This is an optimization exercise on Yosys and OpenROAD, whose aim is small area, not a production implementation. At most, simulation tests tie the RTL to the original design; equivalence was not proved. The series may have gaps, and a smaller design here may also do less where the tests do not look. For run 2, only the layout was checked, not whether the RTL still works. Power and IR drop assume default switching activity.

--- flow/config.mk ---
export PLATFORM = sky130hd
export DESIGN_NAME = spi_denetleyici
export DESIGN_NICKNAME = spi_denetleyici
export VERILOG_FILES = /design/flow/design.v
export SDC_FILE = /design/flow/constraint.sdc
export NUM_CORES = 4
export LEC_CHECK = 0
export CAP_MARGIN = 20
export CORE_MARGIN = 2
export CORE_UTILIZATION = 40
export SLEW_MARGIN = 20
--- flow/constraint.sdc ---
create_clock -name core_clock -period 8.0 [get_ports {clk_i}]
set_input_delay 1.6000 -clock core_clock [delete_from_list [all_inputs] [get_ports {clk_i}]]
set_output_delay 1.6000 -clock core_clock [all_outputs]
set_load 0.01 [all_outputs]
--- flow/design.v ---
`timescale 1ps / 1ps
module spi_denetleyici (
   input clk_i,
   input rst_i,
   input  [ 7:0] wb_adr_i,
   input  [31:0] wb_dat_i,
   input         wb_we_i,
   input         wb_stb_i,
   input  [ 3:0] wb_sel_i,
   input         wb_cyc_i,
   output        wb_ack_o,
   output [31:0] wb_dat_o,
   input  [3:0] qspi_data_i,
   output [3:0] qspi_data_o,
   output [3:0] qspi_data_oe,
   output spi_cs_o,
   output spi_sck_o
);
   localparam [4:0]
   IDLE  = 5'b00001,
   WRITE = 5'b00010,
   READ  = 5'b00100,
   DUMMY = 5'b01000,
   INST  = 5'b10000;
   localparam [1:0]
   sr = 2'b01,
   dr = 2'b10,
   qr = 2'b11;
   reg [319:0] control_register_r;
   reg [3:0] word_ctr;
   reg [4:0] state;
   reg [31:0] t_buffer;
   reg [31:0] r_buffer;
   wire new_inst = wb_stb_i;  
   reg [10:0] bit_ctr;
   wire [31:0] QSPI_CCR = control_register_r[0 +: 32];
   wire [31:0] QSPI_ADR = control_register_r[32 +: 32];
   wire [7:0] instruction_value = QSPI_CCR[7:0];
   wire [1:0] data_mod = QSPI_CCR[9:8];
   wire write_flash = QSPI_CCR[10];
   wire [4:0] dummy_cycles = QSPI_CCR[15:11];
   wire [8:0] data_size = QSPI_CCR[24:16];
   wire [5:0] prescale = QSPI_CCR[30:25];
   wire [2:0] data_rate = (data_mod==2'b11) ? 3'd4 : (data_mod==2'b10) ? 3'd2 : 3'd1;
   reg ack;
   assign wb_ack_o = ack || wb_stb_i && (wb_adr_i!=0);
   reg inst_flag;
   reg clock_en;
   reg [5:0] prescale_ctr;
   always @(posedge clk_i) begin
      if(rst_i) begin
         prescale_ctr <= 0;
         clock_en <= 0;
      end
      else begin
         if(prescale_ctr < prescale) begin
            clock_en <= 0;
            prescale_ctr <= prescale_ctr + 1;
         end
         else begin
            clock_en <= 1;
            prescale_ctr <= 0;
         end
      end
   end
   wire busy = state != IDLE;
   wire [4:0] t_idx = {1'b0, word_ctr} + 5'd2;
   wire [5:0] rd_idx = wb_adr_i[7:2];
   reg [31:0] rd_data;
   reg [31:0] t_next;
   integer k;
   always @(*) begin
      rd_data = 32'b0;
      t_next = 32'b0;
      for(k=0; k<10; k=k+1) begin
         if(rd_idx == k) rd_data = control_register_r[32*k +: 32];
         if(t_idx == k) t_next = control_register_r[32*k +: 32];
      end
   end
   assign wb_dat_o = rd_data;
   wire [4:0] r_idx = {1'b0, word_ctr} + 5'd1;
   reg [31:0] r_next;
   always @(*) begin
      case(data_mod)
      dr: r_next = {r_buffer[29:0], qspi_data_i[1:0]};
      qr: r_next = {r_buffer[27:0], qspi_data_i[3:0]};
      default: r_next = {r_buffer[30:0], qspi_data_i[0]};
      endcase
   end
   wire [31:0] bit_left = {21'b0, bit_ctr} - {29'b0, data_rate};
   reg [1:0] out_mod;
   assign qspi_data_o  = out_mod==2'b11 ? t_buffer[31:28] :
                         out_mod==2'b10 ? {t_buffer[31:30],2'b00} :
                         out_mod==2'b01 ? {3'b000, t_buffer[31]} : 4'b0000;
   assign qspi_data_oe = out_mod==2'b11 ? 4'b1111 :
                         out_mod==2'b10 ? 4'b1100 :
                         out_mod==2'b01 ? 4'b0001 : 4'b0000;
   integer i;
   always @(posedge clk_i) begin
      if(rst_i) begin
         control_register_r <= 320'b0;
         inst_flag <= 0;
         state <= IDLE;
         word_ctr <= 0;
         bit_ctr <= 0;
         t_buffer <= 0;
         r_buffer <= 0;
         ack <= 0;
         out_mod <= 2'b01;
      end
      else begin
         if(wb_we_i && ~busy) begin
            for(i=0; i<10; i=i+1)
               if(rd_idx == i) control_register_r[32*i +: 32] <= wb_dat_i;
            if(wb_adr_i==0 && !wb_ack_o) begin
               inst_flag <= 1;
            end
         end
         if (clock_en) begin
            case(state)
            IDLE: begin
               ack <= 0;
               if(new_inst && inst_flag) begin
                  state <= INST;
                  bit_ctr <= (QSPI_ADR==32'b0) ? 11'd8 : 11'd32;
                  t_buffer <= (QSPI_ADR==32'b0) ? {instruction_value, 24'b0} : {instruction_value, QSPI_ADR[23:0]};
               end
            end
            INST: begin
               if(bit_ctr != 0) begin
                  t_buffer <= t_buffer << 1;
                  bit_ctr <= bit_ctr - 1;
                  inst_flag <= 0;
                  if(bit_ctr==1) begin
                     out_mod <= (!write_flash) ? 2'b00 : data_mod;
                     if(dummy_cycles!=0) begin
                        state <= DUMMY;
                        bit_ctr <= {6'b0, dummy_cycles};
                     end
                     else begin
                        state <= (write_flash) ? WRITE : READ;
                        bit_ctr <= ({2'b0, data_size}+11'd1)<<3;
                        word_ctr <= 1;
                        t_buffer <= control_register_r[64 +: 32];
                     end
                  end
               end
            end
            DUMMY: begin
               if(bit_ctr != 0) begin
                  bit_ctr <= bit_ctr - 1;
               end
               else begin
                  state <= (write_flash) ? WRITE : READ;
                  bit_ctr <= ({2'b0, data_size}+11'd1)<<3;
                  word_ctr <= 1;
                  t_buffer <= control_register_r[64 +: 32];
               end
            end
            WRITE: begin
               if(bit_ctr != 0) begin
                  bit_ctr <= bit_ctr - data_rate;
                  t_buffer <= t_buffer << data_rate;
                  if(bit_left[4:0]==5'b0) begin
                     word_ctr <= word_ctr + 1;
                     t_buffer <= t_next;
                  end
               end
               else begin
                  ack <= 1;
                  state <= IDLE;
                  bit_ctr <= 0;
                  out_mod <= 2'b01;
               end
            end
            READ: begin
               if(bit_ctr != 0) begin
                  r_buffer <= r_next;
                  bit_ctr <= bit_ctr - data_rate;
                  if(bit_left[4:0]==5'b0) begin
                     word_ctr <= word_ctr + 1;
                     for(i=0; i<10; i=i+1)
                        if(r_idx == i) control_register_r[32*i +: 32] <= r_next;
                  end
               end
               else begin
                  ack <= 1;
                  state <= IDLE;
                  bit_ctr <= 0;
                  out_mod <= 2'b01;
               end
            end
            default: ;
            endcase
         end
      end
   end
   assign spi_cs_o = (state==IDLE);
   assign spi_sck_o = busy && ((prescale==0) || clock_en);
endmodule
--- flow/run.sh ---
#!/bin/bash
# synth_recipe.tcl (not shown) runs the flow's synth.tcl, then flattens the netlist and writes it again
# the make line also repeats each setting of config.mk as NAME=value (left out here)
make -C /OpenROAD-flow-scripts/flow DESIGN_CONFIG=/design/flow/config.mk WORK_HOME=/design/flow/orfs CLKGATE_MAP_FILE= SYNTH_SCRIPT=/design/flow/synth_recipe.tcl finish
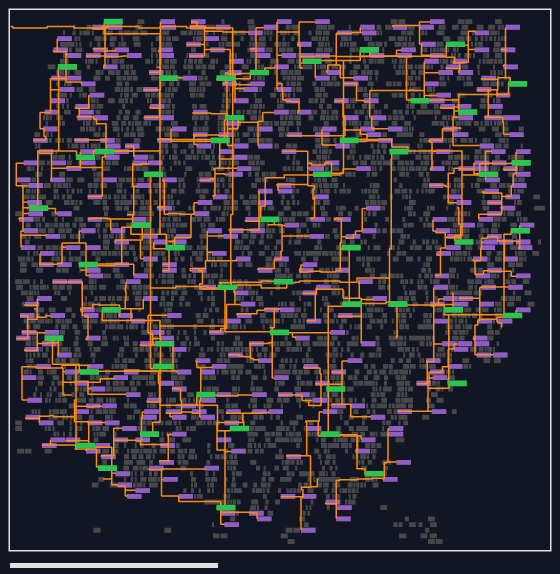
Figure 1: run 1, clock wires, drivers and flops.
Bar = 100 um.
legend:
  clock wires:
    colour: orange
    length: 6630 um
  cells driving clock nets:
    colour: green
    count: 51
  flip-flops:
    colour: purple
    count: 414
routed clock nets: 52
clock network power: 2.44 mW
clk_skew: 0.0240 ns
clock latency (worst-skew pair): 0.63 ns
Clock power frac: 50.1%

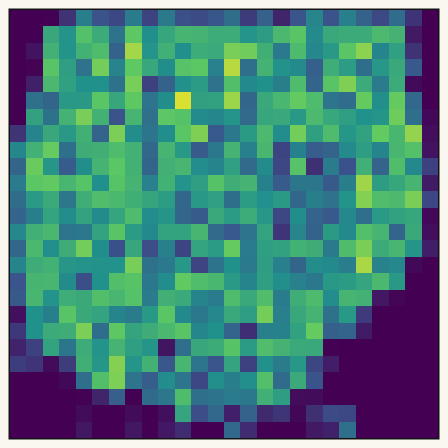
Figure 2: run 1, local utilization.
The die is cut into 26 by 26 equal tiles; dark purple is low, yellow is high, 0 to 100% covered.
tiles over 75% full: 5.5%
nearly empty tiles: 14%
mean over tiles: 42%

==> run summary, run 1 <==
status=complete, no violations; Total Neg Setup Slack=0 ns; Slew Limit Headroom=14.2%; setup ws final=1.09 ns; register area share after synthesis=31.6%; Hold WC Path Type=flop to flop; Sink Count=414; Flop pwr share=43.2%; Final Cycle Share=86.4%; H-tree Lvls=2; most frequent cells in the layout=nor2_1, dfxtp_1, mux2i_1, a211oi_1, nand2_1; post-synthesis sequential element count=414; I/O pin cnt=96; drt drc=0; Final Max Tran Viols=0; Top FF cell, synth=dfxtp_1; pre-CTS setup slack=1.30 ns; final hold vios=0; Rows=93; ys async rst share=0%; synthesized cell area=0.0262 mm^2; clock buffer depth=3; CTS clk-pin slew, worst paths=0.06 ns; first-pass GRT wire length=187 mm; Die Span Y=260 um; routed wire length=130 mm; Setup CP Type=input port to primary output; post-synth cell types=85; layout cell share with drive strength beyond 1=8.23%; Int Pwr=3.59 mW; Switching Share=26.3%; total global routing overflow=0; Mapped Avg Cell Area=7.92 um^2; core region area=0.0646 mm^2; fillers=6319; commonest non-fill, non-tap cell in the layout=nor2_1; Setup Buffers After CTS=0; Inserted Clock Buffers=51; total track usage=37.3%; Initial Util=40.6%; Least-Margin Pin Slew=1.28 ns; max-cap check violation count=0; RSZ-0062 raised after global routing=no; vias in the first global route=27000; Layout area overhead=12.0%; antenna violations before repair=7; # port buffers=90; Worst VDD drop=0.163 mV; gp weighted congestion=1.01; DR vias/cell=7.06; leak pwr=9.63 nW; cells resized by post-CTS repair=0; Nets=3239; # setup viols final=0; Post-synth EDFFs=0; crit end category=primary output; r2r setup slk=3.08 ns; largest net degree at the start of global routing=101; synth warn=1; initial DRC count=4533; Synth Instances=3308; Root Buffer=clkbuf_16; TritonCTS clock tree=built; Switch Pwr=1.28 mW; fmax=145 MHz; largest fanout on the critical path=21; Gate power share=6.8%; CP Launch Type=input port; number of hold buffers added after cts=0; die area=0.0676 mm^2; post-DP HPWL=80.4 mm; Pre-antenna DRT Iters=9; via count=28700; DR WL/cell=31.9 um; Die X=260 um; Final min period=6.91 ns
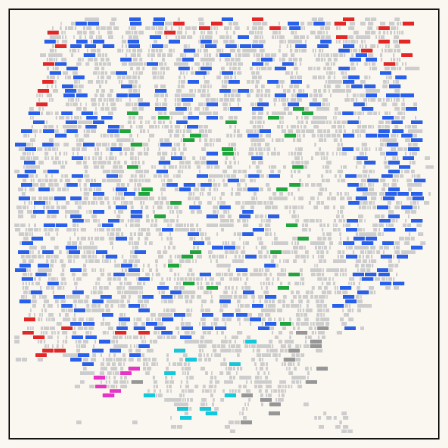
Figure 3: run 1, sequential cells grouped by signal name.
Other sequential cells in the stronger grey, the rest of the logic in the fainter grey.
legend:
  bit_ctr:
    colour: cyan
    placed_flops: 11
    where: south
  prescale_ctr:
    colour: magenta
    placed_flops: 6
    where: south-west
  control_register_r:
    colour: blue
    placed_flops: 320
    where: all over the die
  r_buffer:
    colour: red
    placed_flops: 31
    where: all over the die
  t_buffer:
    colour: green
    placed_flops: 32
fraction of area in registers: 28.3%
seq pwr: 2.11 mW
Layout Utilization: 45.4%
register area: 0.00830 mm^2

[run 1: Yosys cell counts, drive strengths merged, types with 24 or more instances]
| cell type | instances | share of area, % |
|---|---|---|
| o22ai | 46 | 1.1 |
| dfxtp | 414 | 32 |
| or4 | 24 | 0.72 |
| a221o | 24 | 0.92 |
| a311oi | 36 | 1.2 |
| nand3 | 62 | 1.2 |
| o211ai | 42 | 1.2 |
| buf | 119 | 2.2 |
| nor2 | 497 | 7.1 |
| o21ai | 184 | 3.6 |
| nor3 | 31 | 0.65 |
| nand2 | 245 | 3.5 |
| a21oi | 161 | 3.1 |
| a22oi | 66 | 1.9 |
| a211oi | 311 | 8.9 |
| a221oi | 74 | 2.5 |
| inv | 24 | 0.34 |
| clkbuf | 262 | 3.8 |
| mux2i | 377 | 14 |
[run 1: worst paths after layout]
kind	cells past startpoint	start	endpoint
hold / removal	2	r_buffer[30]$_SDFFE_PP0P_	r_buffer[30]$_SDFFE_PP0P_
setup reg to reg	11	control_register_r[9]$_SDFF_PP0_	control_register_r[89]$_SDFF_PP0_
hold reg to reg	2	r_buffer[30]$_SDFFE_PP0P_	r_buffer[30]$_SDFFE_PP0P_
setup / recovery	8	wb_adr_i[5]	wb_dat_o[6]
[run 1: critical path: stages]
cell	delay, ns
clkdlybuf4s50_1	0.54
nor4b_2	0.38
buf_4	0.47
nand3_1	0.83
o22ai_1	0.44
a21oi_1	0.07
a221o_1	0.39
clkdlybuf4s50_1	0.55
[run 1: per-layer routing]
metal  global-route usage [%]  up-vias  wire length, um
li1                         -    12100                -
met1                     48.2    13800            49600
met2                     53.2     2297            52700
met3                     11.7      573            17800
met4                     24.5        8             9630
met5                        0        -               46
[run 1: cell families (layout without fill, tap and decap cells)]
family                   Yosys count  after routing  share of synthesized area (%)
other                              0              4                              0
multiplexers                     392            392                           15.5
adder cells (fa/ha/maj)           18             18                          0.888
AO/OA/AOI/OAI                   1079           1079                           28.8
flip-flops                       414            414                           31.6
buffers and inverters            408            309                           6.29
AND/OR/NAND/NOR                  980            980                           16.3
XOR/XNOR                          17             17                          0.568
[run 1: registers in the layout, summed over array words and instances, names as in the netlist]
name	flops
control_register_r	320
t_buffer	32
r_buffer	31
bit_ctr	11
prescale_ctr	6
state	5
word_ctr	4
out_mod	2
ack	1
clock_en	1
inst_flag	1
[run 1: metrics by stage]
| stage | hold slack (ns) | instance area [um^2] | power, mW | cells |
|---|---|---|---|---|
| final | 0.464 | 29300 | 4.88 | 4068 |
| after global routing | 0.492 | 29300 | 4.96 | 4064 |
| after CTS | 0.463 | 29300 | 4.86 | 4060 |
| after detailed placement | 0.455 | 27500 | 2.46 | 3966 |
| after global placement | 0.442 | 27500 | 2.46 | 3966 |
| after floorplan | 0.425 | 26200 | 2.33 | 3308 |
[run 1: area by class of cell]
class | count | area [um^2] | area share [%]
Timing Repair Buffer | 188 | 1670 | 5.68
Inverter | 27 | 101 | 0.346
Antenna cell | 4 | 10.0 | 0.0341
Tap cell | 855 | 1070 | 3.65
Multi-Input combinational cell | 2486 | 16500 | 56.1
Sequential cell | 414 | 8300 | 28.3
Clock buffer | 76 | 1520 | 5.19
Clock inverter | 18 | 198 | 0.674
[run 1: power by group through the flow]
stage	combinational [mW]	sequential [mW]	clock [mW]
final	0.331	2.11	2.44
after global routing	0.343	2.11	2.51
after CTS	0.316	2.10	2.44
after detailed placement	0.315	2.15	0
after global placement	0.310	2.15	0
after floorplan	0.197	2.14	0
Figure 4. Static IR drop (run 1).
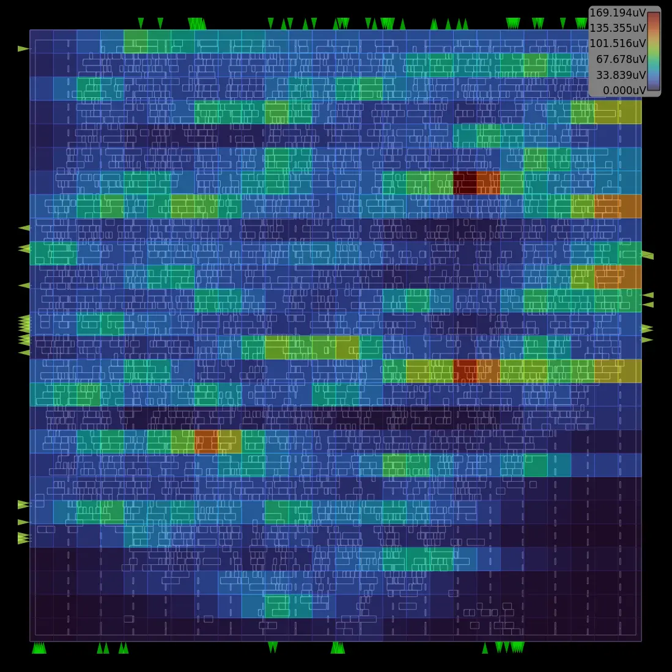

==> run 2: a larger rewrite; changed files in full <==
==> flow/design.v <==
`timescale 1ps / 1ps
module spi_denetleyici (
   input clk_i,
   input rst_i,
   input  [ 7:0] wb_adr_i,
   input  [31:0] wb_dat_i,
   input         wb_we_i,
   input         wb_stb_i,
   input  [ 3:0] wb_sel_i,
   input         wb_cyc_i,
   output        wb_ack_o,
   output [31:0] wb_dat_o,
   input  [3:0] qspi_data_i,
   output [3:0] qspi_data_o,
   output [3:0] qspi_data_oe,
   output spi_cs_o,
   output spi_sck_o
);
   localparam [1:0] S_IDLE = 2'd0, S_INST = 2'd1, S_DUMMY = 2'd2, S_DATA = 2'd3;
   reg [31:0] rf0, rf1, rf2, rf3, rf4, rf5, rf6, rf7, rf8, rf9;
   reg [1:0]  state;
   reg [3:0]  word_ctr;
   reg [10:0] bit_ctr;
   reg [31:0] t_buffer;
   reg [31:0] r_buffer;
   reg        ack;
   reg        inst_flag;
   reg        clock_en;
   reg [5:0]  prescale_ctr;
   wire [7:0] instruction_value = rf0[7:0];
   wire [1:0] data_mod = rf0[9:8];
   wire write_flash = rf0[10];
   wire [4:0] dummy_cycles = rf0[15:11];
   wire [8:0] data_size = rf0[24:16];
   wire [5:0] prescale = rf0[30:25];
   wire x4 = data_mod == 2'b11;
   wire x2 = data_mod == 2'b10;
   wire x1 = ~x4 & ~x2;
   wire idle = state == S_IDLE;
   wire st_inst = state == S_INST;
   wire st_dummy = state == S_DUMMY;
   wire st_data = state == S_DATA;
   wire nrst = ~rst_i;
   assign wb_ack_o = ack | (wb_stb_i & (wb_adr_i != 8'd0));
   always @(posedge clk_i) begin
      if (rst_i) begin
         prescale_ctr <= 6'd0;
         clock_en <= 1'b0;
      end else if (prescale_ctr < prescale) begin
         clock_en <= 1'b0;
         prescale_ctr <= prescale_ctr + 6'd1;
      end else begin
         clock_en <= 1'b1;
         prescale_ctr <= 6'd0;
      end
   end
   wire lo0 = bit_ctr[2:0] == 3'd0;
   wire hi0 = bit_ctr[10:3] == 8'h00;
   wire hi1 = bit_ctr[10:3] == 8'hff;
   wire bc_zero = hi0 & lo0;
   wire bc_one = hi0 & (bit_ctr[2:0] == 3'd1);
   wire d_end = hi1 & lo0;
   wire word_end = (bit_ctr[4:3] == 2'b11) & (bit_ctr[2:0] == {x4, x2, x1});
   wire adr0 = rf1 == 32'd0;
   wire dummy0 = dummy_cycles == 5'd0;
   wire start = clock_en & idle & wb_stb_i & inst_flag;
   wire inst_tick = clock_en & st_inst;
   wire inst_end = inst_tick & bc_one;
   wire dum_end = clock_en & st_dummy & bc_zero;
   wire enter = (inst_end & dummy0) | dum_end;
   wire data_tick = clock_en & st_data & ~d_end;
   wire data_end = clock_en & st_data & d_end;
   wire adv = data_tick & word_end;
   wire store = adv & ~write_flash;
   wire wload = enter | (adv & write_flash);
   wire bus_we = wb_we_i & idle;
   wire [2:0] bc_step = st_data ? {x4, x2, x1} : 3'd1;
   wire [10:0] bc_dec = bit_ctr - {8'd0, bc_step};
   always @(posedge clk_i) begin
      if (rst_i) begin
         state <= S_IDLE;
         word_ctr <= 4'd0;
         bit_ctr <= 11'd0;
         ack <= 1'b0;
         inst_flag <= 1'b0;
      end else begin
         if (bus_we & (wb_adr_i == 8'd0) & ~ack)
            inst_flag <= 1'b1;
         if (inst_tick)
            inst_flag <= 1'b0;
         if (clock_en & idle) ack <= 1'b0;
         if (data_end) ack <= 1'b1;
         if (start) word_ctr <= 4'd0;
         if (enter | adv) word_ctr <= word_ctr + 4'd1;
         if (start) state <= S_INST;
         if (inst_end) state <= dummy0 ? S_DATA : S_DUMMY;
         if (dum_end) state <= S_DATA;
         if (data_end) state <= S_IDLE;
         if (start) bit_ctr <= adr0 ? 11'd8 : 11'd32;
         else if (enter) bit_ctr <= {data_size[7:0], 3'b000};
         else if (inst_end) bit_ctr <= {6'd0, dummy_cycles};
         else if (inst_tick | (clock_en & st_dummy) | data_tick) bit_ctr <= bc_dec;
      end
   end
   wire [5:0] rd_idx = wb_adr_i[7:2];
   wire [9:0] rsel;      
   wire [9:0] wen;       
   wire [9:2] usel;      
   genvar g;
   generate
      for (g = 0; g < 10; g = g + 1) begin : dec
         assign rsel[g] = rd_idx == g;
         if (g == 0) begin : w0
            assign wen[g] = rst_i | (bus_we & rsel[g]);
         end else begin : wn
            assign wen[g] = rst_i | (bus_we & rsel[g]) | (store & (word_ctr == g - 1));
         end
         if (g >= 2) begin : u
            assign usel[g] = nrst & wload & (word_ctr == g - 2);
         end
      end
   endgenerate
   wire usel_i = nrst & start;
   wire t_shift = inst_tick | (data_tick & write_flash);
   wire h1 = nrst & ~wload & (inst_tick | (data_tick & write_flash & x1));
   wire h2 = nrst & ~wload & data_tick & write_flash & x2;
   wire h4 = nrst & ~wload & data_tick & write_flash & x4;
   wire t_en = rst_i | start | t_shift | enter;
   wire r_en = rst_i | (data_tick & ~write_flash);
   wire idle_nr = nrst & idle;
   wire busy_nr = nrst & ~idle;
   wire bx4 = busy_nr & x4;
   wire bx2 = busy_nr & x2;
   wire bx1 = busy_nr & x1;
   wire [31:0] iw = {instruction_value, rf1[23:0]};
   wire [31:0] wd;       
   wire [31:0] t_d;      
   wire [31:0] rdat;
   generate
      for (g = 0; g < 32; g = g + 1) begin : dp
         wire ra, rb, rc, rd;
         g_a222oi ra_i (.a1(rsel[0]), .a2(rf0[g]), .b1(rsel[1]), .b2(rf1[g]), .c1(rsel[2]), .c2(rf2[g]), .y(ra));
         g_a222oi rb_i (.a1(rsel[3]), .a2(rf3[g]), .b1(rsel[4]), .b2(rf4[g]), .c1(rsel[5]), .c2(rf5[g]), .y(rb));
         g_a222oi rc_i (.a1(rsel[6]), .a2(rf6[g]), .b1(rsel[7]), .b2(rf7[g]), .c1(rsel[8]), .c2(rf8[g]), .y(rc));
         g_nand2  rd_i (.a(rsel[9]), .b(rf9[g]), .y(rd));
         g_nand4  ro_i (.a(ra), .b(rb), .c(rc), .d(rd), .y(rdat[g]));
         wire ta, tb, tc, td;
         g_a222oi ta_i (.a1(usel[2]), .a2(rf2[g]), .b1(usel[3]), .b2(rf3[g]), .c1(usel[4]), .c2(rf4[g]), .y(ta));
         g_a222oi tb_i (.a1(usel[5]), .a2(rf5[g]), .b1(usel[6]), .b2(rf6[g]), .c1(usel[7]), .c2(rf7[g]), .y(tb));
         g_a222oi tc_i (.a1(usel[8]), .a2(rf8[g]), .b1(usel[9]), .b2(rf9[g]), .c1(usel_i), .c2(iw[g]), .y(tc));
         if (g >= 4) begin : sh4
            g_a222oi td_i (.a1(h1), .a2(t_buffer[g-1]), .b1(h2), .b2(t_buffer[g-2]), .c1(h4), .c2(t_buffer[g-4]), .y(td));
         end else if (g >= 2) begin : sh2
            g_a22oi td_i (.a1(h1), .a2(t_buffer[g-1]), .b1(h2), .b2(t_buffer[g-2]), .y(td));
         end else if (g == 1) begin : sh1
            g_nand2 td_i (.a(h1), .b(t_buffer[0]), .y(td));
         end else begin : sh0
            assign td = 1'b1;
         end
         if (g >= 1) begin : t4
            g_nand4 to_i (.a(ta), .b(tb), .c(tc), .d(td), .y(t_d[g]));
         end else begin : t3
            g_nand3 to_i (.a(ta), .b(tb), .c(tc), .y(t_d[g]));
         end
         if (g >= 4) begin : wd4
            wire wa, wc;
            g_a222oi wa_i (.a1(idle_nr), .a2(wb_dat_i[g]), .b1(bx4), .b2(r_buffer[g-4]), .c1(bx2), .c2(r_buffer[g-2]), .y(wa));
            g_nand2  wc_i (.a(bx1), .b(r_buffer[g-1]), .y(wc));
            g_nand2  wo_i (.a(wa), .b(wc), .y(wd[g]));
         end
      end
   endgenerate
   assign wd[3] = (idle_nr & wb_dat_i[3]) | (bx4 & qspi_data_i[3]) | (bx2 & r_buffer[1]) | (bx1 & r_buffer[2]);
   assign wd[2] = (idle_nr & wb_dat_i[2]) | (bx4 & qspi_data_i[2]) | (bx2 & r_buffer[0]) | (bx1 & r_buffer[1]);
   assign wd[1] = (idle_nr & wb_dat_i[1]) | ((bx4 | bx2) & qspi_data_i[1]) | (bx1 & r_buffer[0]);
   assign wd[0] = (idle_nr & wb_dat_i[0]) | (busy_nr & qspi_data_i[0]);
   assign wb_dat_o = rdat;
   always @(posedge clk_i) begin
      if (wen[0]) rf0 <= wd;
      if (wen[1]) rf1 <= wd;
      if (wen[2]) rf2 <= wd;
      if (wen[3]) rf3 <= wd;
      if (wen[4]) rf4 <= wd;
      if (wen[5]) rf5 <= wd;
      if (wen[6]) rf6 <= wd;
      if (wen[7]) rf7 <= wd;
      if (wen[8]) rf8 <= wd;
      if (wen[9]) rf9 <= wd;
      if (r_en) r_buffer <= wd;
      if (t_en) t_buffer <= t_d;
   end
   wire [1:0] out_mod = (st_dummy | st_data) ? (write_flash ? data_mod : 2'b00) : 2'b01;
   assign qspi_data_o  = out_mod == 2'b11 ? t_buffer[31:28] :
                         out_mod == 2'b10 ? {t_buffer[31:30], 2'b00} :
                         out_mod == 2'b01 ? {3'b000, t_buffer[31]} : 4'b0000;
   assign qspi_data_oe = out_mod == 2'b11 ? 4'b1111 :
                         out_mod == 2'b10 ? 4'b1100 :
                         out_mod == 2'b01 ? 4'b0001 : 4'b0000;
   assign spi_cs_o = idle;
   assign spi_sck_o = ~idle & ((prescale == 6'd0) | clock_en);
endmodule
module g_a222oi (input a1, input a2, input b1, input b2, input c1, input c2, output y);
   assign y = ~((a1 & a2) | (b1 & b2) | (c1 & c2));
endmodule
module g_a22oi (input a1, input a2, input b1, input b2, output y);
   assign y = ~((a1 & a2) | (b1 & b2));
endmodule
module g_nand2 (input a, input b, output y);
   assign y = ~(a & b);
endmodule
module g_nand3 (input a, input b, input c, output y);
   assign y = ~(a & b & c);
endmodule
module g_nand4 (input a, input b, input c, input d, output y);
   assign y = ~(a & b & c & d);
endmodule
==> flow/config.mk <==
export PLATFORM = sky130hd
export DESIGN_NAME = spi_denetleyici
export DESIGN_NICKNAME = spi_denetleyici
export VERILOG_FILES = /design/flow/design.v
export SDC_FILE = /design/flow/constraint.sdc
export NUM_CORES = 4
export LEC_CHECK = 0
export CAP_MARGIN = 20
export CORE_MARGIN = 2
export CORE_UTILIZATION = 40
export CTS_BUF_LIST = sky130_fd_sc_hd__clkbuf_4
export SLEW_MARGIN = 20
export SYNTH_HIERARCHICAL = 1
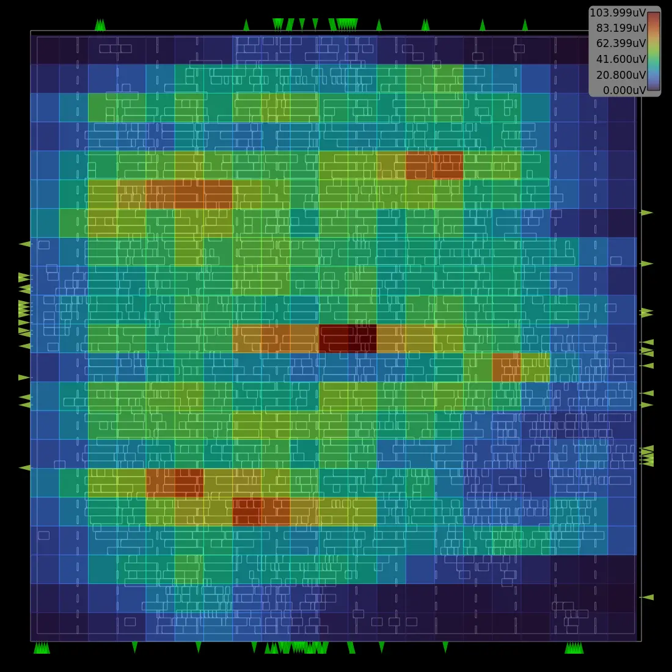
Figure 5: run 2, static IR drop.
Switch Pwr: 1.06 mW
Int Pwr: 3.46 mW
PD cells: 221 mW/mm^2
total power draw: 4.52 mW

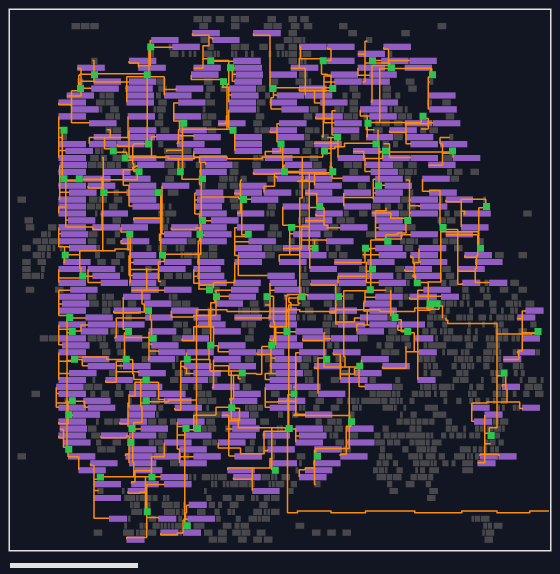
Figure 6: run 2, clock wires, drivers and flops.
Bar = 50 um.
legend:
  flip-flops:
    colour: purple
    count: 409
  clock wires:
    colour: orange
    length: 5200 um
  cells driving clock nets:
    colour: green
    count: 102
routed clock nets: 103

==> run 2 against run 1 <==
  * Synthesized cell count is 65% lower
  * Sequential power up 21%
  * Hold slack better by 0.011 ns
  * Cell count decreased by 52%
  * Non-clock buffer count down 59
  * Power is 7.4% lower
  * Clock power decreased by 28%
  * Combinational power shrank 36%
  * Final area shrank 30%
  * Global-route usage is 10 points lower
  * Clock-buffer cell count increased by 72
  * Critical endpoint is now wb_dat_o[4]
==> run summary, run 2 <==
CP Launch Type=input port; Final Cycle Share=78.1%; clock buffer depth=3; Layout area overhead=18.3%; most frequent cells in the layout=edfxtp_1, a222oi_1, clkbuf_4, nand2_1, clkdlybuf4s50_1; hold_sp=inst_flag$_SDFFE_PP0P_; post-DP HPWL=34.2 mm; initial DRC count=3235; antenna violations before repair=2; Rows=76; layout cell share with drive strength beyond 1=17.3%; first-pass GRT wire length=87.8 mm; Die X=212 um; Top FF cell, synth=edfxtp_1; Flop pwr share=56.6%; Root Buffer=clkbuf_4; ys async rst share=0%; H-tree Lvls=3; largest fanout on the critical path=22; # port buffers=90; clk_skew=0.0614 ns; most common library cells after synthesis=edfxtp_1, a222oi_1, nand2_1; Final min period=6.25 ns; clock latency (worst-skew pair)=0.83 ns; Setup CP Type=input port to primary output; commonest non-fill, non-tap cell in the layout=edfxtp_1; most frequent cell after synthesis=edfxtp_1; Hold Crit Depth=1; Switching Share=23.5%; die area=0.0448 mm^2; Pre-antenna DRT Iters=11; # setup viols final=0; CTS clk-pin slew, worst paths=0.07 ns; Hold WC Path Type=flop to flop; Total Neg Setup Slack=0 ns; Clock power frac=38.7%; gp weighted congestion=0.846; Post-synth EDFFs=383; Nets=1422; final hold vios=0; RSZ-0062 raised after global routing=no; register area=0.0120 mm^2; TritonCTS clock tree=built; DRT antenna net count=0; Synth Instances=1142; register area share after synthesis=69.7%; Gate power share=4.7%; worst r2r dst=t_buffer[26]$_DFFE_PP_; I/O pin cnt=96; via count=13700; worst endpoint required time=6.40 ns; post-synth cell types=62; reg2reg start=rf0[11]$_DFFE_PP_; synthesized cell area=0.0173 mm^2; total track usage=27.2%; area of the multi-input gates=0.00519 mm^2; largest net degree at the start of global routing=40; Sink Count=409; Worst VDD drop=0.0962 mV; status=complete, no violations; Final Max Tran Viols=0; r2r setup slk=3.95 ns; Inserted Clock Buffers=102; routed wire length=61.7 mm; DR WL/cell=31.4 um; crit end category=primary output; core region area=0.0428 mm^2; cells resized by post-CTS repair=0; Least-Margin Pin Slew=1.22 ns; post-synthesis sequential element count=409; WP data arrival=4.65 ns; cell depth of the worst flop-to-flop path=7; synth warn=7; Setup Buffers After CTS=0; Initial Util=40.3%; fillers=3758; fmax=160 MHz; hold endpoint=inst_flag$_SDFFE_PP0P_; leak pwr=6.99 nW; DR vias/cell=6.98; total global routing overflow=0; top-area cell type share of the netlist area=66.7%; number of hold buffers added after cts=0; drt drc=0; max-cap check violation count=0; Slew Limit Headroom=18.8%; Mapped Avg Cell Area=15.1 um^2; synth top area cells=edfxtp_1, a222oi_1, dfxtp_1; area leader, netlist=edfxtp_1; Die Span Y=212 um; vias in the first global route=13500
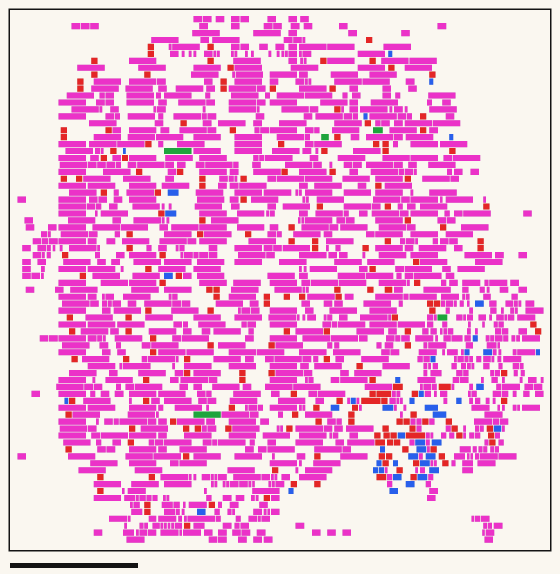
Figure 7: run 2, cell sizes after repair.
Bar = 50 um.
legend:
  drive 1 or less:
    colour: magenta
    cells: 1175
    share: 83%
    most_used: edfxtp_1
  drive 6 and up:
    colour: green
    cells: 5
    share: 0.35%
  drive 2:
    colour: blue
    cells: 45
    share: 3.2%
  drive 3 to 4:
    colour: red
    cells: 195
    share: 14%
    most_used: clkbuf_4

==> run 2: power by group through the flow <==
stage / sequential [mW] / clock [mW] / combinational [mW]
CTS: 2.55 / 1.78 / 0.210
detailed placement: 2.60 / 0 / 0.210
floorplan: 2.56 / 0 / 0.0981
global placement: 2.60 / 0 / 0.207
global route: 2.57 / 1.88 / 0.223
finish: 2.56 / 1.75 / 0.213
==> run 2: cell type report <==
cell class              instances  share of cell area [%]
well taps                     546                    3.35
diodes                          1                  0.0123
clock inverters                21                   0.797
repair buffers                129                    5.82
multi-input cells             699                    25.4
clock buffers                 148                    5.44
inverters                      14                   0.257
flip-flops and latches        409                    58.9
==> run 2: layer usage <==
metal / track usage [%] / up-vias / wire length [um]
li1: - / 5691 / -
met1: 35.9 / 6625 / 22300
met2: 42.2 / 1199 / 27800
met3: 6.72 / 213 / 8700
met4: 13.1 / 0 / 2900
met5: 0 / - / 0
==> run 2: modules after synthesis (local to each module, per instance) <==
module,times used,area (um^2)
g_a222oi,248,10.0
g_a22oi,2,12.5
g_nand2,89,3.75
g_nand3,1,5.00
g_nand4,63,6.26
spi_denetleyici,1,14000
==> run 2: through the flow <==
stage / setup slack, ns / cell area (um^2) / std cells / utilization, % / hold WS (ns)
after floorplan: 2.18 / 17300 / 1142 / - / 0.425
after global placement: 1.86 / 19100 / 1797 / 44.7 / 0.451
after detailed placement: 1.84 / 19100 / 1797 / 44.7 / 0.446
after CTS: 1.83 / 20400 / 1966 / 47.7 / 0.472
after global routing: 1.67 / 20400 / 1967 / 47.7 / 0.517
final: 1.75 / 20400 / 1967 / 47.7 / 0.474
==> run 2: cell families (layout without fill, tap and decap cells) <==
kind of cell / count (synthesis) / count (layout) / share of synthesized area [%]
other cells: 0 / 1 / 0
compound gates: 335 / 335 / 18.0
simple gates: 337 / 337 / 9.80
buf+inv: 34 / 312 / 0.827
flops: 409 / 409 / 69.7
xor+xnor: 10 / 10 / 0.508
mux: 3 / 3 / 0.174
fa+ha+maj: 14 / 14 / 1.06
==> run 2: how the worst max path moves through the flow <==
stage	from	to	cells after the start
2_1_floorplan	wb_adr_i[5]	wb_dat_o[0]	5
3_3_place_gp	wb_adr_i[5]	wb_dat_o[4]	8
3_5_place_dp	wb_adr_i[5]	wb_dat_o[4]	8
4_1_cts	wb_adr_i[5]	wb_dat_o[4]	8
5_1_grt	wb_adr_i[2]	wb_dat_o[20]	7
6_report	wb_adr_i[5]	wb_dat_o[4]	8
==> run 2: critical path, cell delays in order <==
cell and delay (ns):
clkdlybuf4s50_1 0.42, nor3_1 0.25, nand2_1 0.29, nor2_4 0.86, buf_4 0.37, a222oi_1 0.10
nand4_1 0.17, clkdlybuf4s50_1 0.57
Figure 8. Local utilization (run 2).
The die is cut into 21 by 21 equal tiles; dark purple is low, yellow is high, 0 to 100% covered.
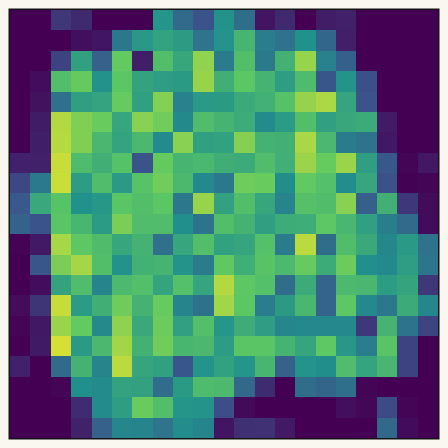

==> run 2 -> run 3 <==
--- a/flow/design.v
+++ b/flow/design.v
@@ -54,28 +54,22 @@
          prescale_ctr <= 6'd0;
       end
    end
-   wire lo0 = bit_ctr[2:0] == 3'd0;
-   wire hi0 = bit_ctr[10:3] == 8'h00;
-   wire hi1 = bit_ctr[10:3] == 8'hff;
-   wire bc_zero = hi0 & lo0;
-   wire bc_one = hi0 & (bit_ctr[2:0] == 3'd1);
-   wire d_end = hi1 & lo0;
-   wire word_end = (bit_ctr[4:3] == 2'b11) & (bit_ctr[2:0] == {x4, x2, x1});
+   wire bc_zero = bit_ctr == 11'd0;
+   wire bc_one = bit_ctr == 11'd1;
+   wire word_end = bit_ctr[4:0] == {2'b0, x4, x2, x1};
    wire adr0 = rf1 == 32'd0;
    wire dummy0 = dummy_cycles == 5'd0;
+   wire [10:0] nbits = {data_size + 9'd1, 3'b000};
    wire start = clock_en & idle & wb_stb_i & inst_flag;
    wire inst_tick = clock_en & st_inst;
    wire inst_end = inst_tick & bc_one;
    wire dum_end = clock_en & st_dummy & bc_zero;
    wire enter = (inst_end & dummy0) | dum_end;
-   wire data_tick = clock_en & st_data & ~d_end;
-   wire data_end = clock_en & st_data & d_end;
+   wire data_tick = clock_en & st_data & ~bc_zero;
    wire adv = data_tick & word_end;
    wire store = adv & ~write_flash;
    wire wload = enter | (adv & write_flash);
    wire bus_we = wb_we_i & idle;
-   wire [2:0] bc_step = st_data ? {x4, x2, x1} : 3'd1;
-   wire [10:0] bc_dec = bit_ctr - {8'd0, bc_step};
    always @(posedge clk_i) begin
       if (rst_i) begin
          state <= S_IDLE;
@@ -89,17 +83,18 @@
          if (inst_tick)
             inst_flag <= 1'b0;
          if (clock_en & idle) ack <= 1'b0;
-         if (data_end) ack <= 1'b1;
+         if (clock_en & st_data & bc_zero) ack <= 1'b1;
          if (start) word_ctr <= 4'd0;
          if (enter | adv) word_ctr <= word_ctr + 4'd1;
          if (start) state <= S_INST;
          if (inst_end) state <= dummy0 ? S_DATA : S_DUMMY;
          if (dum_end) state <= S_DATA;
-         if (data_end) state <= S_IDLE;
+         if (clock_en & st_data & bc_zero) state <= S_IDLE;
          if (start) bit_ctr <= adr0 ? 11'd8 : 11'd32;
-         else if (enter) bit_ctr <= {data_size[7:0], 3'b000};
-         else if (inst_end) bit_ctr <= {6'd0, dummy_cycles};
-         else if (inst_tick | (clock_en & st_dummy) | data_tick) bit_ctr <= bc_dec;
+         if (clock_en & (st_inst | st_dummy) & ~bc_zero) bit_ctr <= bit_ctr - 11'd1;
+         if (data_tick) bit_ctr <= bit_ctr - {8'd0, x4, x2, x1};
+         if (inst_end & ~dummy0) bit_ctr <= {6'd0, dummy_cycles};
+         if (enter) bit_ctr <= nbits;
       end
    end
    wire [5:0] rd_idx = wb_adr_i[7:2];
--- a/flow/config.mk
+++ b/flow/config.mk
@@ -8,6 +8,5 @@
 export CAP_MARGIN = 20
 export CORE_MARGIN = 2
 export CORE_UTILIZATION = 40
-export CTS_BUF_LIST = sky130_fd_sc_hd__clkbuf_4
 export SLEW_MARGIN = 20
 export SYNTH_HIERARCHICAL = 1
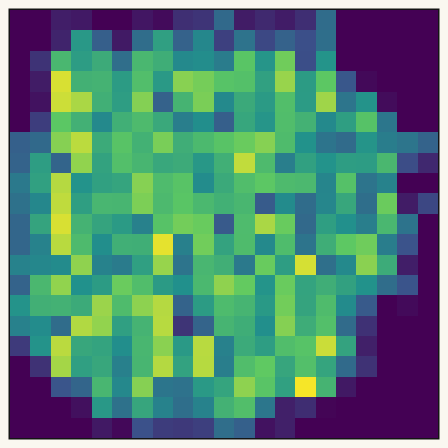
Figure 9: run 3, local utilization.
The die is cut into 21 by 21 equal tiles; dark purple is low, yellow is high, 0 to 100% covered.
fullest tile: 99%
emptiest ninth of the die: south-east
tiles over 75% full: 14%
Layout Utilization: 47.7%
Initial Util: 40.3%
core region area: 0.0440 mm^2

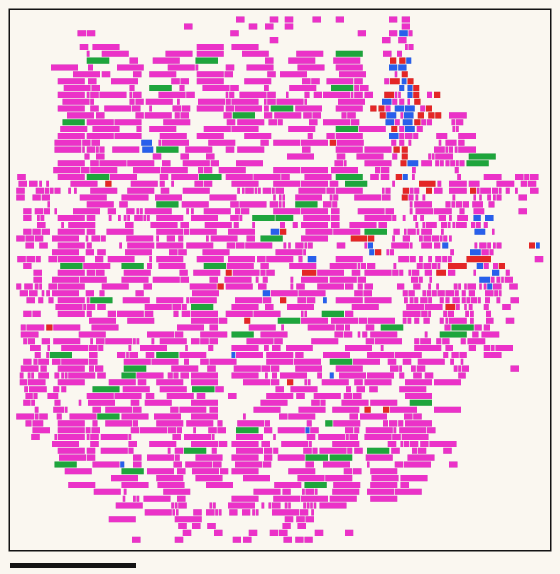
Figure 10: run 3, cell sizes after repair.
Bar = 50 um.
legend:
  drive 3 to 4:
    colour: red
    cells: 50
    share: 3.6%
    most_used: buf_4
  drive 2:
    colour: blue
    cells: 41
    share: 3.0%
  drive 1 or less:
    colour: magenta
    cells: 1234
    share: 90%
    most_used: edfxtp_1
  drive 6 and up:
    colour: green
    cells: 51
    share: 3.7%
    most_used: clkbuf_16

==> run 3 against run 2 <==
  * Still clean on timing, DRC and antenna
  * Non-clock buffer count grew 3
  * Maximum frequency decreased by 5.6%
  * Hold slack gained 0.0062 ns
  * Power rose by 4.6%
  * Synthesized cell count grew 4.2%
  * Highest routed layer unchanged
==> run summary, run 3 <==
Hold Crit Depth=1; total global routing overflow=0; status=complete, no violations; clk_skew=0.0310 ns; fmax=151 MHz; most frequent cells in the layout=edfxtp_1, a222oi_1, nand2_1, clkdlybuf4s50_1, nand4_1; Int Pwr=3.67 mW; PD cells=225 mW/mm^2; routed wire length=62.3 mm; synthesized cell area=0.0177 mm^2; Inserted Clock Buffers=43; final hold vios=0; most frequent cell after synthesis=edfxtp_1; area of the multi-input gates=0.00560 mm^2; Setup Buffers After CTS=0; Final Cycle Share=82.7%; hold_sp=prescale_ctr[0]$_SDFF_PP0_; H-tree Lvls=2; Root Buffer=clkbuf_16; Nets=1419; commonest non-fill, non-tap cell in the layout=edfxtp_1; CP Launch Type=input port; register area=0.0120 mm^2; hold endpoint=prescale_ctr[0]$_SDFF_PP0_; Least-Margin Pin Slew=1.19 ns; Final Max Tran Viols=0; Hold WS=0.481 ns; vias in the first global route=13500; top-area cell type share of the netlist area=64.8%; clock buffer depth=3; Switching Share=22.4%; worst endpoint required time=6.40 ns; Pre-antenna DRT Iters=13; Sink Count=409; most common library cells after synthesis=edfxtp_1, a222oi_1, nand2_1; ant diodes=0; leak pwr=7.12 nW; Switch Pwr=1.06 mW; worst r2r dst=rf6[27]$_DFFE_PP_; Synth Instances=1190; clock latency (worst-skew pair)=0.59 ns; Die Span Y=215 um; crit end category=primary output; Rows=77; CTS clk-pin slew, worst paths=0.05 ns; max-cap check violation count=0; ys async rst share=0%; Post-synth EDFFs=383; cells resized by post-CTS repair=0; Gate power share=4.7%; area leader, netlist=edfxtp_1; Top FF cell, synth=edfxtp_1; largest net degree at the start of global routing=48; register area share after synthesis=67.8%; post-DP HPWL=35.6 mm; synth warn=7; Mapped Avg Cell Area=14.9 um^2; WP data arrival=5.02 ns; post-synthesis sequential element count=409; Flop pwr share=54.2%; Final min period=6.62 ns; Worst VDD drop=0.166 mV; total track usage=26.4%; Slew Limit Headroom=20.8%; r2r setup slk=4.01 ns; layout cell share with drive strength beyond 1=10.3%; cell depth of the worst flop-to-flop path=7; Hold WC Path Type=flop to flop; DR vias/cell=7.11; first-pass GRT wire length=89.7 mm; Layout area overhead=18.4%; DR WL/cell=31.7 um; largest fanout on the critical path=19; fillers=3801; RSZ-0062 raised after global routing=no; synth top area cells=edfxtp_1, a222oi_1, dfxtp_1; Die X=215 um; Total Neg Setup Slack=0 ns; # port buffers=90; Clock power frac=41.2%; drt drc=0; DRT antenna net count=0; # setup viols final=0; initial DRC count=3355; reg2reg start=rf0[9]$_DFFE_PP_; die area=0.0461 mm^2; via count=14000; TritonCTS clock tree=built; number of hold buffers added after cts=0; post-synth cell types=71
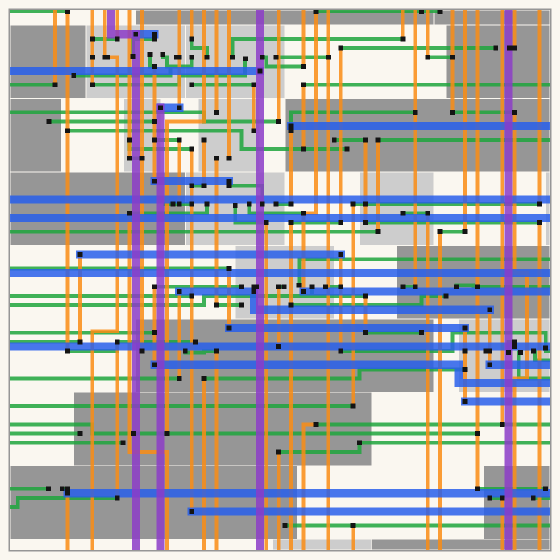
Figure 11: run 3, a small window of the routed layout.
Window x 97 to 117, y 54 to 74 um. Cells in grey, sequential cells in the stronger grey; small squares are vias.
legend:
  met2:
    colour: orange
  met3:
    colour: blue
  met4:
    colour: purple
  met1:
    colour: green
netlist names of flops here include: rf1 (2), t_buffer (2)
most frequent: edfxtp_1 (6), a222oi_1 (5)
cells with their middle in the window: 14
sequential cells in the window: 6

==> run 3: cell count changes in the layout (fill, tap and decap cells not counted), moves of 7 or more <==
| cell | before | now |
|---|---|---|
| clkbuf_4 | 148 | 0 |
| and3_1 | 2 | 11 |
| clkbuf_16 | 0 | 43 |
| clkbuf_1 | 0 | 9 |
| nand3_1 | 15 | 22 |
| o21ai_0 | 18 | 11 |
| ha_1 | 13 | 21 |
==> run 3: how the worst max path moves through the flow <==
stage,from,to,slack [ns]
6_report,wb_adr_i[5],wb_dat_o[7],1.38
5_1_grt,wb_adr_i[7],wb_dat_o[2],1.19
4_1_cts,wb_adr_i[5],wb_dat_o[7],1.46
3_5_place_dp,wb_adr_i[5],wb_dat_o[7],1.46
3_3_place_gp,wb_adr_i[5],wb_dat_o[7],1.45
2_1_floorplan,wb_adr_i[4],wb_dat_o[0],1.98
==> run 3: metal layers <==
layer  up-vias  wire length [um]  global-route usage (%)
met1      6808             23100                    36.7
met2      1289             27400                    39.9
met3       178              9370                    6.16
li1       5723                 -                       -
met5         -                 0                       0
met4         0              2500                    11.1
==> run 3: power groups by stage <==
stage	Combinational, mW	Sequential (mW)	Clock [mW]
after floorplan	0.107	2.56	0
after global placement	0.214	2.60	0
after detailed placement	0.217	2.60	0
after CTS	0.217	2.55	1.96
after global routing	0.233	2.57	2.04
final	0.222	2.56	1.94
==> run 3: final cells by class <==
class / count / share of cell area, %
timing repair buffer: 132 / 5.83
multi-input combinational: 741 / 26.6
clock inverter: 25 / 1.19
sequential: 409 / 57.2
clock buffer: 52 / 5.28
inverter: 17 / 0.304
tap: 592 / 3.53
==> run 3: critical path: stages <==
cell and delay [ns]:
clkdlybuf4s50_1 0.41, nor3_1 0.24, nand2b_1 0.19, or3_1 0.49, inv_1 0.81, buf_4 0.35
a222oi_1 0.12, nand4_1 0.21, clkdlybuf4s50_1 0.57
==> run 3: per-stage QoR <==
stage | cell area (um^2) | setup WS (ns) | utilization, % | power, mW | std cells
after floorplan | 17700 | 1.98 | - | 2.67 | 1190
after global placement | 19600 | 1.45 | 44.5 | 2.81 | 1889
after detailed placement | 19600 | 1.46 | 44.6 | 2.81 | 1890
after CTS | 21000 | 1.46 | 47.6 | 4.73 | 1967
after global routing | 21000 | 1.19 | 47.7 | 4.84 | 1968
final | 21000 | 1.38 | 47.7 | 4.72 | 1968
==> run 3: cells by family (layout without fill, tap and decap cells) <==
group           Yosys count  count (layout)  synth area share (%)
xor+xnor                 16              16                 0.790
compound gates          346             346                  18.1
simple gates            350             350                  10.1
mux                       7               7                 0.395
buf+inv                  40             226                  1.28
flops                   409             409                  67.8
fa+ha+maj                22              22                  1.59
==> run 3: modules after synthesis, one instance, submodules excluded <==
module / cells inside / flops+latches / copies in the design
g_nand4: 1 / 0 / 63
g_a22oi: 1 / 0 / 2
g_nand3: 1 / 0 / 1
g_nand2: 1 / 0 / 89
g_a222oi: 1 / 0 / 248
spi_denetleyici: 787 / 409 / 1
Figure 12. Clock wires, drivers and flops (run 3).
Bar = 50 um.
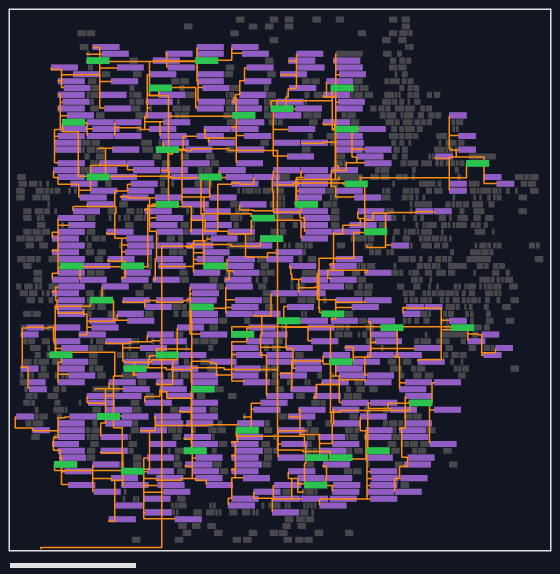

## Run 4: files that changed since run 3, shown whole
removed: flow/run.sh
==> flow/design.v <==
`timescale 1ps / 1ps
module spi_denetleyici (
   input clk_i,
   input rst_i,
   input  [ 7:0] wb_adr_i,
   input  [31:0] wb_dat_i,
   input         wb_we_i,
   input         wb_stb_i,
   input  [ 3:0] wb_sel_i,
   input         wb_cyc_i,
   output        wb_ack_o,
   output [31:0] wb_dat_o,
   input  [3:0] qspi_data_i,
   output [3:0] qspi_data_o,
   output [3:0] qspi_data_oe,
   output spi_cs_o,
   output spi_sck_o
);
   localparam [1:0] S_IDLE = 2'd0, S_INST = 2'd1, S_DUMMY = 2'd2, S_DATA = 2'd3;
   reg [31:0] rf0, rf1, rf2, rf3, rf4, rf5, rf6, rf7, rf8, rf9;
   reg [1:0]  state;
   reg [3:0]  word_ctr;
   reg [10:0] bit_ctr;
   reg [31:0] t_buffer;
   reg [31:0] r_buffer;
   reg        ack;
   reg        inst_flag;
   reg        clock_en;
   reg [5:0]  prescale_ctr;
   wire [7:0] instruction_value = rf0[7:0];
   wire [1:0] data_mod = rf0[9:8];
   wire write_flash = rf0[10];
   wire [4:0] dummy_cycles = rf0[15:11];
   wire [8:0] data_size = rf0[24:16];
   wire [5:0] prescale = rf0[30:25];
   wire x4 = data_mod == 2'b11;
   wire x2 = data_mod == 2'b10;
   wire x1 = ~x4 & ~x2;
   wire idle = state == S_IDLE;
   wire st_inst = state == S_INST;
   wire st_dummy = state == S_DUMMY;
   wire st_data = state == S_DATA;
   wire nrst = ~rst_i;
   assign wb_ack_o = ack | (wb_stb_i & (wb_adr_i != 8'd0));
   always @(posedge clk_i) begin
      if (rst_i) begin
         prescale_ctr <= 6'd0;
         clock_en <= 1'b0;
      end else if (prescale_ctr < prescale) begin
         clock_en <= 1'b0;
         prescale_ctr <= prescale_ctr + 6'd1;
      end else begin
         clock_en <= 1'b1;
         prescale_ctr <= 6'd0;
      end
   end
   wire lo0 = bit_ctr[2:0] == 3'd0;
   wire hi0 = bit_ctr[10:3] == 8'h00;
   wire hi1 = bit_ctr[10:3] == 8'hff;
   wire bc_zero = hi0 & lo0;
   wire bc_one = hi0 & (bit_ctr[2:0] == 3'd1);
   wire d_end = hi1 & lo0;
   wire word_end = (bit_ctr[4:3] == 2'b11) & (bit_ctr[2:0] == {x4, x2, x1});
   wire adr0 = rf1 == 32'd0;
   wire dummy0 = dummy_cycles == 5'd0;
   wire start = clock_en & idle & wb_stb_i & inst_flag;
   wire inst_tick = clock_en & st_inst;
   wire inst_end = inst_tick & bc_one;
   wire dum_end = clock_en & st_dummy & bc_zero;
   wire enter = (inst_end & dummy0) | dum_end;
   wire data_tick = clock_en & st_data & ~d_end;
   wire data_end = clock_en & st_data & d_end;
   wire adv = data_tick & word_end;
   wire store = adv & ~write_flash;
   wire wload = enter | (adv & write_flash);
   wire bus_we = wb_we_i & idle;
   wire [2:0] bc_step = st_data ? {x4, x2, x1} : 3'd1;
   wire [3:0] bc_lo = {1'b0, bit_ctr[2:0]} - {1'b0, bc_step};
   wire [7:0] bc_hi = bit_ctr[10:3] - {7'd0, bc_lo[3]};
   wire [10:0] bc_dec = {bc_hi, bc_lo[2:0]};
   always @(posedge clk_i) begin
      if (rst_i) begin
         state <= S_IDLE;
         word_ctr <= 4'd0;
         bit_ctr <= 11'd0;
         ack <= 1'b0;
         inst_flag <= 1'b0;
      end else begin
         if (bus_we & (wb_adr_i == 8'd0) & ~ack)
            inst_flag <= 1'b1;
         if (inst_tick)
            inst_flag <= 1'b0;
         if (clock_en & idle) ack <= 1'b0;
         if (data_end) ack <= 1'b1;
         if (start) word_ctr <= 4'd0;
         if (enter | adv) word_ctr <= word_ctr + 4'd1;
         if (start) state <= S_INST;
         if (inst_end) state <= dummy0 ? S_DATA : S_DUMMY;
         if (dum_end) state <= S_DATA;
         if (data_end) state <= S_IDLE;
         if (start) bit_ctr <= adr0 ? 11'd8 : 11'd32;
         else if (enter) bit_ctr <= {data_size[7:0], 3'b000};
         else if (inst_end) bit_ctr <= {6'd0, dummy_cycles};
         else if (inst_tick | (clock_en & st_dummy) | data_tick) bit_ctr <= bc_dec;
      end
   end
   wire [5:0] rd_idx = wb_adr_i[7:2];
   wire [9:0] rsel;      
   wire [9:0] wen;       
   wire [9:2] usel;      
   genvar g;
   generate
      for (g = 0; g < 10; g = g + 1) begin : dec
         assign rsel[g] = rd_idx == g;
         if (g == 0) begin : w0
            assign wen[g] = rst_i | (bus_we & rsel[g]);
         end else begin : wn
            assign wen[g] = rst_i | (bus_we & rsel[g]) | (store & (word_ctr == g - 1));
         end
         if (g >= 2) begin : u
            assign usel[g] = nrst & wload & (word_ctr == g - 2);
         end
      end
   endgenerate
   wire usel_i = nrst & start;
   wire [1:0] bl = bit_ctr[1:0];
   wire nib_last = x4 | (x2 & (bl == 2'd2)) | (x1 & (bl == 2'd1));
   wire t_sh4 = (inst_tick & (bl == 2'd1)) | (data_tick & write_flash & nib_last);
   wire h4 = nrst & ~wload & t_sh4;
   wire t_hold = nrst & ~(start | t_sh4 | enter);
   wire rd_tick = data_tick & ~write_flash;
   wire r_en = rst_i | (rd_tick & nib_last);
   wire rs3_en = rd_tick & ~x4 & (bl == 2'd0);
   wire rs2_en = rd_tick & ((x1 & (bl == 2'd3)) | (x2 & (bl == 2'd0)));
   wire rs1_en = rd_tick & x1 & (bl == 2'd2);
   reg rs3, rs2, rs1;
   always @(posedge clk_i) begin
      if (rs3_en) rs3 <= x2 ? qspi_data_i[1] : qspi_data_i[0];
      if (rs2_en) rs2 <= qspi_data_i[0];
      if (rs1_en) rs1 <= qspi_data_i[0];
   end
   wire idle_nr = nrst & idle;
   wire busy_nr = nrst & ~idle;
   wire [31:0] iw = {instruction_value, rf1[23:0]};
   wire [31:0] wd;       
   wire [31:0] t_d;      
   wire [31:0] rdat;
   generate
      for (g = 0; g < 32; g = g + 1) begin : dp
         wire ra, rb, rc, rd;
         g_a222oi ra_i (.a1(rsel[0]), .a2(rf0[g]), .b1(rsel[1]), .b2(rf1[g]), .c1(rsel[2]), .c2(rf2[g]), .y(ra));
         g_a222oi rb_i (.a1(rsel[3]), .a2(rf3[g]), .b1(rsel[4]), .b2(rf4[g]), .c1(rsel[5]), .c2(rf5[g]), .y(rb));
         g_a222oi rc_i (.a1(rsel[6]), .a2(rf6[g]), .b1(rsel[7]), .b2(rf7[g]), .c1(rsel[8]), .c2(rf8[g]), .y(rc));
         g_nand2  rd_i (.a(rsel[9]), .b(rf9[g]), .y(rd));
         g_nand4  ro_i (.a(ra), .b(rb), .c(rc), .d(rd), .y(rdat[g]));
         wire ta, tb, tc, td;
         g_a222oi ta_i (.a1(usel[2]), .a2(rf2[g]), .b1(usel[3]), .b2(rf3[g]), .c1(usel[4]), .c2(rf4[g]), .y(ta));
         g_a222oi tb_i (.a1(usel[5]), .a2(rf5[g]), .b1(usel[6]), .b2(rf6[g]), .c1(usel[7]), .c2(rf7[g]), .y(tb));
         g_a222oi tc_i (.a1(usel[8]), .a2(rf8[g]), .b1(usel[9]), .b2(rf9[g]), .c1(usel_i), .c2(iw[g]), .y(tc));
         if (g >= 4) begin : sh4
            g_a222oi td_i (.a1(h4), .a2(t_buffer[g-4]), .b1(t_hold), .b2(t_buffer[g]), .c1(1'b0), .c2(1'b0), .y(td));
            g_nand4 to_i (.a(ta), .b(tb), .c(tc), .d(td), .y(t_d[g]));
            g_a22o wd_i (.a1(idle_nr), .a2(wb_dat_i[g]), .b1(busy_nr), .b2(r_buffer[g-4]), .y(wd[g]));
         end else begin : sh0
            g_nand2 td_i (.a(t_hold), .b(t_buffer[g]), .y(td));
            g_nand4 to_i (.a(ta), .b(tb), .c(tc), .d(td), .y(t_d[g]));
         end
      end
   endgenerate
   assign wd[3] = (idle_nr & wb_dat_i[3]) | (busy_nr & (x4 ? qspi_data_i[3] : rs3));
   assign wd[2] = (idle_nr & wb_dat_i[2]) | (busy_nr & (x4 ? qspi_data_i[2] : rs2));
   assign wd[1] = (idle_nr & wb_dat_i[1]) | (busy_nr & (x1 ? rs1 : qspi_data_i[1]));
   assign wd[0] = (idle_nr & wb_dat_i[0]) | (busy_nr & qspi_data_i[0]);
   assign wb_dat_o = rdat;
   always @(posedge clk_i) begin
      if (wen[0]) rf0 <= wd;
      if (wen[1]) rf1 <= wd;
      if (wen[2]) rf2 <= wd;
      if (wen[3]) rf3 <= wd;
      if (wen[4]) rf4 <= wd;
      if (wen[5]) rf5 <= wd;
      if (wen[6]) rf6 <= wd;
      if (wen[7]) rf7 <= wd;
      if (wen[8]) rf8 <= wd;
      if (wen[9]) rf9 <= wd;
      if (r_en) r_buffer <= wd;
      t_buffer <= t_d;
   end
   wire [1:0] out_mod = (st_dummy | st_data) ? (write_flash ? data_mod : 2'b00) : 2'b01;
   wire om1 = out_mod == 2'b01;
   wire om2 = out_mod == 2'b10;
   wire om3 = out_mod == 2'b11;
   reg x1_bit;
   always @(*)
      case (bl)
         2'd0: x1_bit = t_buffer[31];
         2'd3: x1_bit = t_buffer[30];
         2'd2: x1_bit = t_buffer[29];
         default: x1_bit = t_buffer[28];
      endcase
   assign qspi_data_o[0] = (om1 & x1_bit) | (om3 & t_buffer[28]);
   assign qspi_data_o[1] = om3 & t_buffer[29];
   assign qspi_data_o[2] = (om3 & t_buffer[30]) | (om2 & (bl[1] ? t_buffer[28] : t_buffer[30]));
   assign qspi_data_o[3] = (om3 & t_buffer[31]) | (om2 & (bl[1] ? t_buffer[29] : t_buffer[31]));
   assign qspi_data_oe = out_mod == 2'b11 ? 4'b1111 :
                         out_mod == 2'b10 ? 4'b1100 :
                         out_mod == 2'b01 ? 4'b0001 : 4'b0000;
   assign spi_cs_o = idle;
   assign spi_sck_o = ~idle & ((prescale == 6'd0) | clock_en);
endmodule
module g_a222oi (input a1, input a2, input b1, input b2, input c1, input c2, output y);
   assign y = ~((a1 & a2) | (b1 & b2) | (c1 & c2));
endmodule
module g_a22oi (input a1, input a2, input b1, input b2, output y);
   assign y = ~((a1 & a2) | (b1 & b2));
endmodule
module g_a22o (input a1, input a2, input b1, input b2, output y);
   assign y = (a1 & a2) | (b1 & b2);
endmodule
module g_nand2 (input a, input b, output y);
   assign y = ~(a & b);
endmodule
module g_nand3 (input a, input b, input c, output y);
   assign y = ~(a & b & c);
endmodule
module g_nand4 (input a, input b, input c, input d, output y);
   assign y = ~(a & b & c & d);
endmodule
==> flow/flow/run.sh <==
#!/bin/bash
set -e
export BUFFER_PORTS_ARGS="-buffer_cell sky130_fd_sc_hd__buf_1"
bash standard.sh > standard.log 2>&1
==> flow/standard.sh <==
#!/bin/bash
# synth_recipe.tcl (not shown) runs the flow's synth.tcl, then flattens the netlist and writes it again
# the make line also repeats each setting of config.mk as NAME=value (left out here)
make -C /OpenROAD-flow-scripts/flow DESIGN_CONFIG=/design/flow/config.mk WORK_HOME=/design/flow/orfs CLKGATE_MAP_FILE= SYNTH_SCRIPT=/design/flow/synth_recipe.tcl "${@:-finish}"
==> flow/config.mk <==
export PLATFORM = sky130hd
export DESIGN_NAME = spi_denetleyici
export DESIGN_NICKNAME = spi_denetleyici
export VERILOG_FILES = /design/flow/design.v
export SDC_FILE = /design/flow/constraint.sdc
export NUM_CORES = 4
export LEC_CHECK = 0
export CAP_MARGIN = 5
export CORE_MARGIN = 2
export CORE_UTILIZATION = 40
export CTS_BUF_LIST = sky130_fd_sc_hd__clkbuf_8
export CTS_CLUSTER_DIAMETER = 60
export CTS_CLUSTER_SIZE = 16
export SLEW_MARGIN = 5
export SYNTH_HIERARCHICAL = 1
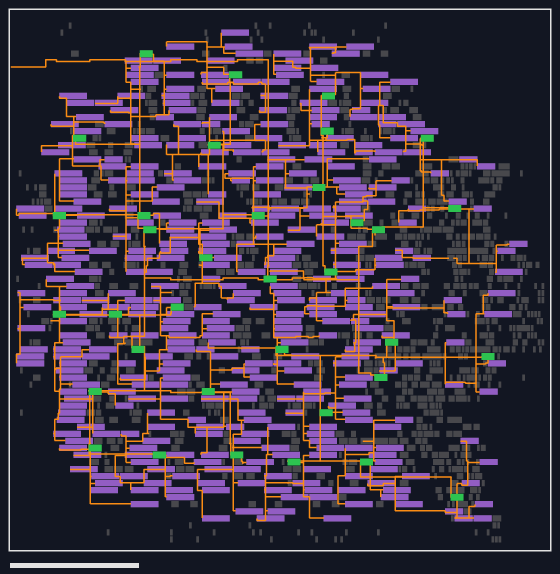
Figure 13: run 4, clock wires, drivers and flops.
Bar = 50 um.
legend:
  clock wires:
    colour: orange
    length: 4610 um
  flip-flops:
    colour: purple
    count: 409
  cells driving clock nets:
    colour: green
    count: 35
routed clock nets: 36
Clock power frac: 30.6%
clock network power: 1.22 mW
clk_skew: 0.0382 ns

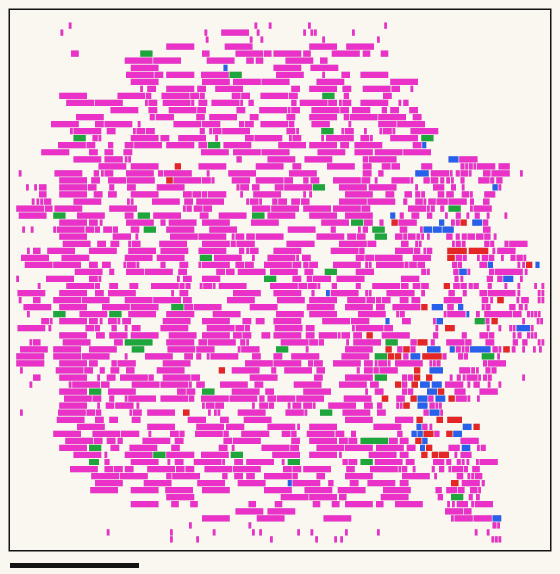
Figure 14: run 4, cell sizes after repair.
Bar = 50 um.
legend:
  drive 6 and up:
    colour: green
    cells: 41
    share: 3.2%
    most_used: clkbuf_8
  drive 1 or less:
    colour: magenta
    cells: 1170
    share: 90%
    most_used: edfxtp_1
  drive 2:
    colour: blue
    cells: 44
    share: 3.4%
    most_used: a221o_2
  drive 3 to 4:
    colour: red
    cells: 45
    share: 3.5%
    most_used: buf_4

==> run 4 against run 3 <==
  * Sequential power barely moved
  * Maximum frequency rose by 14%
  * Final area down 10%
  * Still clean
  * Largest cell class unchanged
  * Worst setup slack improved by 0.81 ns
  * Clock power decreased by 37%
  * Core utilization down 1.7 points
==> run summary, run 4 <==
status=complete, no violations; ys async rst share=0%; Hold Crit Depth=1; most frequent cell after synthesis=edfxtp_1; Sink Count=409; Die Span Y=209 um; die area=0.0435 mm^2; DR vias/cell=6.87; largest net degree at the start of global routing=44; largest fanout on the critical path=18; total power draw=3.98 mW; # setup viols final=0; area leader, netlist=edfxtp_1; Nets=1348; finished layout cell area=0.0189 mm^2; Final Cycle Share=72.6%; Setup Buffers After CTS=0; Root Buffer=clkbuf_8; Cell Chain, Critical Path=buf_1 > nor3_1 > nand2_1 > nor2_2 > buf_4 > a222oi_1 > nand4_1 > buf_1; Worst VDD drop=0.159 mV; antenna violations before repair=0; clock latency (worst-skew pair)=0.58 ns; clock buffer depth=3; cell depth of the worst flop-to-flop path=9; Inserted Clock Buffers=35; Pre-antenna DRT Iters=13; Top FF cell, synth=edfxtp_1; vias in the first global route=12500; Hold WC Path Type=flop to flop; max-cap check violation count=0; worst endpoint required time=6.40 ns; post-synthesis sequential element count=409; via count=12600; dpl cells=1773; Setup CP Type=input port to primary output; layout cell share with drive strength beyond 1=10.0%; fmax=172 MHz; DR WL/cell=31.9 um; Layout area overhead=12.9%; Mapped Avg Cell Area=15.5 um^2; Placed Area=0.0182 mm^2; gp weighted congestion=0.831; Initial Util=40.7%; drt drc=0; Slew Limit Headroom=18.6%; pre-CTS setup slack=2.18 ns; most common library cells after synthesis=edfxtp_1, a222oi_1, nand4_1; Final min period=5.80 ns; max incr delay on CP=0.82 ns; most frequent cells in the layout=edfxtp_1, a222oi_1, buf_1, nand4_1, nand2_1; CTS clk-pin slew, worst paths=0.09 ns; routed wire length=58.4 mm; Die X=209 um; leak pwr=6.37 nW; I/O pin cnt=96; critical path's slowest cell=nor2_2; Total Neg Setup Slack=0 ns; register area share after synthesis=69.9%; total track usage=26.2%; Rows=74; crit end category=primary output; Final Max Tran Viols=0; cells resized by post-CTS repair=0; CP Launch Type=input port; fin cells=1832; top-area cell type share of the netlist area=62.9%; synth top area cells=edfxtp_1, a222oi_1, dfxtp_1; CP most frequent cell=buf_1; Post-synth EDFFs=351; RSZ-0062 raised after global routing=no; first-pass GRT wire length=83.6 mm; Synth Instances=1079; total global routing overflow=0; Hold WS=0.473 ns; setup ws final=2.20 ns; H-tree Lvls=2; Least-Margin Pin Slew=1.22 ns; DRT antenna net count=0; WP data arrival=4.20 ns; post-DP HPWL=32.4 mm; final hold vios=0; TritonCTS clock tree=built; ant diodes=0; post-synth cell types=65; synthesized cell area=0.0168 mm^2; number of hold buffers added after cts=0; # port buffers=90; commonest non-fill, non-tap cell in the layout=edfxtp_1; initial DRC count=2694; synth warn=7; PD cells=210 mW/mm^2
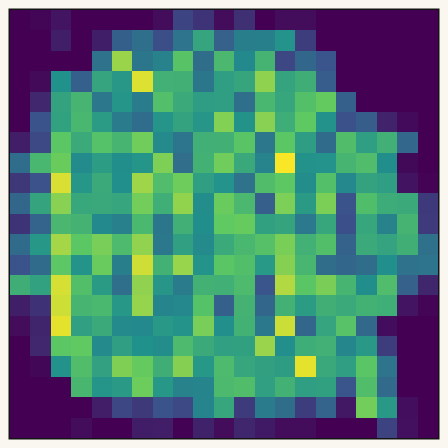
Figure 15: run 4, local utilization.
The die is cut into 21 by 21 equal tiles; dark purple is low, yellow is high, 0 to 100% covered.
tiles over 75% full: 11%
nearly empty tiles: 18%
mean over tiles: 42%
emptiest ninth of the die: north-east
fullest tile: 99%
Layout Utilization: 46.0%
core region area: 0.0411 mm^2

-- run 4: cells by family (layout without fill, tap and decap cells) --
| kind of cell | count (synthesis) | count (layout) | synth area share [%] |
|---|---|---|---|
| adder cells (fa/ha/maj) | 17 | 17 | 1.31 |
| flip-flops | 409 | 409 | 69.9 |
| buffers and inverters | 37 | 203 | 1.01 |
| AND/OR/NAND/NOR | 272 | 272 | 8.70 |
| AO/OA/AOI/OAI | 326 | 326 | 18.1 |
| XOR/XNOR | 10 | 10 | 0.523 |
| other | 1 | 56 | 0.0224 |
| multiplexers | 7 | 7 | 0.515 |
-- run 4: per-layer routing --
layer  GRT usage, %  up-vias  share of wire [%]
li1               -     5241                  -
met1           35.8     6202                 38
met2           40.8      985                 45
met3           6.40      150                 13
met4           9.80        0                3.7
met5              0        -                  0
-- run 4: worst max-delay path: cells and delay by family --
family | cells | cell delay [ns]
and+or+nand+nor | 4 | 1.63
AOI/OAI and AO/OA | 1 | 0.19
buffers and inverters | 3 | 0.76
-- run 4: worst paths after layout --
check / slack [ns] / end / startpoint
worst max-delay path: 2.20 / wb_dat_o[20] / wb_adr_i[5]
worst min-delay path: 0.47 / prescale_ctr[0]$_SDFF_PP0_ / prescale_ctr[0]$_SDFF_PP0_
worst max register to register: 3.99 / t_buffer[14]$_DFF_P_ / rf0[9]$_DFFE_PP_
worst min register to register: 0.47 / prescale_ctr[0]$_SDFF_PP0_ / prescale_ctr[0]$_SDFF_PP0_
-- run 4: modules after synthesis, one instance, submodules excluded --
module	flip-flops and latches	cells inside	area (um^2)
g_a22o	0	1	8.76
g_nand4	0	1	6.26
g_nand2	0	1	3.75
g_a222oi	0	1	10.0
spi_denetleyici	409	731	13800
-- run 4: power breakdown --
| group | switching (mW) | internal, mW |
|---|---|---|
| clock | 0.711 | 0.506 |
| combinational | 0.154 | 0.0593 |
| sequential | 0.0899 | 2.46 |
| total | 0.955 | 3.02 |
-- run 4: layout make-up --
| cell class | instances | area, um^2 |
|---|---|---|
| clock buffers | 37 | 509 |
| clock inverters | 22 | 166 |
| fillers | 3688 | 22200 |
| inverters | 19 | 71.3 |
| multi-input cells | 688 | 5190 |
| flip-flops and latches | 409 | 11700 |
| well taps | 532 | 666 |
| repair buffers | 125 | 602 |
Figure 16. A small window of the routed layout (run 4).
Window x 94 to 114, y 53 to 73 um. Cells in grey, sequential cells in the stronger grey; small squares are vias.
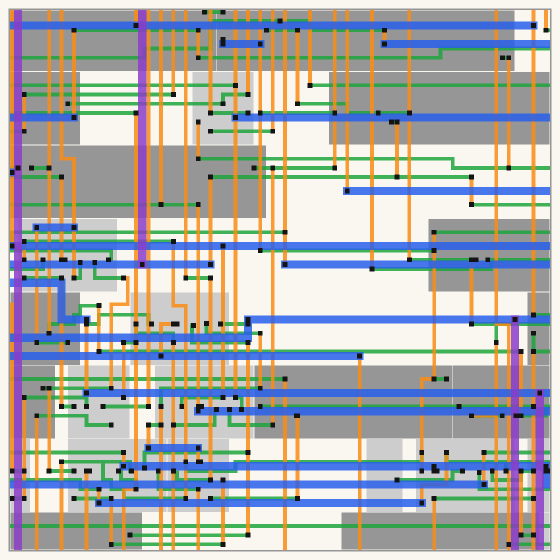

==> run 4 -> run 5 <==
--- a/flow/design.v
+++ b/flow/design.v
@@ -158,8 +158,8 @@
          g_a222oi tb_i (.a1(usel[5]), .a2(rf5[g]), .b1(usel[6]), .b2(rf6[g]), .c1(usel[7]), .c2(rf7[g]), .y(tb));
          g_a222oi tc_i (.a1(usel[8]), .a2(rf8[g]), .b1(usel[9]), .b2(rf9[g]), .c1(usel_i), .c2(iw[g]), .y(tc));
          if (g >= 4) begin : sh4
-            g_a222oi td_i (.a1(h4), .a2(t_buffer[g-4]), .b1(t_hold), .b2(t_buffer[g]), .c1(1'b0), .c2(1'b0), .y(td));
-            g_nand4 to_i (.a(ta), .b(tb), .c(tc), .d(td), .y(t_d[g]));
+            g_a22o td_i (.a1(h4), .a2(t_buffer[g-4]), .b1(t_hold), .b2(t_buffer[g]), .y(td));
+            g_nand4b to_i (.a_n(td), .b(ta), .c(tb), .d(tc), .y(t_d[g]));
             g_a22o wd_i (.a1(idle_nr), .a2(wb_dat_i[g]), .b1(busy_nr), .b2(r_buffer[g-4]), .y(wd[g]));
          end else begin : sh0
             g_nand2 td_i (.a(t_hold), .b(t_buffer[g]), .y(td));
@@ -217,6 +217,9 @@
 module g_a22o (input a1, input a2, input b1, input b2, output y);
    assign y = (a1 & a2) | (b1 & b2);
 endmodule
+module g_nand4b (input a_n, input b, input c, input d, output y);
+   assign y = ~(~a_n & b & c & d);
+endmodule
 module g_nand2 (input a, input b, output y);
    assign y = ~(a & b);
 endmodule
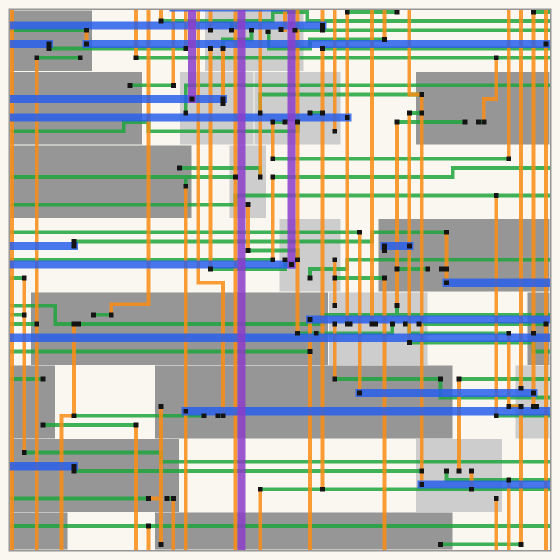
Figure 17: run 5, a small window of the routed layout.
Window x 94 to 114, y 53 to 73 um. Cells in grey, sequential cells in the stronger grey; small squares are vias.
legend:
  met4:
    colour: purple
  met3:
    colour: blue
  met2:
    colour: orange
  met1:
    colour: green
cells with their middle in the window: 13
sequential cells in the window: 6
most frequent: edfxtp_1 (6), a222oi_1 (2), a22o_1 (2)

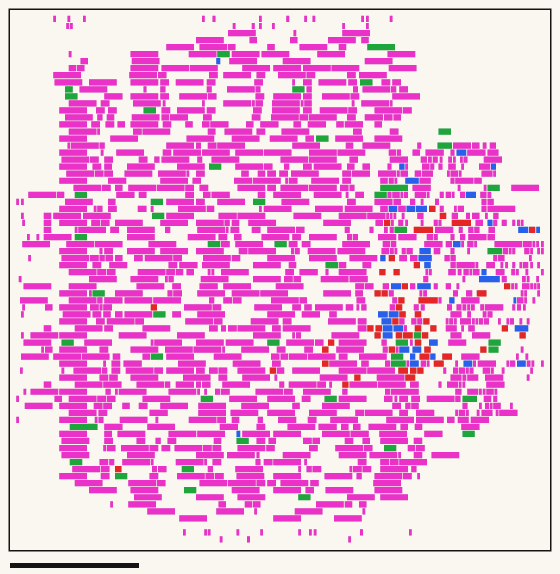
Figure 18: run 5, cell sizes after repair.
Bar = 50 um.
legend:
  drive 2:
    colour: blue
    cells: 39
    share: 3.1%
    most_used: a221o_2
  drive 6 and up:
    colour: green
    cells: 47
    share: 3.8%
    most_used: clkbuf_8
  drive 1 or less:
    colour: magenta
    cells: 1116
    share: 89%
    most_used: edfxtp_1
  drive 3 to 4:
    colour: red
    cells: 51
    share: 4.1%
    most_used: buf_4
finished layout cell area: 0.0189 mm^2
setup ws final: 2.02 ns
Buffers excl. clock: 129

==> run 5 against run 4 <==
  * Still clean
  * Combinational power decreased by about 10%
  * Hold slack better by 0.0045 ns
  * Critical path depth decreased by 1
  * Clock power grew 7%
  * Sequential cell count did not move
  * Sequential share of layout area rose by 0.12 points
  * Core utilization decreased by 0.70 points
  * Power grew 0.78%
  * Cell count shrank 2.2%
  * Global-route usage fell by 0.18 points
  * Worst setup slack got worse by 0.18 ns
  * Non-clock buffer count is 4 higher
  * Critical endpoint is now wb_dat_o[21]
  * Largest power group unchanged
==> run summary, run 5 <==
status=complete, no violations; Rows=75; WP data arrival=4.38 ns; met1 Resource Use GR=36.3%; Slew Limit Headroom=18.9%; first-pass GRT wire length=82.5 mm; register area share after synthesis=69.7%; Post-synth EDFFs=351; post-synth cell types=64; drt drc=0; Die Span Y=209 um; cells resized by post-CTS repair=0; Top FF cell, synth=edfxtp_1; RSZ-0062 raised after global routing=no; CTS clk-pin slew, worst paths=0.08 ns; Synth Instances=1078; Final Cycle Share=74.8%; area leader, netlist=edfxtp_1; layout cell share with drive strength beyond 1=10.9%; Worst VDD drop=0.121 mV; leak pwr=6.30 nW; Die X=209 um; initial DRC count=2619; Layout area overhead=12.4%; met2 usage=38.9%; total track usage=26.0%; r2r setup slk=4.36 ns; TritonCTS clock tree=built; Hold WS=0.478 ns; via count=12400; post-synthesis sequential element count=409; # port buffers=90; die area=0.0436 mm^2; most common library cells after synthesis=edfxtp_1, a222oi_1, nand2_1; Total Neg Setup Slack=0 ns; Root Buffer=clkbuf_8; vias in the first global route=12100; synthesized cell area=0.0168 mm^2; Least-Margin Pin Slew=1.21 ns; most frequent cell after synthesis=edfxtp_1; top-area cell type share of the netlist area=62.8%; Hold WC Path Type=flop to flop; DR WL/cell=32.2 um; fmax=167 MHz; Initial Util=40.3%; post-DP HPWL=32.7 mm; synth top area cells=edfxtp_1, a222oi_1, dfxtp_1; Mapped Avg Cell Area=15.6 um^2; fillers=3759; commonest non-fill, non-tap cell in the layout=edfxtp_1; routed wire length=57.7 mm; final hold vios=0; dpl cells=1728; largest net degree at the start of global routing=44; clock buffer depth=3; I/O pin cnt=96; DR vias/cell=6.93; total power draw=4.01 mW; # setup viols final=0; max-cap check violation count=0; largest fanout on the critical path=14; Setup Buffers After CTS=0; Inserted Clock Buffers=36; Pre-antenna DRT Iters=8; fin cells=1792; Setup CP Type=input port to primary output; Final Max Tran Viols=0; clk_skew=0.0395 ns; antenna violations before repair=0; CP Launch Type=input port; worst endpoint required time=6.40 ns; PD cells=212 mW/mm^2; Nets=1297; most frequent cells in the layout=edfxtp_1, a222oi_1, buf_1, nand2_1, dfxtp_1; clock latency (worst-skew pair)=0.61 ns; global route hottest layer=met2; H-tree Lvls=2; DRT antenna net count=0; ys async rst share=0%; core region area=0.0417 mm^2; ant diodes=0; crit end category=primary output; grt met3 use=6.99%; Final min period=5.98 ns; gp weighted congestion=0.834; number of hold buffers added after cts=0; Sink Count=409; total global routing overflow=0; synth warn=7
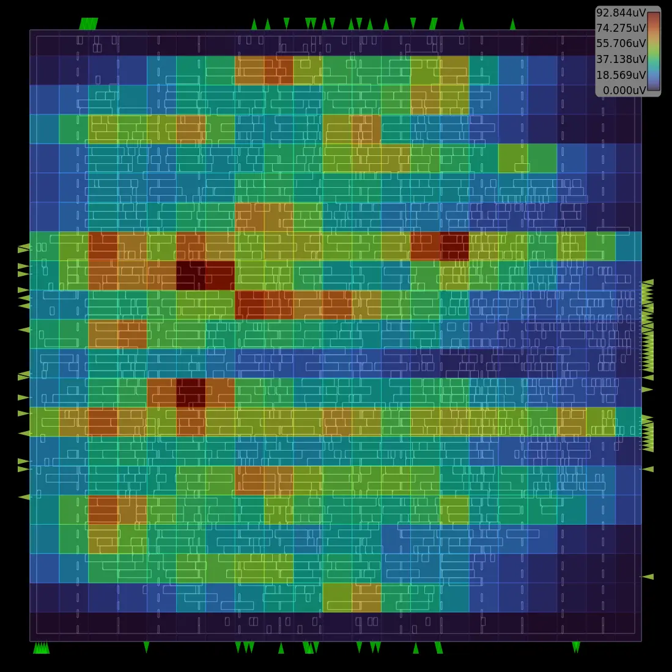
Figure 19: run 5, static IR drop.
Int Pwr: 3.05 mW
Switch Pwr: 0.963 mW

==> run 5: cell types whose count changed after synthesis <==
cell	previous run	this run
conb_1	1	0
a22o_1	28	56
nand4_1	69	41
a222oi_1	220	192
nand4b_1	1	29
==> run 5: area by class of cell <==
| class | instances | area [um^2] | share of cell area, % |
|---|---|---|---|
| Sequential cell | 409 | 11700 | 62.0 |
| Clock buffer | 37 | 509 | 2.70 |
| Tap cell | 539 | 674 | 3.57 |
| Multi-Input combinational cell | 632 | 5020 | 26.6 |
| Inverter | 19 | 71.3 | 0.378 |
| Timing Repair Buffer | 129 | 632 | 3.35 |
| Clock inverter | 27 | 258 | 1.37 |
==> run 5: critical path, cell delays in order <==
cell,delay [ns]
buf_1,0.09
or4b_2,0.76
nor3_2,0.94
buf_4,0.44
a222oi_1,0.14
nand4_1,0.22
buf_1,0.18
==> run 5: power by group <==
| part | total (mW) | switching [mW] | leakage (nW) | internal [mW] |
|---|---|---|---|---|
| Combinational | 0.191 | 0.144 | 1.83 | 0.0469 |
| Sequential | 2.52 | 0.0721 | 4.04 | 2.45 |
| Clock | 1.30 | 0.747 | 0.428 | 0.554 |
| Total | 4.01 | 0.963 | 6.30 | 3.05 |
==> run 5: modules after synthesis (local to each module, per instance) <==
module / cells / area (um^2) / flip-flops and latches
g_a222oi: 1 / 10.0 / 0
g_nand2: 1 / 3.75 / 0
g_a22o: 1 / 8.76 / 0
g_nand4b: 1 / 8.76 / 0
spi_denetleyici: 730 / 13800 / 409
g_nand4: 1 / 6.26 / 0
==> run 5: logic make-up after synthesis <==
| kind of cell | after synthesis | share of synthesized area [%] |
|---|---|---|
| DFF | 409 | 69.7 |
| buffers and inverters | 37 | 1.01 |
| adders and majority gates | 17 | 1.31 |
| xor gates and xnor gates | 10 | 0.522 |
| AOI/OAI and AO/OA | 326 | 17.8 |
| and+or+nand+nor | 272 | 9.10 |
| muxes | 7 | 0.514 |
==> run 5: final timing paths <==
check / start / endpoint / cells past startpoint
max: wb_adr_i[4] / wb_dat_o[21] / 7
min reg2reg: prescale_ctr[0]$_SDFF_PP0_ / prescale_ctr[0]$_SDFF_PP0_ / 1
min: prescale_ctr[0]$_SDFF_PP0_ / prescale_ctr[0]$_SDFF_PP0_ / 1
max reg2reg: rf0[8]$_DFFE_PP_ / rf1[19]$_DFFE_PP_ / 6
==> run 5: through the flow <==
stage,util (%),setup WS (ns),instance area [um^2]
floorplan,-,1.95,16800
global placement,43.5,2.12,18100
detailed placement,43.5,2.10,18100
CTS,45.3,2.10,18900
global route,45.3,2.01,18900
finish,45.3,2.02,18900
==> run 5: per-layer routing <==
layer  wire length, um  part of all wire (%)
met1             22300                    39
met2             25000                    43
met3              8200                    14
met4              2310                   4.0
met5                 0                     0
Figure 20. Local utilization (run 5).
The die is cut into 21 by 21 equal tiles; dark purple is low, yellow is high, 0 to 100% covered.
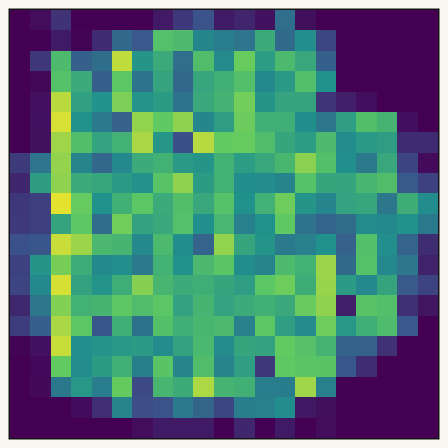

==> run 5 -> run 6 <==
==> flow/flow/run.sh (replaced) <==
#!/bin/bash
set -e
export BUFFER_PORTS_ARGS="-buffer_cell sky130_fd_sc_hd__buf_1"
export CTS_ARGS="-sink_clustering_enable -repair_clock_nets -dont_use_dummy_load -buf_list sky130_fd_sc_hd__clkbuf_8 -sink_clustering_size 16 -sink_clustering_max_diameter 60"
bash standard.sh > standard.log 2>&1
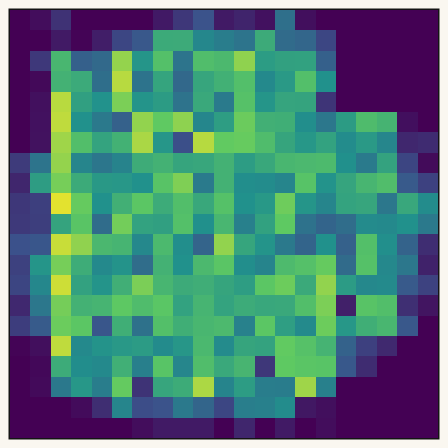
Figure 21: run 6, local utilization.
The die is cut into 21 by 21 equal tiles; dark purple is low, yellow is high, 0 to 100% covered.
Initial Util: 40.3%
Layout Utilization: 44.6%
core region area: 0.0417 mm^2

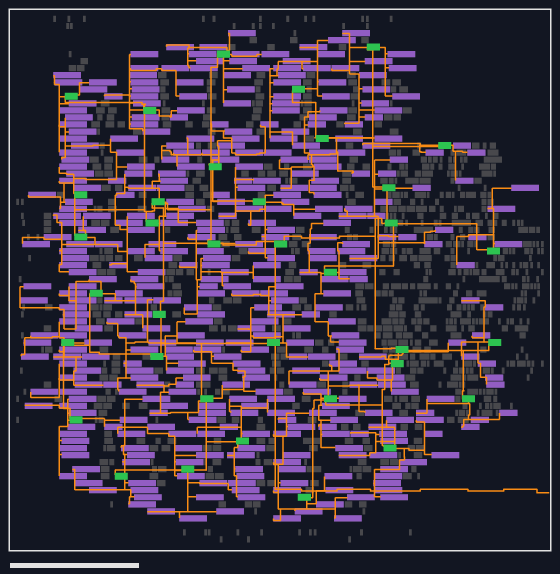
Figure 22: run 6, clock wires, drivers and flops.
Bar = 50 um.
clock latency (worst-skew pair): 0.61 ns
clk_skew: 0.0931 ns
Clock power frac: 28.2%
clock network power: 1.06 mW

==> run 6 against run 5 <==
  * Register-to-register slack better by 0.03 ns
  * Die area unchanged
  * Cell count down 1.6%
  * First-iteration DRC count down 0.53%
  * Core utilization down 0.65 points
  * Final area down 1.4%
  * Critical endpoint unchanged
  * Largest cell class unchanged
  * Highest routed layer unchanged
==> run summary, run 6 <==
status=complete, no violations; DR WL/cell=32.7 um; most frequent cell after synthesis=edfxtp_1; post-DP HPWL=32.7 mm; # setup viols final=0; fillers=3775; most common library cells after synthesis=edfxtp_1, a222oi_1, nand2_1; Total Neg Setup Slack=0 ns; Sink Count=409; Post-synth EDFFs=351; Die X=209 um; cells resized by post-CTS repair=0; initial DRC count=2605; Mapped Avg Cell Area=15.6 um^2; dpl cells=1728; DRT antenna net count=0; hold_sp=prescale_ctr[0]$_SDFF_PP0_; Layout area overhead=10.8%; leak pwr=6.13 nW; Inserted Clock Buffers=36; most frequent cells in the layout=edfxtp_1, a222oi_1, buf_1, nand2_1, dfxtp_1; RSZ-0062 raised after global routing=no; largest net degree at the start of global routing=44; worst r2r dst=rf1[19]$_DFFE_PP_; WP data arrival=4.40 ns; critical path's slowest cell=nor3_2; Final Cycle Share=75.0%; Hold WC Path Type=flop to flop; antenna violations before repair=0; pre-CTS setup slack=2.10 ns; CTS clk-pin slew, worst paths=0.05 ns; top-area cell type share of the netlist area=62.8%; Setup CP Type=input port to primary output; total global routing overflow=0; Rows=75; crit end category=primary output; Top FF cell, synth=edfxtp_1; Placed Area=0.0181 mm^2; H-tree Lvls=2; r2r setup slk=4.39 ns; first-pass GRT wire length=82.0 mm; setup ws final=2.00 ns; reg2reg start=rf0[8]$_DFFE_PP_; CP most frequent cell=buf_1; via count=12400; routed wire length=57.7 mm; fin cells=1764; Pre-antenna DRT Iters=12; total power draw=3.77 mW; final hold vios=0; worst endpoint required time=6.40 ns; # port buffers=90; die area=0.0436 mm^2; layout cell share with drive strength beyond 1=9.96%; max incr delay on CP=0.96 ns; clock buffer depth=3; Synth Area in XOR/XNOR=0.522%; Setup Buffers After CTS=0; hold endpoint=prescale_ctr[0]$_SDFF_PP0_; largest fanout on the critical path=14; gp weighted congestion=0.834; Least-Margin Pin Slew=1.24 ns; Final min period=6.00 ns; I/O pin cnt=96; Hold Crit Depth=1; Cell Chain, Critical Path=buf_1 > or4b_2 > nor3_2 > buf_4 > a222oi_1 > nand4_1 > buf_1; area leader, netlist=edfxtp_1; Nets=1297; Worst VDD drop=0.120 mV; Final Max Tran Viols=0; synth top area cells=edfxtp_1, a222oi_1, dfxtp_1; commonest non-fill, non-tap cell in the layout=edfxtp_1; ant diodes=0; Hold WS=0.470 ns; post-synthesis sequential element count=409; multiplexer share of the synthesized area=0.514%; finished layout cell area=0.0186 mm^2; simple-gate area share of the yosys netlist=9.10%; Die Span Y=209 um; total track usage=25.9%; register area share after synthesis=69.7%; max-cap check violation count=0; synthesized cell area=0.0168 mm^2; synth warn=7; compound-gate portion of the synthesized area=17.8%; main combinational cell family by area after synthesis=compound AO/OA/AOI/OAI gates; adder-cell share of the synthesized area=1.31%; vias in the first global route=12000; DR vias/cell=7.00; post-synth cell types=64; fmax=167 MHz; TritonCTS clock tree=built; Root Buffer=clkbuf_8; cell depth of the worst flop-to-flop path=6; Slew Limit Headroom=16.8%; ys async rst share=0%; drt drc=0; CP Launch Type=input port; number of hold buffers added after cts=0; Synth Instances=1078
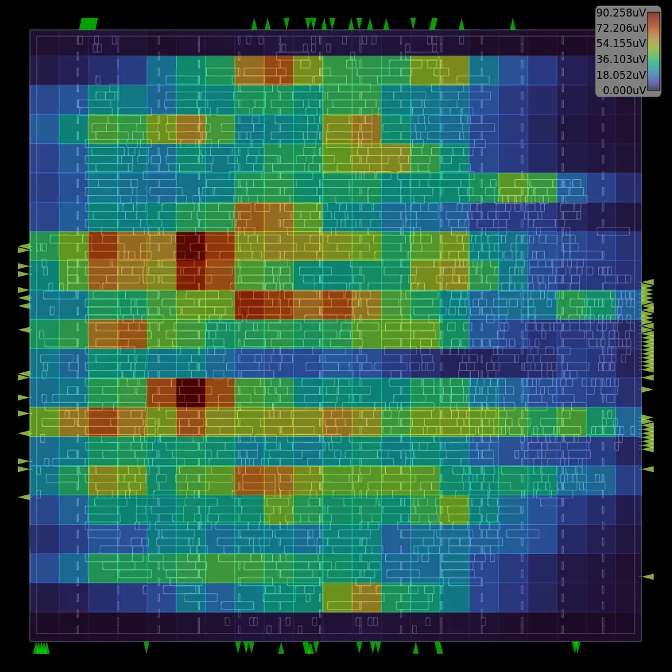
Figure 23: run 6, static IR drop.
PD cells: 203 mW/mm^2
Switch Pwr: 0.875 mW

-- run 6: layout make-up --
class / count / area, um^2 / share of cell area (%)
timing repair buffer: 129 / 632 / 3.40
inverter: 19 / 71.3 / 0.383
sequential: 409 / 11700 / 62.9
multi-input combinational: 632 / 5020 / 27.0
clock buffer: 36 / 495 / 2.66
tap: 539 / 674 / 3.63
-- run 6: per-layer routing --
metal / global-route usage [%] / up-vias / wire length [um]
li1: - / 5119 / -
met2: 38.8 / 1004 / 25100
met4: 10.1 / 0 / 2150
met5: 0 / - / 0
met3: 6.30 / 143 / 8060
met1: 36.4 / 6086 / 22400
-- run 6: cells by family after synthesis --
logic type	count (synthesis)
fa+ha+maj	17
flops	409
xor+xnor	10
buf+inv	37
simple gates	272
mux	7
compound gates	326
-- run 6: per-module statistics from Yosys (local to each module, per instance) --
module	cells inside	times used
spi_denetleyici	730	1
g_nand2	1	36
g_nand4	1	36
g_nand4b	1	28
g_a222oi	1	192
g_a22o	1	56
-- run 6: power by group --
group          switching, mW  internal (mW)
Clock                  0.659          0.404
Combinational          0.144         0.0469
Sequential            0.0717           2.45
Total                  0.875           2.90
-- run 6: worst max-delay path: cells and delay by family --
family,cells,cell delay (ns)
buffers and inverters,3,0.72
AO/OA/AOI/OAI,1,0.14
AND/OR/NAND/NOR,3,1.92
-- run 6: worst max path at each step --
stage / from / end / slack, ns / depth (start not counted)
final: wb_adr_i[4] / wb_dat_o[21] / 2.00 / 7
after floorplan: wb_adr_i[4] / wb_dat_o[0] / 1.95 / 4
after global routing: wb_adr_i[4] / wb_dat_o[20] / 2.01 / 7
after detailed placement: wb_adr_i[4] / wb_dat_o[21] / 2.10 / 7
after CTS: wb_adr_i[4] / wb_dat_o[21] / 2.10 / 7
after global placement: wb_adr_i[4] / wb_dat_o[21] / 2.12 / 7
Figure 24. A small window of the routed layout (run 6).
Window x 94 to 114, y 53 to 73 um. Cells in grey, sequential cells in the stronger grey; small squares are vias.
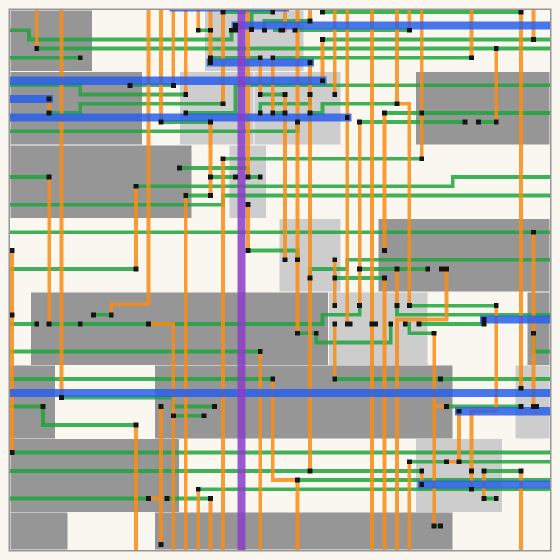

==> run 6 -> run 7 <==
==> flow/flow/run.sh (replaced) <==
#!/bin/bash
set -e
export BUFFER_PORTS_ARGS="-buffer_cell sky130_fd_sc_hd__buf_1"
bash standard.sh > standard.log 2>&1
==> flow/config.mk (replaced) <==
export PLATFORM = sky130hd
export DESIGN_NAME = spi_denetleyici
export DESIGN_NICKNAME = spi_denetleyici
export VERILOG_FILES = /design/flow/design.v
export SDC_FILE = /design/flow/constraint.sdc
export NUM_CORES = 4
export LEC_CHECK = 0
export CAP_MARGIN = 0
export CORE_MARGIN = 2
export CORE_UTILIZATION = 50
export CTS_BUF_LIST = sky130_fd_sc_hd__clkbuf_8
export CTS_CLUSTER_DIAMETER = 50
export CTS_CLUSTER_SIZE = 20
export SLEW_MARGIN = 0
export SYNTH_HIERARCHICAL = 1
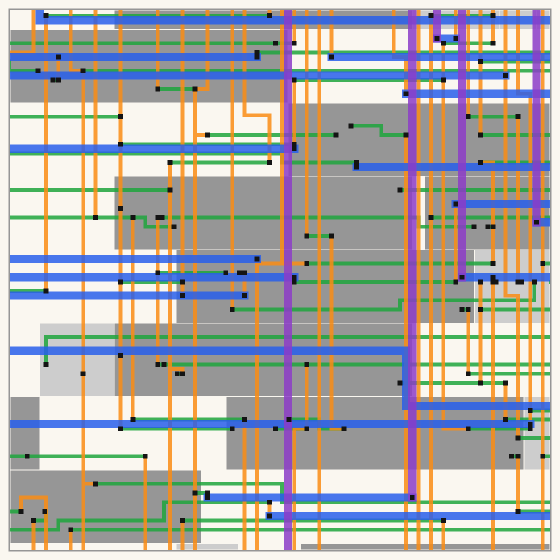
Figure 25: run 7, a small window of the routed layout.
Window x 84 to 104, y 46 to 66 um. Cells in grey, sequential cells in the stronger grey; small squares are vias.

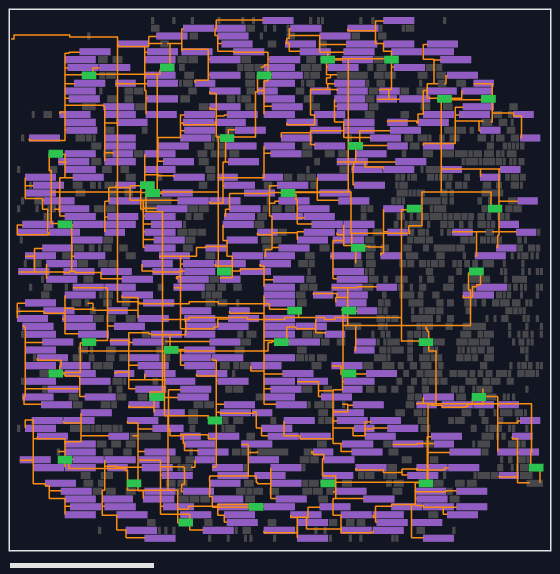
Figure 26: run 7, clock wires, drivers and flops.
Bar = 50 um.
legend:
  clock wires:
    colour: orange
    length: 4540 um
  cells driving clock nets:
    colour: green
    count: 37
  flip-flops:
    colour: purple
    count: 409
routed clock nets: 38
Clock power frac: 34.7%
clk_skew: 0.0309 ns

==> run 7 against run 6 <==
  * Synthesized cell count is the same
  * Routed wire length is essentially flat
  * Non-clock buffer count shrank 2
  * Clock power grew 36%
  * Sequential share of layout area shrank 0.84 points
  * Critical path depth is the same
  * Maximum frequency grew 11%
  * Global-route usage grew 6.6 points
  * Clock-buffer cell count grew 4
  * Largest cell class unchanged
  * Power grew 10%
==> run summary, run 7 <==
status=complete, no violations; Synth Instances=1078; Root Buffer=clkbuf_8; commonest non-fill, non-tap cell in the layout=edfxtp_1; top-area cell type share of the netlist area=62.8%; most frequent cell after synthesis=edfxtp_1; crit end category=primary output; gp weighted congestion=0.884; # setup viols final=0; first-pass GRT wire length=82.1 mm; CP Launch Type=input port; Nets=1296; routed wire length=57.7 mm; drt drc=0; antenna violations before repair=1; Gate power share=4.5%; number of hold buffers added after cts=0; die area=0.0350 mm^2; Initial Util=50.4%; Worst VDD drop=0.140 mV; Setup Buffers After CTS=0; H-tree Lvls=2; Flop pwr share=60.8%; Post-synth EDFFs=351; post-synthesis sequential element count=409; leak pwr=6.32 nW; RSZ-0062 raised after global routing=no; ys async rst share=0%; ant diodes=0; largest fanout on the critical path=33; CTS clk-pin slew, worst paths=0.09 ns; Total Neg Setup Slack=0 ns; clock latency (worst-skew pair)=0.62 ns; Die Span Y=187 um; PD cells=220 mW/mm^2; Inserted Clock Buffers=37; layout cell share with drive strength beyond 1=11.6%; Mapped Avg Cell Area=15.6 um^2; largest net degree at the start of global routing=44; Int Pwr=3.13 mW; worst endpoint required time=6.40 ns; DR vias/cell=7.39; TritonCTS clock tree=built; via count=12600; cells resized by post-CTS repair=0; # port buffers=90; Setup CP Type=input port to primary output; synthesized cell area=0.0168 mm^2; clock buffer depth=3; final hold vios=0; I/O pin cnt=96; synth warn=7; synth top area cells=edfxtp_1, a222oi_1, dfxtp_1; total track usage=32.5%; CP most frequent cell=buf_1; Top FF cell, synth=edfxtp_1; post-synth cell types=64; Cell Chain, Critical Path=buf_1 > or4b_2 > nor3_2 > buf_4 > a222oi_1 > nand4_1 > buf_1; area leader, netlist=edfxtp_1; total global routing overflow=0; fmax=185 MHz; Sink Count=409; Switch Pwr=1.02 mW; initial DRC count=2895; Hold WC Path Type=flop to flop; Layout area overhead=12.3%; vias in the first global route=12100; DRT antenna net count=0; Slew Limit Headroom=12.4%; register area share after synthesis=69.7%; core region area=0.0333 mm^2; Final Max Tran Viols=0; critical path's slowest cell=or4b_2; Switching Share=24.5%; Final min period=5.39 ns; Pre-antenna DRT Iters=10; Die X=187 um; DR WL/cell=33.9 um; post-DP HPWL=31.9 mm; Final Cycle Share=67.4%; Layout Utilization=56.6%; Rows=67; max incr delay on CP=0.73 ns; max-cap check violation count=0; Least-Margin Pin Slew=1.31 ns; most frequent cells in the layout=edfxtp_1, a222oi_1, buf_1, nand2_1, dfxtp_1; WP data arrival=3.79 ns; most common library cells after synthesis=edfxtp_1, a222oi_1, nand2_1
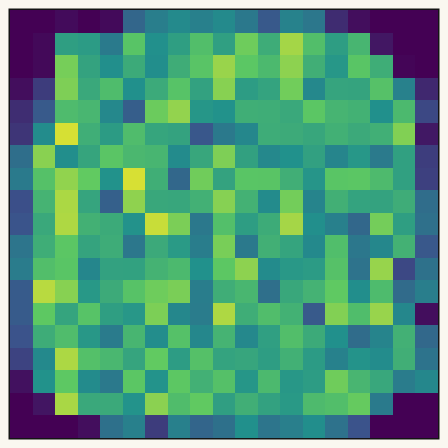
Figure 27: run 7, local utilization.
The die is cut into 19 by 19 equal tiles; dark purple is low, yellow is high, 0 to 100% covered.
fullest tile: 94%
nearly empty tiles: 5.8%
tiles over 75% full: 13%
mean over tiles: 52%

[run 7: cell counts after synthesis]
Identical to the previous run, type by type.
[run 7: power groups by stage]
| stage | clock network, mW | logic, mW | registers [mW] |
|---|---|---|---|
| after floorplan | 0 | 0.0964 | 2.53 |
| after global placement | 0 | 0.183 | 2.56 |
| after detailed placement | 0 | 0.184 | 2.57 |
| after CTS | 1.45 | 0.185 | 2.52 |
| after global routing | 1.54 | 0.196 | 2.53 |
| final | 1.44 | 0.188 | 2.52 |
[run 7: stage by stage]
step           total power, mW  hold slack, ns  setup WS (ns)  area (um^2)  cells
6_report                  4.15           0.472           2.61        18900   1702
5_1_grt                   4.27           0.491           2.58        18900   1702
4_1_cts                   4.15           0.473           2.69        18900   1702
3_5_place_dp              2.75           0.450           2.70        18000   1635
3_3_place_gp              2.75           0.444           2.71        18000   1635
2_1_floorplan             2.63           0.425           1.95        16800   1078
[run 7: worst paths after layout]
check | startpoint | endpoint | slack (ns) | cells past startpoint
worst max-delay path | wb_adr_i[4] | wb_dat_o[21] | 2.61 | 7
worst max register to register | rf0[9]$_DFFE_PP_ | t_buffer[31]$_DFF_P_ | 3.75 | 9
worst min-delay path | prescale_ctr[0]$_SDFF_PP0_ | prescale_ctr[0]$_SDFF_PP0_ | 0.47 | 1
worst min register to register | prescale_ctr[0]$_SDFF_PP0_ | prescale_ctr[0]$_SDFF_PP0_ | 0.47 | 1
[run 7: layout make-up]
cell class	count	area, um^2
clock buffers	40	551
clock inverters	27	332
fillers	2730	14400
inverters	19	71.3
multi-input cells	632	5020
flip-flops and latches	409	11700
well taps	448	561
repair buffers	127	617
[run 7: modules after synthesis, one instance, submodules excluded]
module           cells  cell area [um^2]
spi_denetleyici    730             13800
g_a222oi             1              10.0
g_a22o               1              8.76
g_nand4b             1              8.76
g_nand4              1              6.26
g_nand2              1              3.75
[run 7: critical path: cells and delay by family]
kind | cells | cell delay (ns)
AND/OR/NAND/NOR | 3 | 1.09
buffers and inverters | 3 | 0.88
AO/OA/AOI/OAI | 1 | 0.21
[run 7: cell families (layout without fill, tap and decap cells)]
group,Yosys count,in the layout,share of synthesized area [%]
muxes,7,7,0.514
and+or+nand+nor,272,272,9.10
xor gates and xnor gates,10,10,0.522
AOI/OAI and AO/OA,326,326,17.8
buffers and inverters,37,213,1.01
adders and majority gates,17,17,1.31
DFF,409,409,69.7
[run 7: layer usage]
| layer | wire [um] | track usage [%] | part of all wire [%] |
|---|---|---|---|
| met1 | 21400 | 45.6 | 37 |
| met4 | 2660 | 14.6 | 4.6 |
| met2 | 25400 | 49.0 | 44 |
| met3 | 8130 | 7.22 | 14 |
| met5 | 0 | 0 | 0 |
Figure 28. Cell sizes after repair (run 7).
Bar = 50 um.
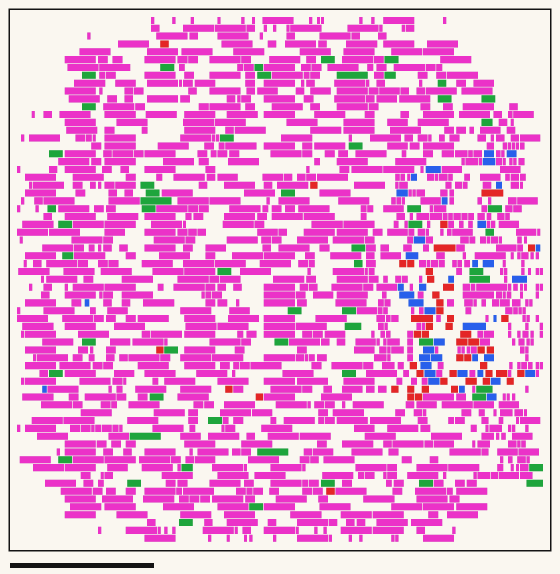

==> run 7 -> run 8 <==
--- a/flow/design.v
+++ b/flow/design.v
@@ -75,9 +75,7 @@
    wire wload = enter | (adv & write_flash);
    wire bus_we = wb_we_i & idle;
    wire [2:0] bc_step = st_data ? {x4, x2, x1} : 3'd1;
-   wire [3:0] bc_lo = {1'b0, bit_ctr[2:0]} - {1'b0, bc_step};
-   wire [7:0] bc_hi = bit_ctr[10:3] - {7'd0, bc_lo[3]};
-   wire [10:0] bc_dec = {bc_hi, bc_lo[2:0]};
+   wire [10:0] bc_dec = bit_ctr - {8'd0, bc_step};
    always @(posedge clk_i) begin
       if (rst_i) begin
          state <= S_IDLE;
@@ -127,7 +125,7 @@
    wire nib_last = x4 | (x2 & (bl == 2'd2)) | (x1 & (bl == 2'd1));
    wire t_sh4 = (inst_tick & (bl == 2'd1)) | (data_tick & write_flash & nib_last);
    wire h4 = nrst & ~wload & t_sh4;
-   wire t_hold = nrst & ~(start | t_sh4 | enter);
+   wire t_en = rst_i | start | t_sh4 | enter;
    wire rd_tick = data_tick & ~write_flash;
    wire r_en = rst_i | (rd_tick & nib_last);
    wire rs3_en = rd_tick & ~x4 & (bl == 2'd0);
@@ -158,12 +156,11 @@
          g_a222oi tb_i (.a1(usel[5]), .a2(rf5[g]), .b1(usel[6]), .b2(rf6[g]), .c1(usel[7]), .c2(rf7[g]), .y(tb));
          g_a222oi tc_i (.a1(usel[8]), .a2(rf8[g]), .b1(usel[9]), .b2(rf9[g]), .c1(usel_i), .c2(iw[g]), .y(tc));
          if (g >= 4) begin : sh4
-            g_a22o td_i (.a1(h4), .a2(t_buffer[g-4]), .b1(t_hold), .b2(t_buffer[g]), .y(td));
-            g_nand4b to_i (.a_n(td), .b(ta), .c(tb), .d(tc), .y(t_d[g]));
+            g_nand2 td_i (.a(h4), .b(t_buffer[g-4]), .y(td));
+            g_nand4 to_i (.a(ta), .b(tb), .c(tc), .d(td), .y(t_d[g]));
             g_a22o wd_i (.a1(idle_nr), .a2(wb_dat_i[g]), .b1(busy_nr), .b2(r_buffer[g-4]), .y(wd[g]));
          end else begin : sh0
-            g_nand2 td_i (.a(t_hold), .b(t_buffer[g]), .y(td));
-            g_nand4 to_i (.a(ta), .b(tb), .c(tc), .d(td), .y(t_d[g]));
+            g_nand3 to_i (.a(ta), .b(tb), .c(tc), .y(t_d[g]));
          end
       end
    endgenerate
@@ -184,7 +181,7 @@
       if (wen[8]) rf8 <= wd;
       if (wen[9]) rf9 <= wd;
       if (r_en) r_buffer <= wd;
-      t_buffer <= t_d;
+      if (t_en) t_buffer <= t_d;
    end
    wire [1:0] out_mod = (st_dummy | st_data) ? (write_flash ? data_mod : 2'b00) : 2'b01;
    wire om1 = out_mod == 2'b01;
@@ -217,9 +214,6 @@
 module g_a22o (input a1, input a2, input b1, input b2, output y);
    assign y = (a1 & a2) | (b1 & b2);
 endmodule
-module g_nand4b (input a_n, input b, input c, input d, output y);
-   assign y = ~(~a_n & b & c & d);
-endmodule
 module g_nand2 (input a, input b, output y);
    assign y = ~(a & b);
 endmodule
==> flow/run.sh (new file) <==
#!/bin/bash
# synth_recipe.tcl (not shown) runs the flow's synth.tcl, then flattens the netlist and writes it again
# the make line also repeats each setting of config.mk as NAME=value (left out here)
make -C /OpenROAD-flow-scripts/flow DESIGN_CONFIG=/design/flow/config.mk WORK_HOME=/design/flow/orfs CLKGATE_MAP_FILE= SYNTH_SCRIPT=/design/flow/synth_recipe.tcl finish
==> flow/config.mk (replaced) <==
export PLATFORM = sky130hd
export DESIGN_NAME = spi_denetleyici
export DESIGN_NICKNAME = spi_denetleyici
export VERILOG_FILES = /design/flow/design.v
export SDC_FILE = /design/flow/constraint.sdc
export NUM_CORES = 4
export LEC_CHECK = 0
export CAP_MARGIN = 20
export CORE_MARGIN = 2
export CORE_UTILIZATION = 40
export CTS_BUF_LIST = sky130_fd_sc_hd__clkbuf_16
export CTS_CLUSTER_DIAMETER = 80
export CTS_CLUSTER_SIZE = 24
export SLEW_MARGIN = 20
export SYNTH_HIERARCHICAL = 1
removed: flow/flow/run.sh
removed: flow/standard.sh
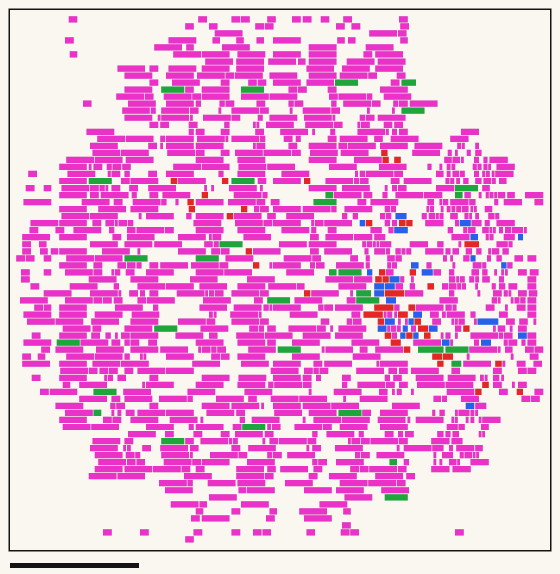
Figure 29: run 8, cell sizes after repair.
Bar = 50 um.
finished layout cell area: 0.0193 mm^2
setup ws final: 1.57 ns
Layout area overhead: 15.1%
Buffers excl. clock: 125

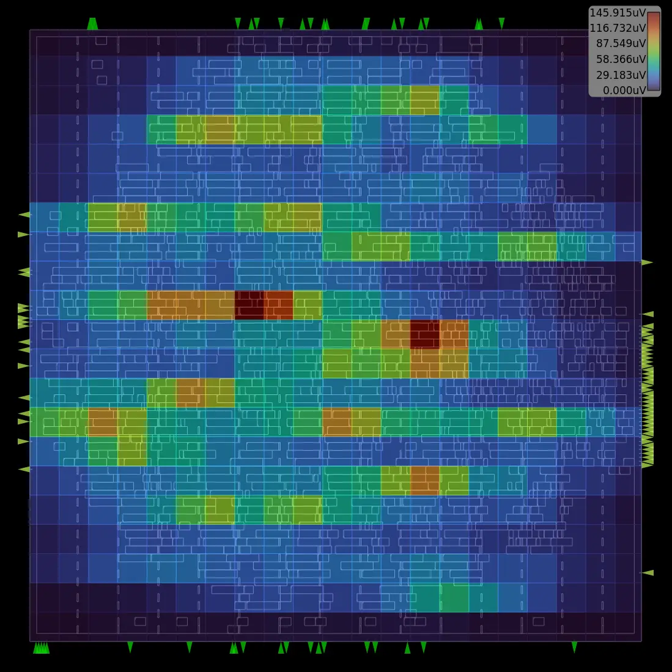
Figure 30: run 8, static IR drop.
PD cells: 207 mW/mm^2
Int Pwr: 3.09 mW
total power draw: 4.00 mW

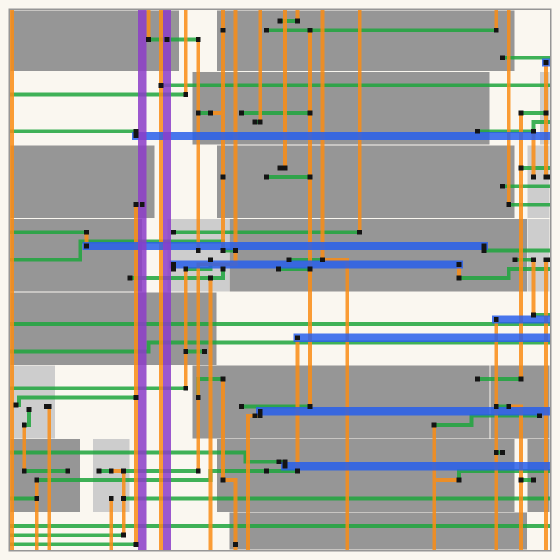
Figure 31: run 8, a small window of the routed layout.
Window x 94 to 114, y 53 to 73 um. Cells in grey, sequential cells in the stronger grey; small squares are vias.
legend:
  met2:
    colour: orange
  met4:
    colour: purple
  met1:
    colour: green
  met3:
    colour: blue
netlist names of flops here include: rf1 (2)
sequential cells in the window: 9
most frequent: edfxtp_1 (9), nor4_1 (1), nand2_1 (1)
cells with their middle in the window: 11

==> run 8 against run 7 <==
  * Area after synthesis grew 0.14%
  * Still clean on timing, DRC and antenna
  * Largest power group unchanged
  * Synthesized cell count shrank 0.28%
  * Combinational power grew 11%
  * Worst setup slack lost 1.0 ns
  * Critical path depth grew 1
  * Global-route usage shrank 8.0 points
  * Cell count grew 2.8%
  * Critical endpoint is now wb_dat_o[31]
==> run summary, run 8 <==
most common library cells after synthesis=edfxtp_1, a222oi_1, nand2_1; max-cap check violation count=0; area leader, netlist=edfxtp_1; largest fanout on the critical path=23; clock buffer depth=3; Root Buffer=clkbuf_16; cell depth of the worst flop-to-flop path=9; clock latency (worst-skew pair)=0.56 ns; initial DRC count=2884; TritonCTS clock tree=built; antenna violations before repair=1; post-synthesis sequential element count=409; via count=12100; Setup CP Type=input port to primary output; Hold WS=0.467 ns; CTS clk-pin slew, worst paths=0.09 ns; Die Span Y=209 um; Switching Share=22.9%; DR WL/cell=31.2 um; Gate power share=5.2%; met1 Resource Use GR=35.4%; worst endpoint required time=6.40 ns; Post-synth EDFFs=383; Synth Instances=1075; Inserted Clock Buffers=23; Initial Util=40.3%; Least-Margin Pin Slew=1.15 ns; total global routing overflow=0; WP data arrival=4.83 ns; Top FF cell, synth=edfxtp_1; I/O pin cnt=96; Switch Pwr=0.915 mW; multiplexer share of the synthesized area=0.439%; leak pwr=6.38 nW; DRT antenna net count=0; largest net degree at the start of global routing=37; H-tree Lvls=1; Synth Area in XOR/XNOR=0.573%; simple-gate area share of the yosys netlist=9.38%; max incr delay on CP=0.84 ns; Pre-antenna DRT Iters=13; total track usage=24.5%; Hold WC Path Type=flop to flop; routed wire length=54.6 mm; RSZ-0062 raised after global routing=no; DR vias/cell=6.92; fmax=156 MHz; Sink Count=409; synth top area cells=edfxtp_1, a222oi_1, dfxtp_1; # setup viols final=0; Slew Limit Headroom=23.1%; register area=0.0120 mm^2; critical path's slowest cell=nor2_4; synth warn=7; fillers=3646; layout cell share with drive strength beyond 1=8.68%; synthesized cell area=0.0168 mm^2; status=complete, no violations; CP Launch Type=input port; cells resized by post-CTS repair=0; post-DP HPWL=32.1 mm; most frequent cells in the layout=edfxtp_1, a222oi_1, clkdlybuf4s50_1, nand2_1, nand4_1; Rows=75; die area=0.0437 mm^2; core region area=0.0417 mm^2; top-area cell type share of the netlist area=68.4%; vias in the first global route=12000; Flop pwr share=63.8%; Mapped Avg Cell Area=15.6 um^2; grt met3 use=4.75%; register area share after synthesis=71.5%; Final Cycle Share=80.3%; crit end category=primary output; clk_skew=0.0218 ns; Worst VDD drop=0.143 mV; post-synth cell types=59; Total Neg Setup Slack=0 ns; met2 usage=37.7%; drt drc=0; adder-cell share of the synthesized area=1.09%; Nets=1269; Hold Crit Depth=1; Die X=209 um; # port buffers=90; Setup Buffers After CTS=0; commonest non-fill, non-tap cell in the layout=edfxtp_1; gp weighted congestion=0.861; first-pass GRT wire length=79.5 mm; area of the multi-input gates=0.00474 mm^2; Final min period=6.43 ns; CP delay by family, top=simple AND/OR/NAND/NOR gates; ys async rst share=0%; number of hold buffers added after cts=0; final hold vios=0; Clock power frac=31.0%; critical path depth in cells=8; WP buf/inv=3; Final Max Tran Viols=0; CP most frequent cell=clkdlybuf4s50_1; compound-gate portion of the synthesized area=16.0%; Cell Chain, Critical Path=clkdlybuf4s50_1 > nor3_1 > nand2_1 > nor2_4 > buf_4 > a222oi_1 > nand4_1 > clkdlybuf4s50_1; global route hottest layer=met2; main combinational cell family by area after synthesis=compound AO/OA/AOI/OAI gates; most frequent cell after synthesis=edfxtp_1
## run 8: changes by cell type after synthesis, sizes merged, moves of 7 or more
cell     change
dfxtp       -32
edfxtp      +32
nand4b      -27
a22o        -25
nand4       +23
nand2       +21
clkbuf      +11
nand3        +7
o21ai        +7
o2bb2ai      -7
## run 8: metrics by stage
stage / std cells / setup slack [ns] / utilization, % / instance area (um^2)
after floorplan: 1075 / 1.96 / - / 16800
after global placement: 1715 / 1.69 / 44.7 / 18600
after detailed placement: 1715 / 1.68 / 44.7 / 18600
after CTS: 1748 / 1.68 / 46.3 / 19300
after global routing: 1749 / 1.45 / 46.4 / 19300
final: 1750 / 1.57 / 46.4 / 19300
## run 8: layout make-up
cell class | count | area share [%]
diodes | 1 | 0.0129
clock buffers | 23 | 2.97
clock inverters | 10 | 0.511
inverters | 15 | 0.291
multi-input cells | 628 | 24.5
flip-flops and latches | 409 | 62.1
well taps | 539 | 3.49
repair buffers | 125 | 6.12
## run 8: layer usage
layer | routed length [um] | vias up
met5 | 0 | -
met4 | 1800 | 0
met3 | 7200 | 130
met2 | 24300 | 974
met1 | 21300 | 5940
li1 | - | 5063
## run 8: power by group through the flow
stage,clock (mW),combinational (mW),sequential [mW]
2_1_floorplan,0,0.0973,2.56
3_3_place_gp,0,0.202,2.60
3_5_place_dp,0,0.204,2.60
4_1_cts,1.25,0.205,2.55
5_1_grt,1.32,0.222,2.56
6_report,1.24,0.209,2.55
## run 8: path summary, 6_finish.rpt
check / startpoint / end / slack [ns]
worst min-delay path: prescale_ctr[0]$_SDFF_PP0_ / prescale_ctr[0]$_SDFF_PP0_ / 0.47
worst max-delay path: wb_adr_i[5] / wb_dat_o[31] / 1.57
worst min register to register: prescale_ctr[0]$_SDFF_PP0_ / prescale_ctr[0]$_SDFF_PP0_ / 0.47
worst max register to register: rf0[11]$_DFFE_PP_ / t_buffer[28]$_DFFE_PP_ / 3.74
## run 8: modules after synthesis, one instance, submodules excluded
module,flops+latches,cells
g_a22o,0,1
g_nand4,0,1
g_nand2,0,1
g_a222oi,0,1
g_nand3,0,1
spi_denetleyici,409,731
## run 8: kinds of logic after synthesis
logic type | Yosys count
xor gates and xnor gates | 11
AOI/OAI and AO/OA | 295
DFF | 409
buffers and inverters | 38
adders and majority gates | 14
muxes | 6
and+or+nand+nor | 302

==> screenshots <==
Static IR drop.
panel A
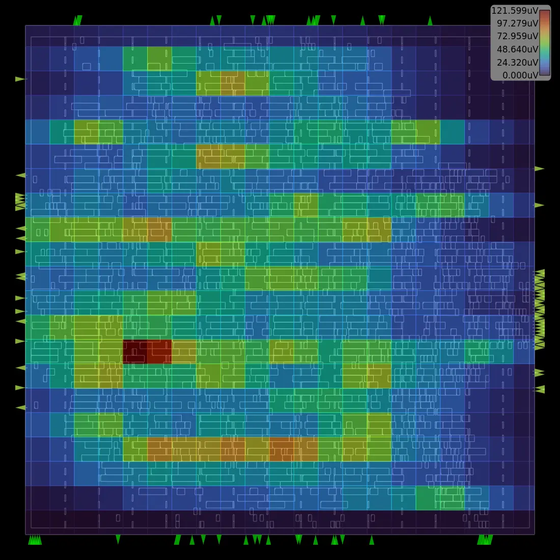
panel B
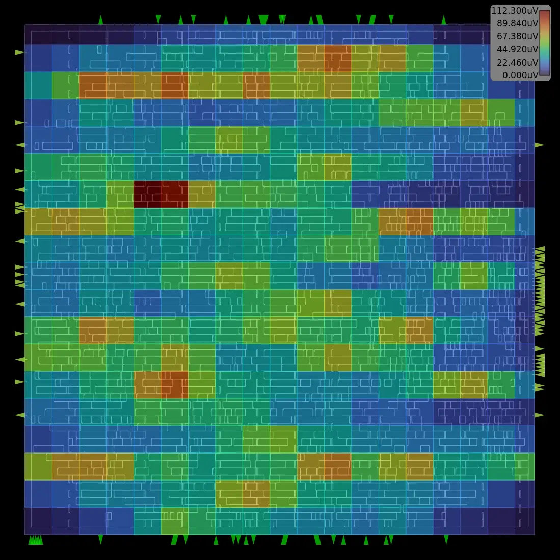
- run 4 = panel A
- run 7 = panel B

-- separate check: timing with driven ports --
In the flow no input, the clock included, has a driving cell. The finished layouts below were timed again as built, in two steps. Step 1 assumes that a clkbuf_16 drives the clock port and a buf_2 every other input. Step 2 also shifts input and output timing later by t, the mid clock arrival at the registers, as if the neighbouring blocks saw the same clock. Three values: no drivers, after step 1, after step 2; two values: the first two.
run	t (ns)	slack for setup (ns)	worst register clock-pin slew, ns	cell pins on the clock port's net
run 1	0.686	1.091 / 1.056 / 1.056	0.07 / 0.07	1
run 2	0.842	1.751 / 1.730 / 1.730	0.08 / 0.08	1
run 3	0.635	1.383 / 1.358 / 1.358	0.06 / 0.06	1
run 4	0.617	2.196 / 2.176 / 2.176	0.10 / 0.10	1
run 5	0.639	2.019 / 1.998 / 1.998	0.11 / 0.11	1
run 6	0.614	2.003 / 1.982 / 1.982	0.10 / 0.10	1
run 7	0.654	2.608 / 2.587 / 2.587	0.12 / 0.12	1
run 8	0.605	1.575 / 1.546 / 1.546	0.10 / 0.10	1
After both steps setup and hold are still met in every run listed. The setup slack of run 1, which loses most, moves by -0.035 ns with the drivers and by -0.035 ns with both steps.
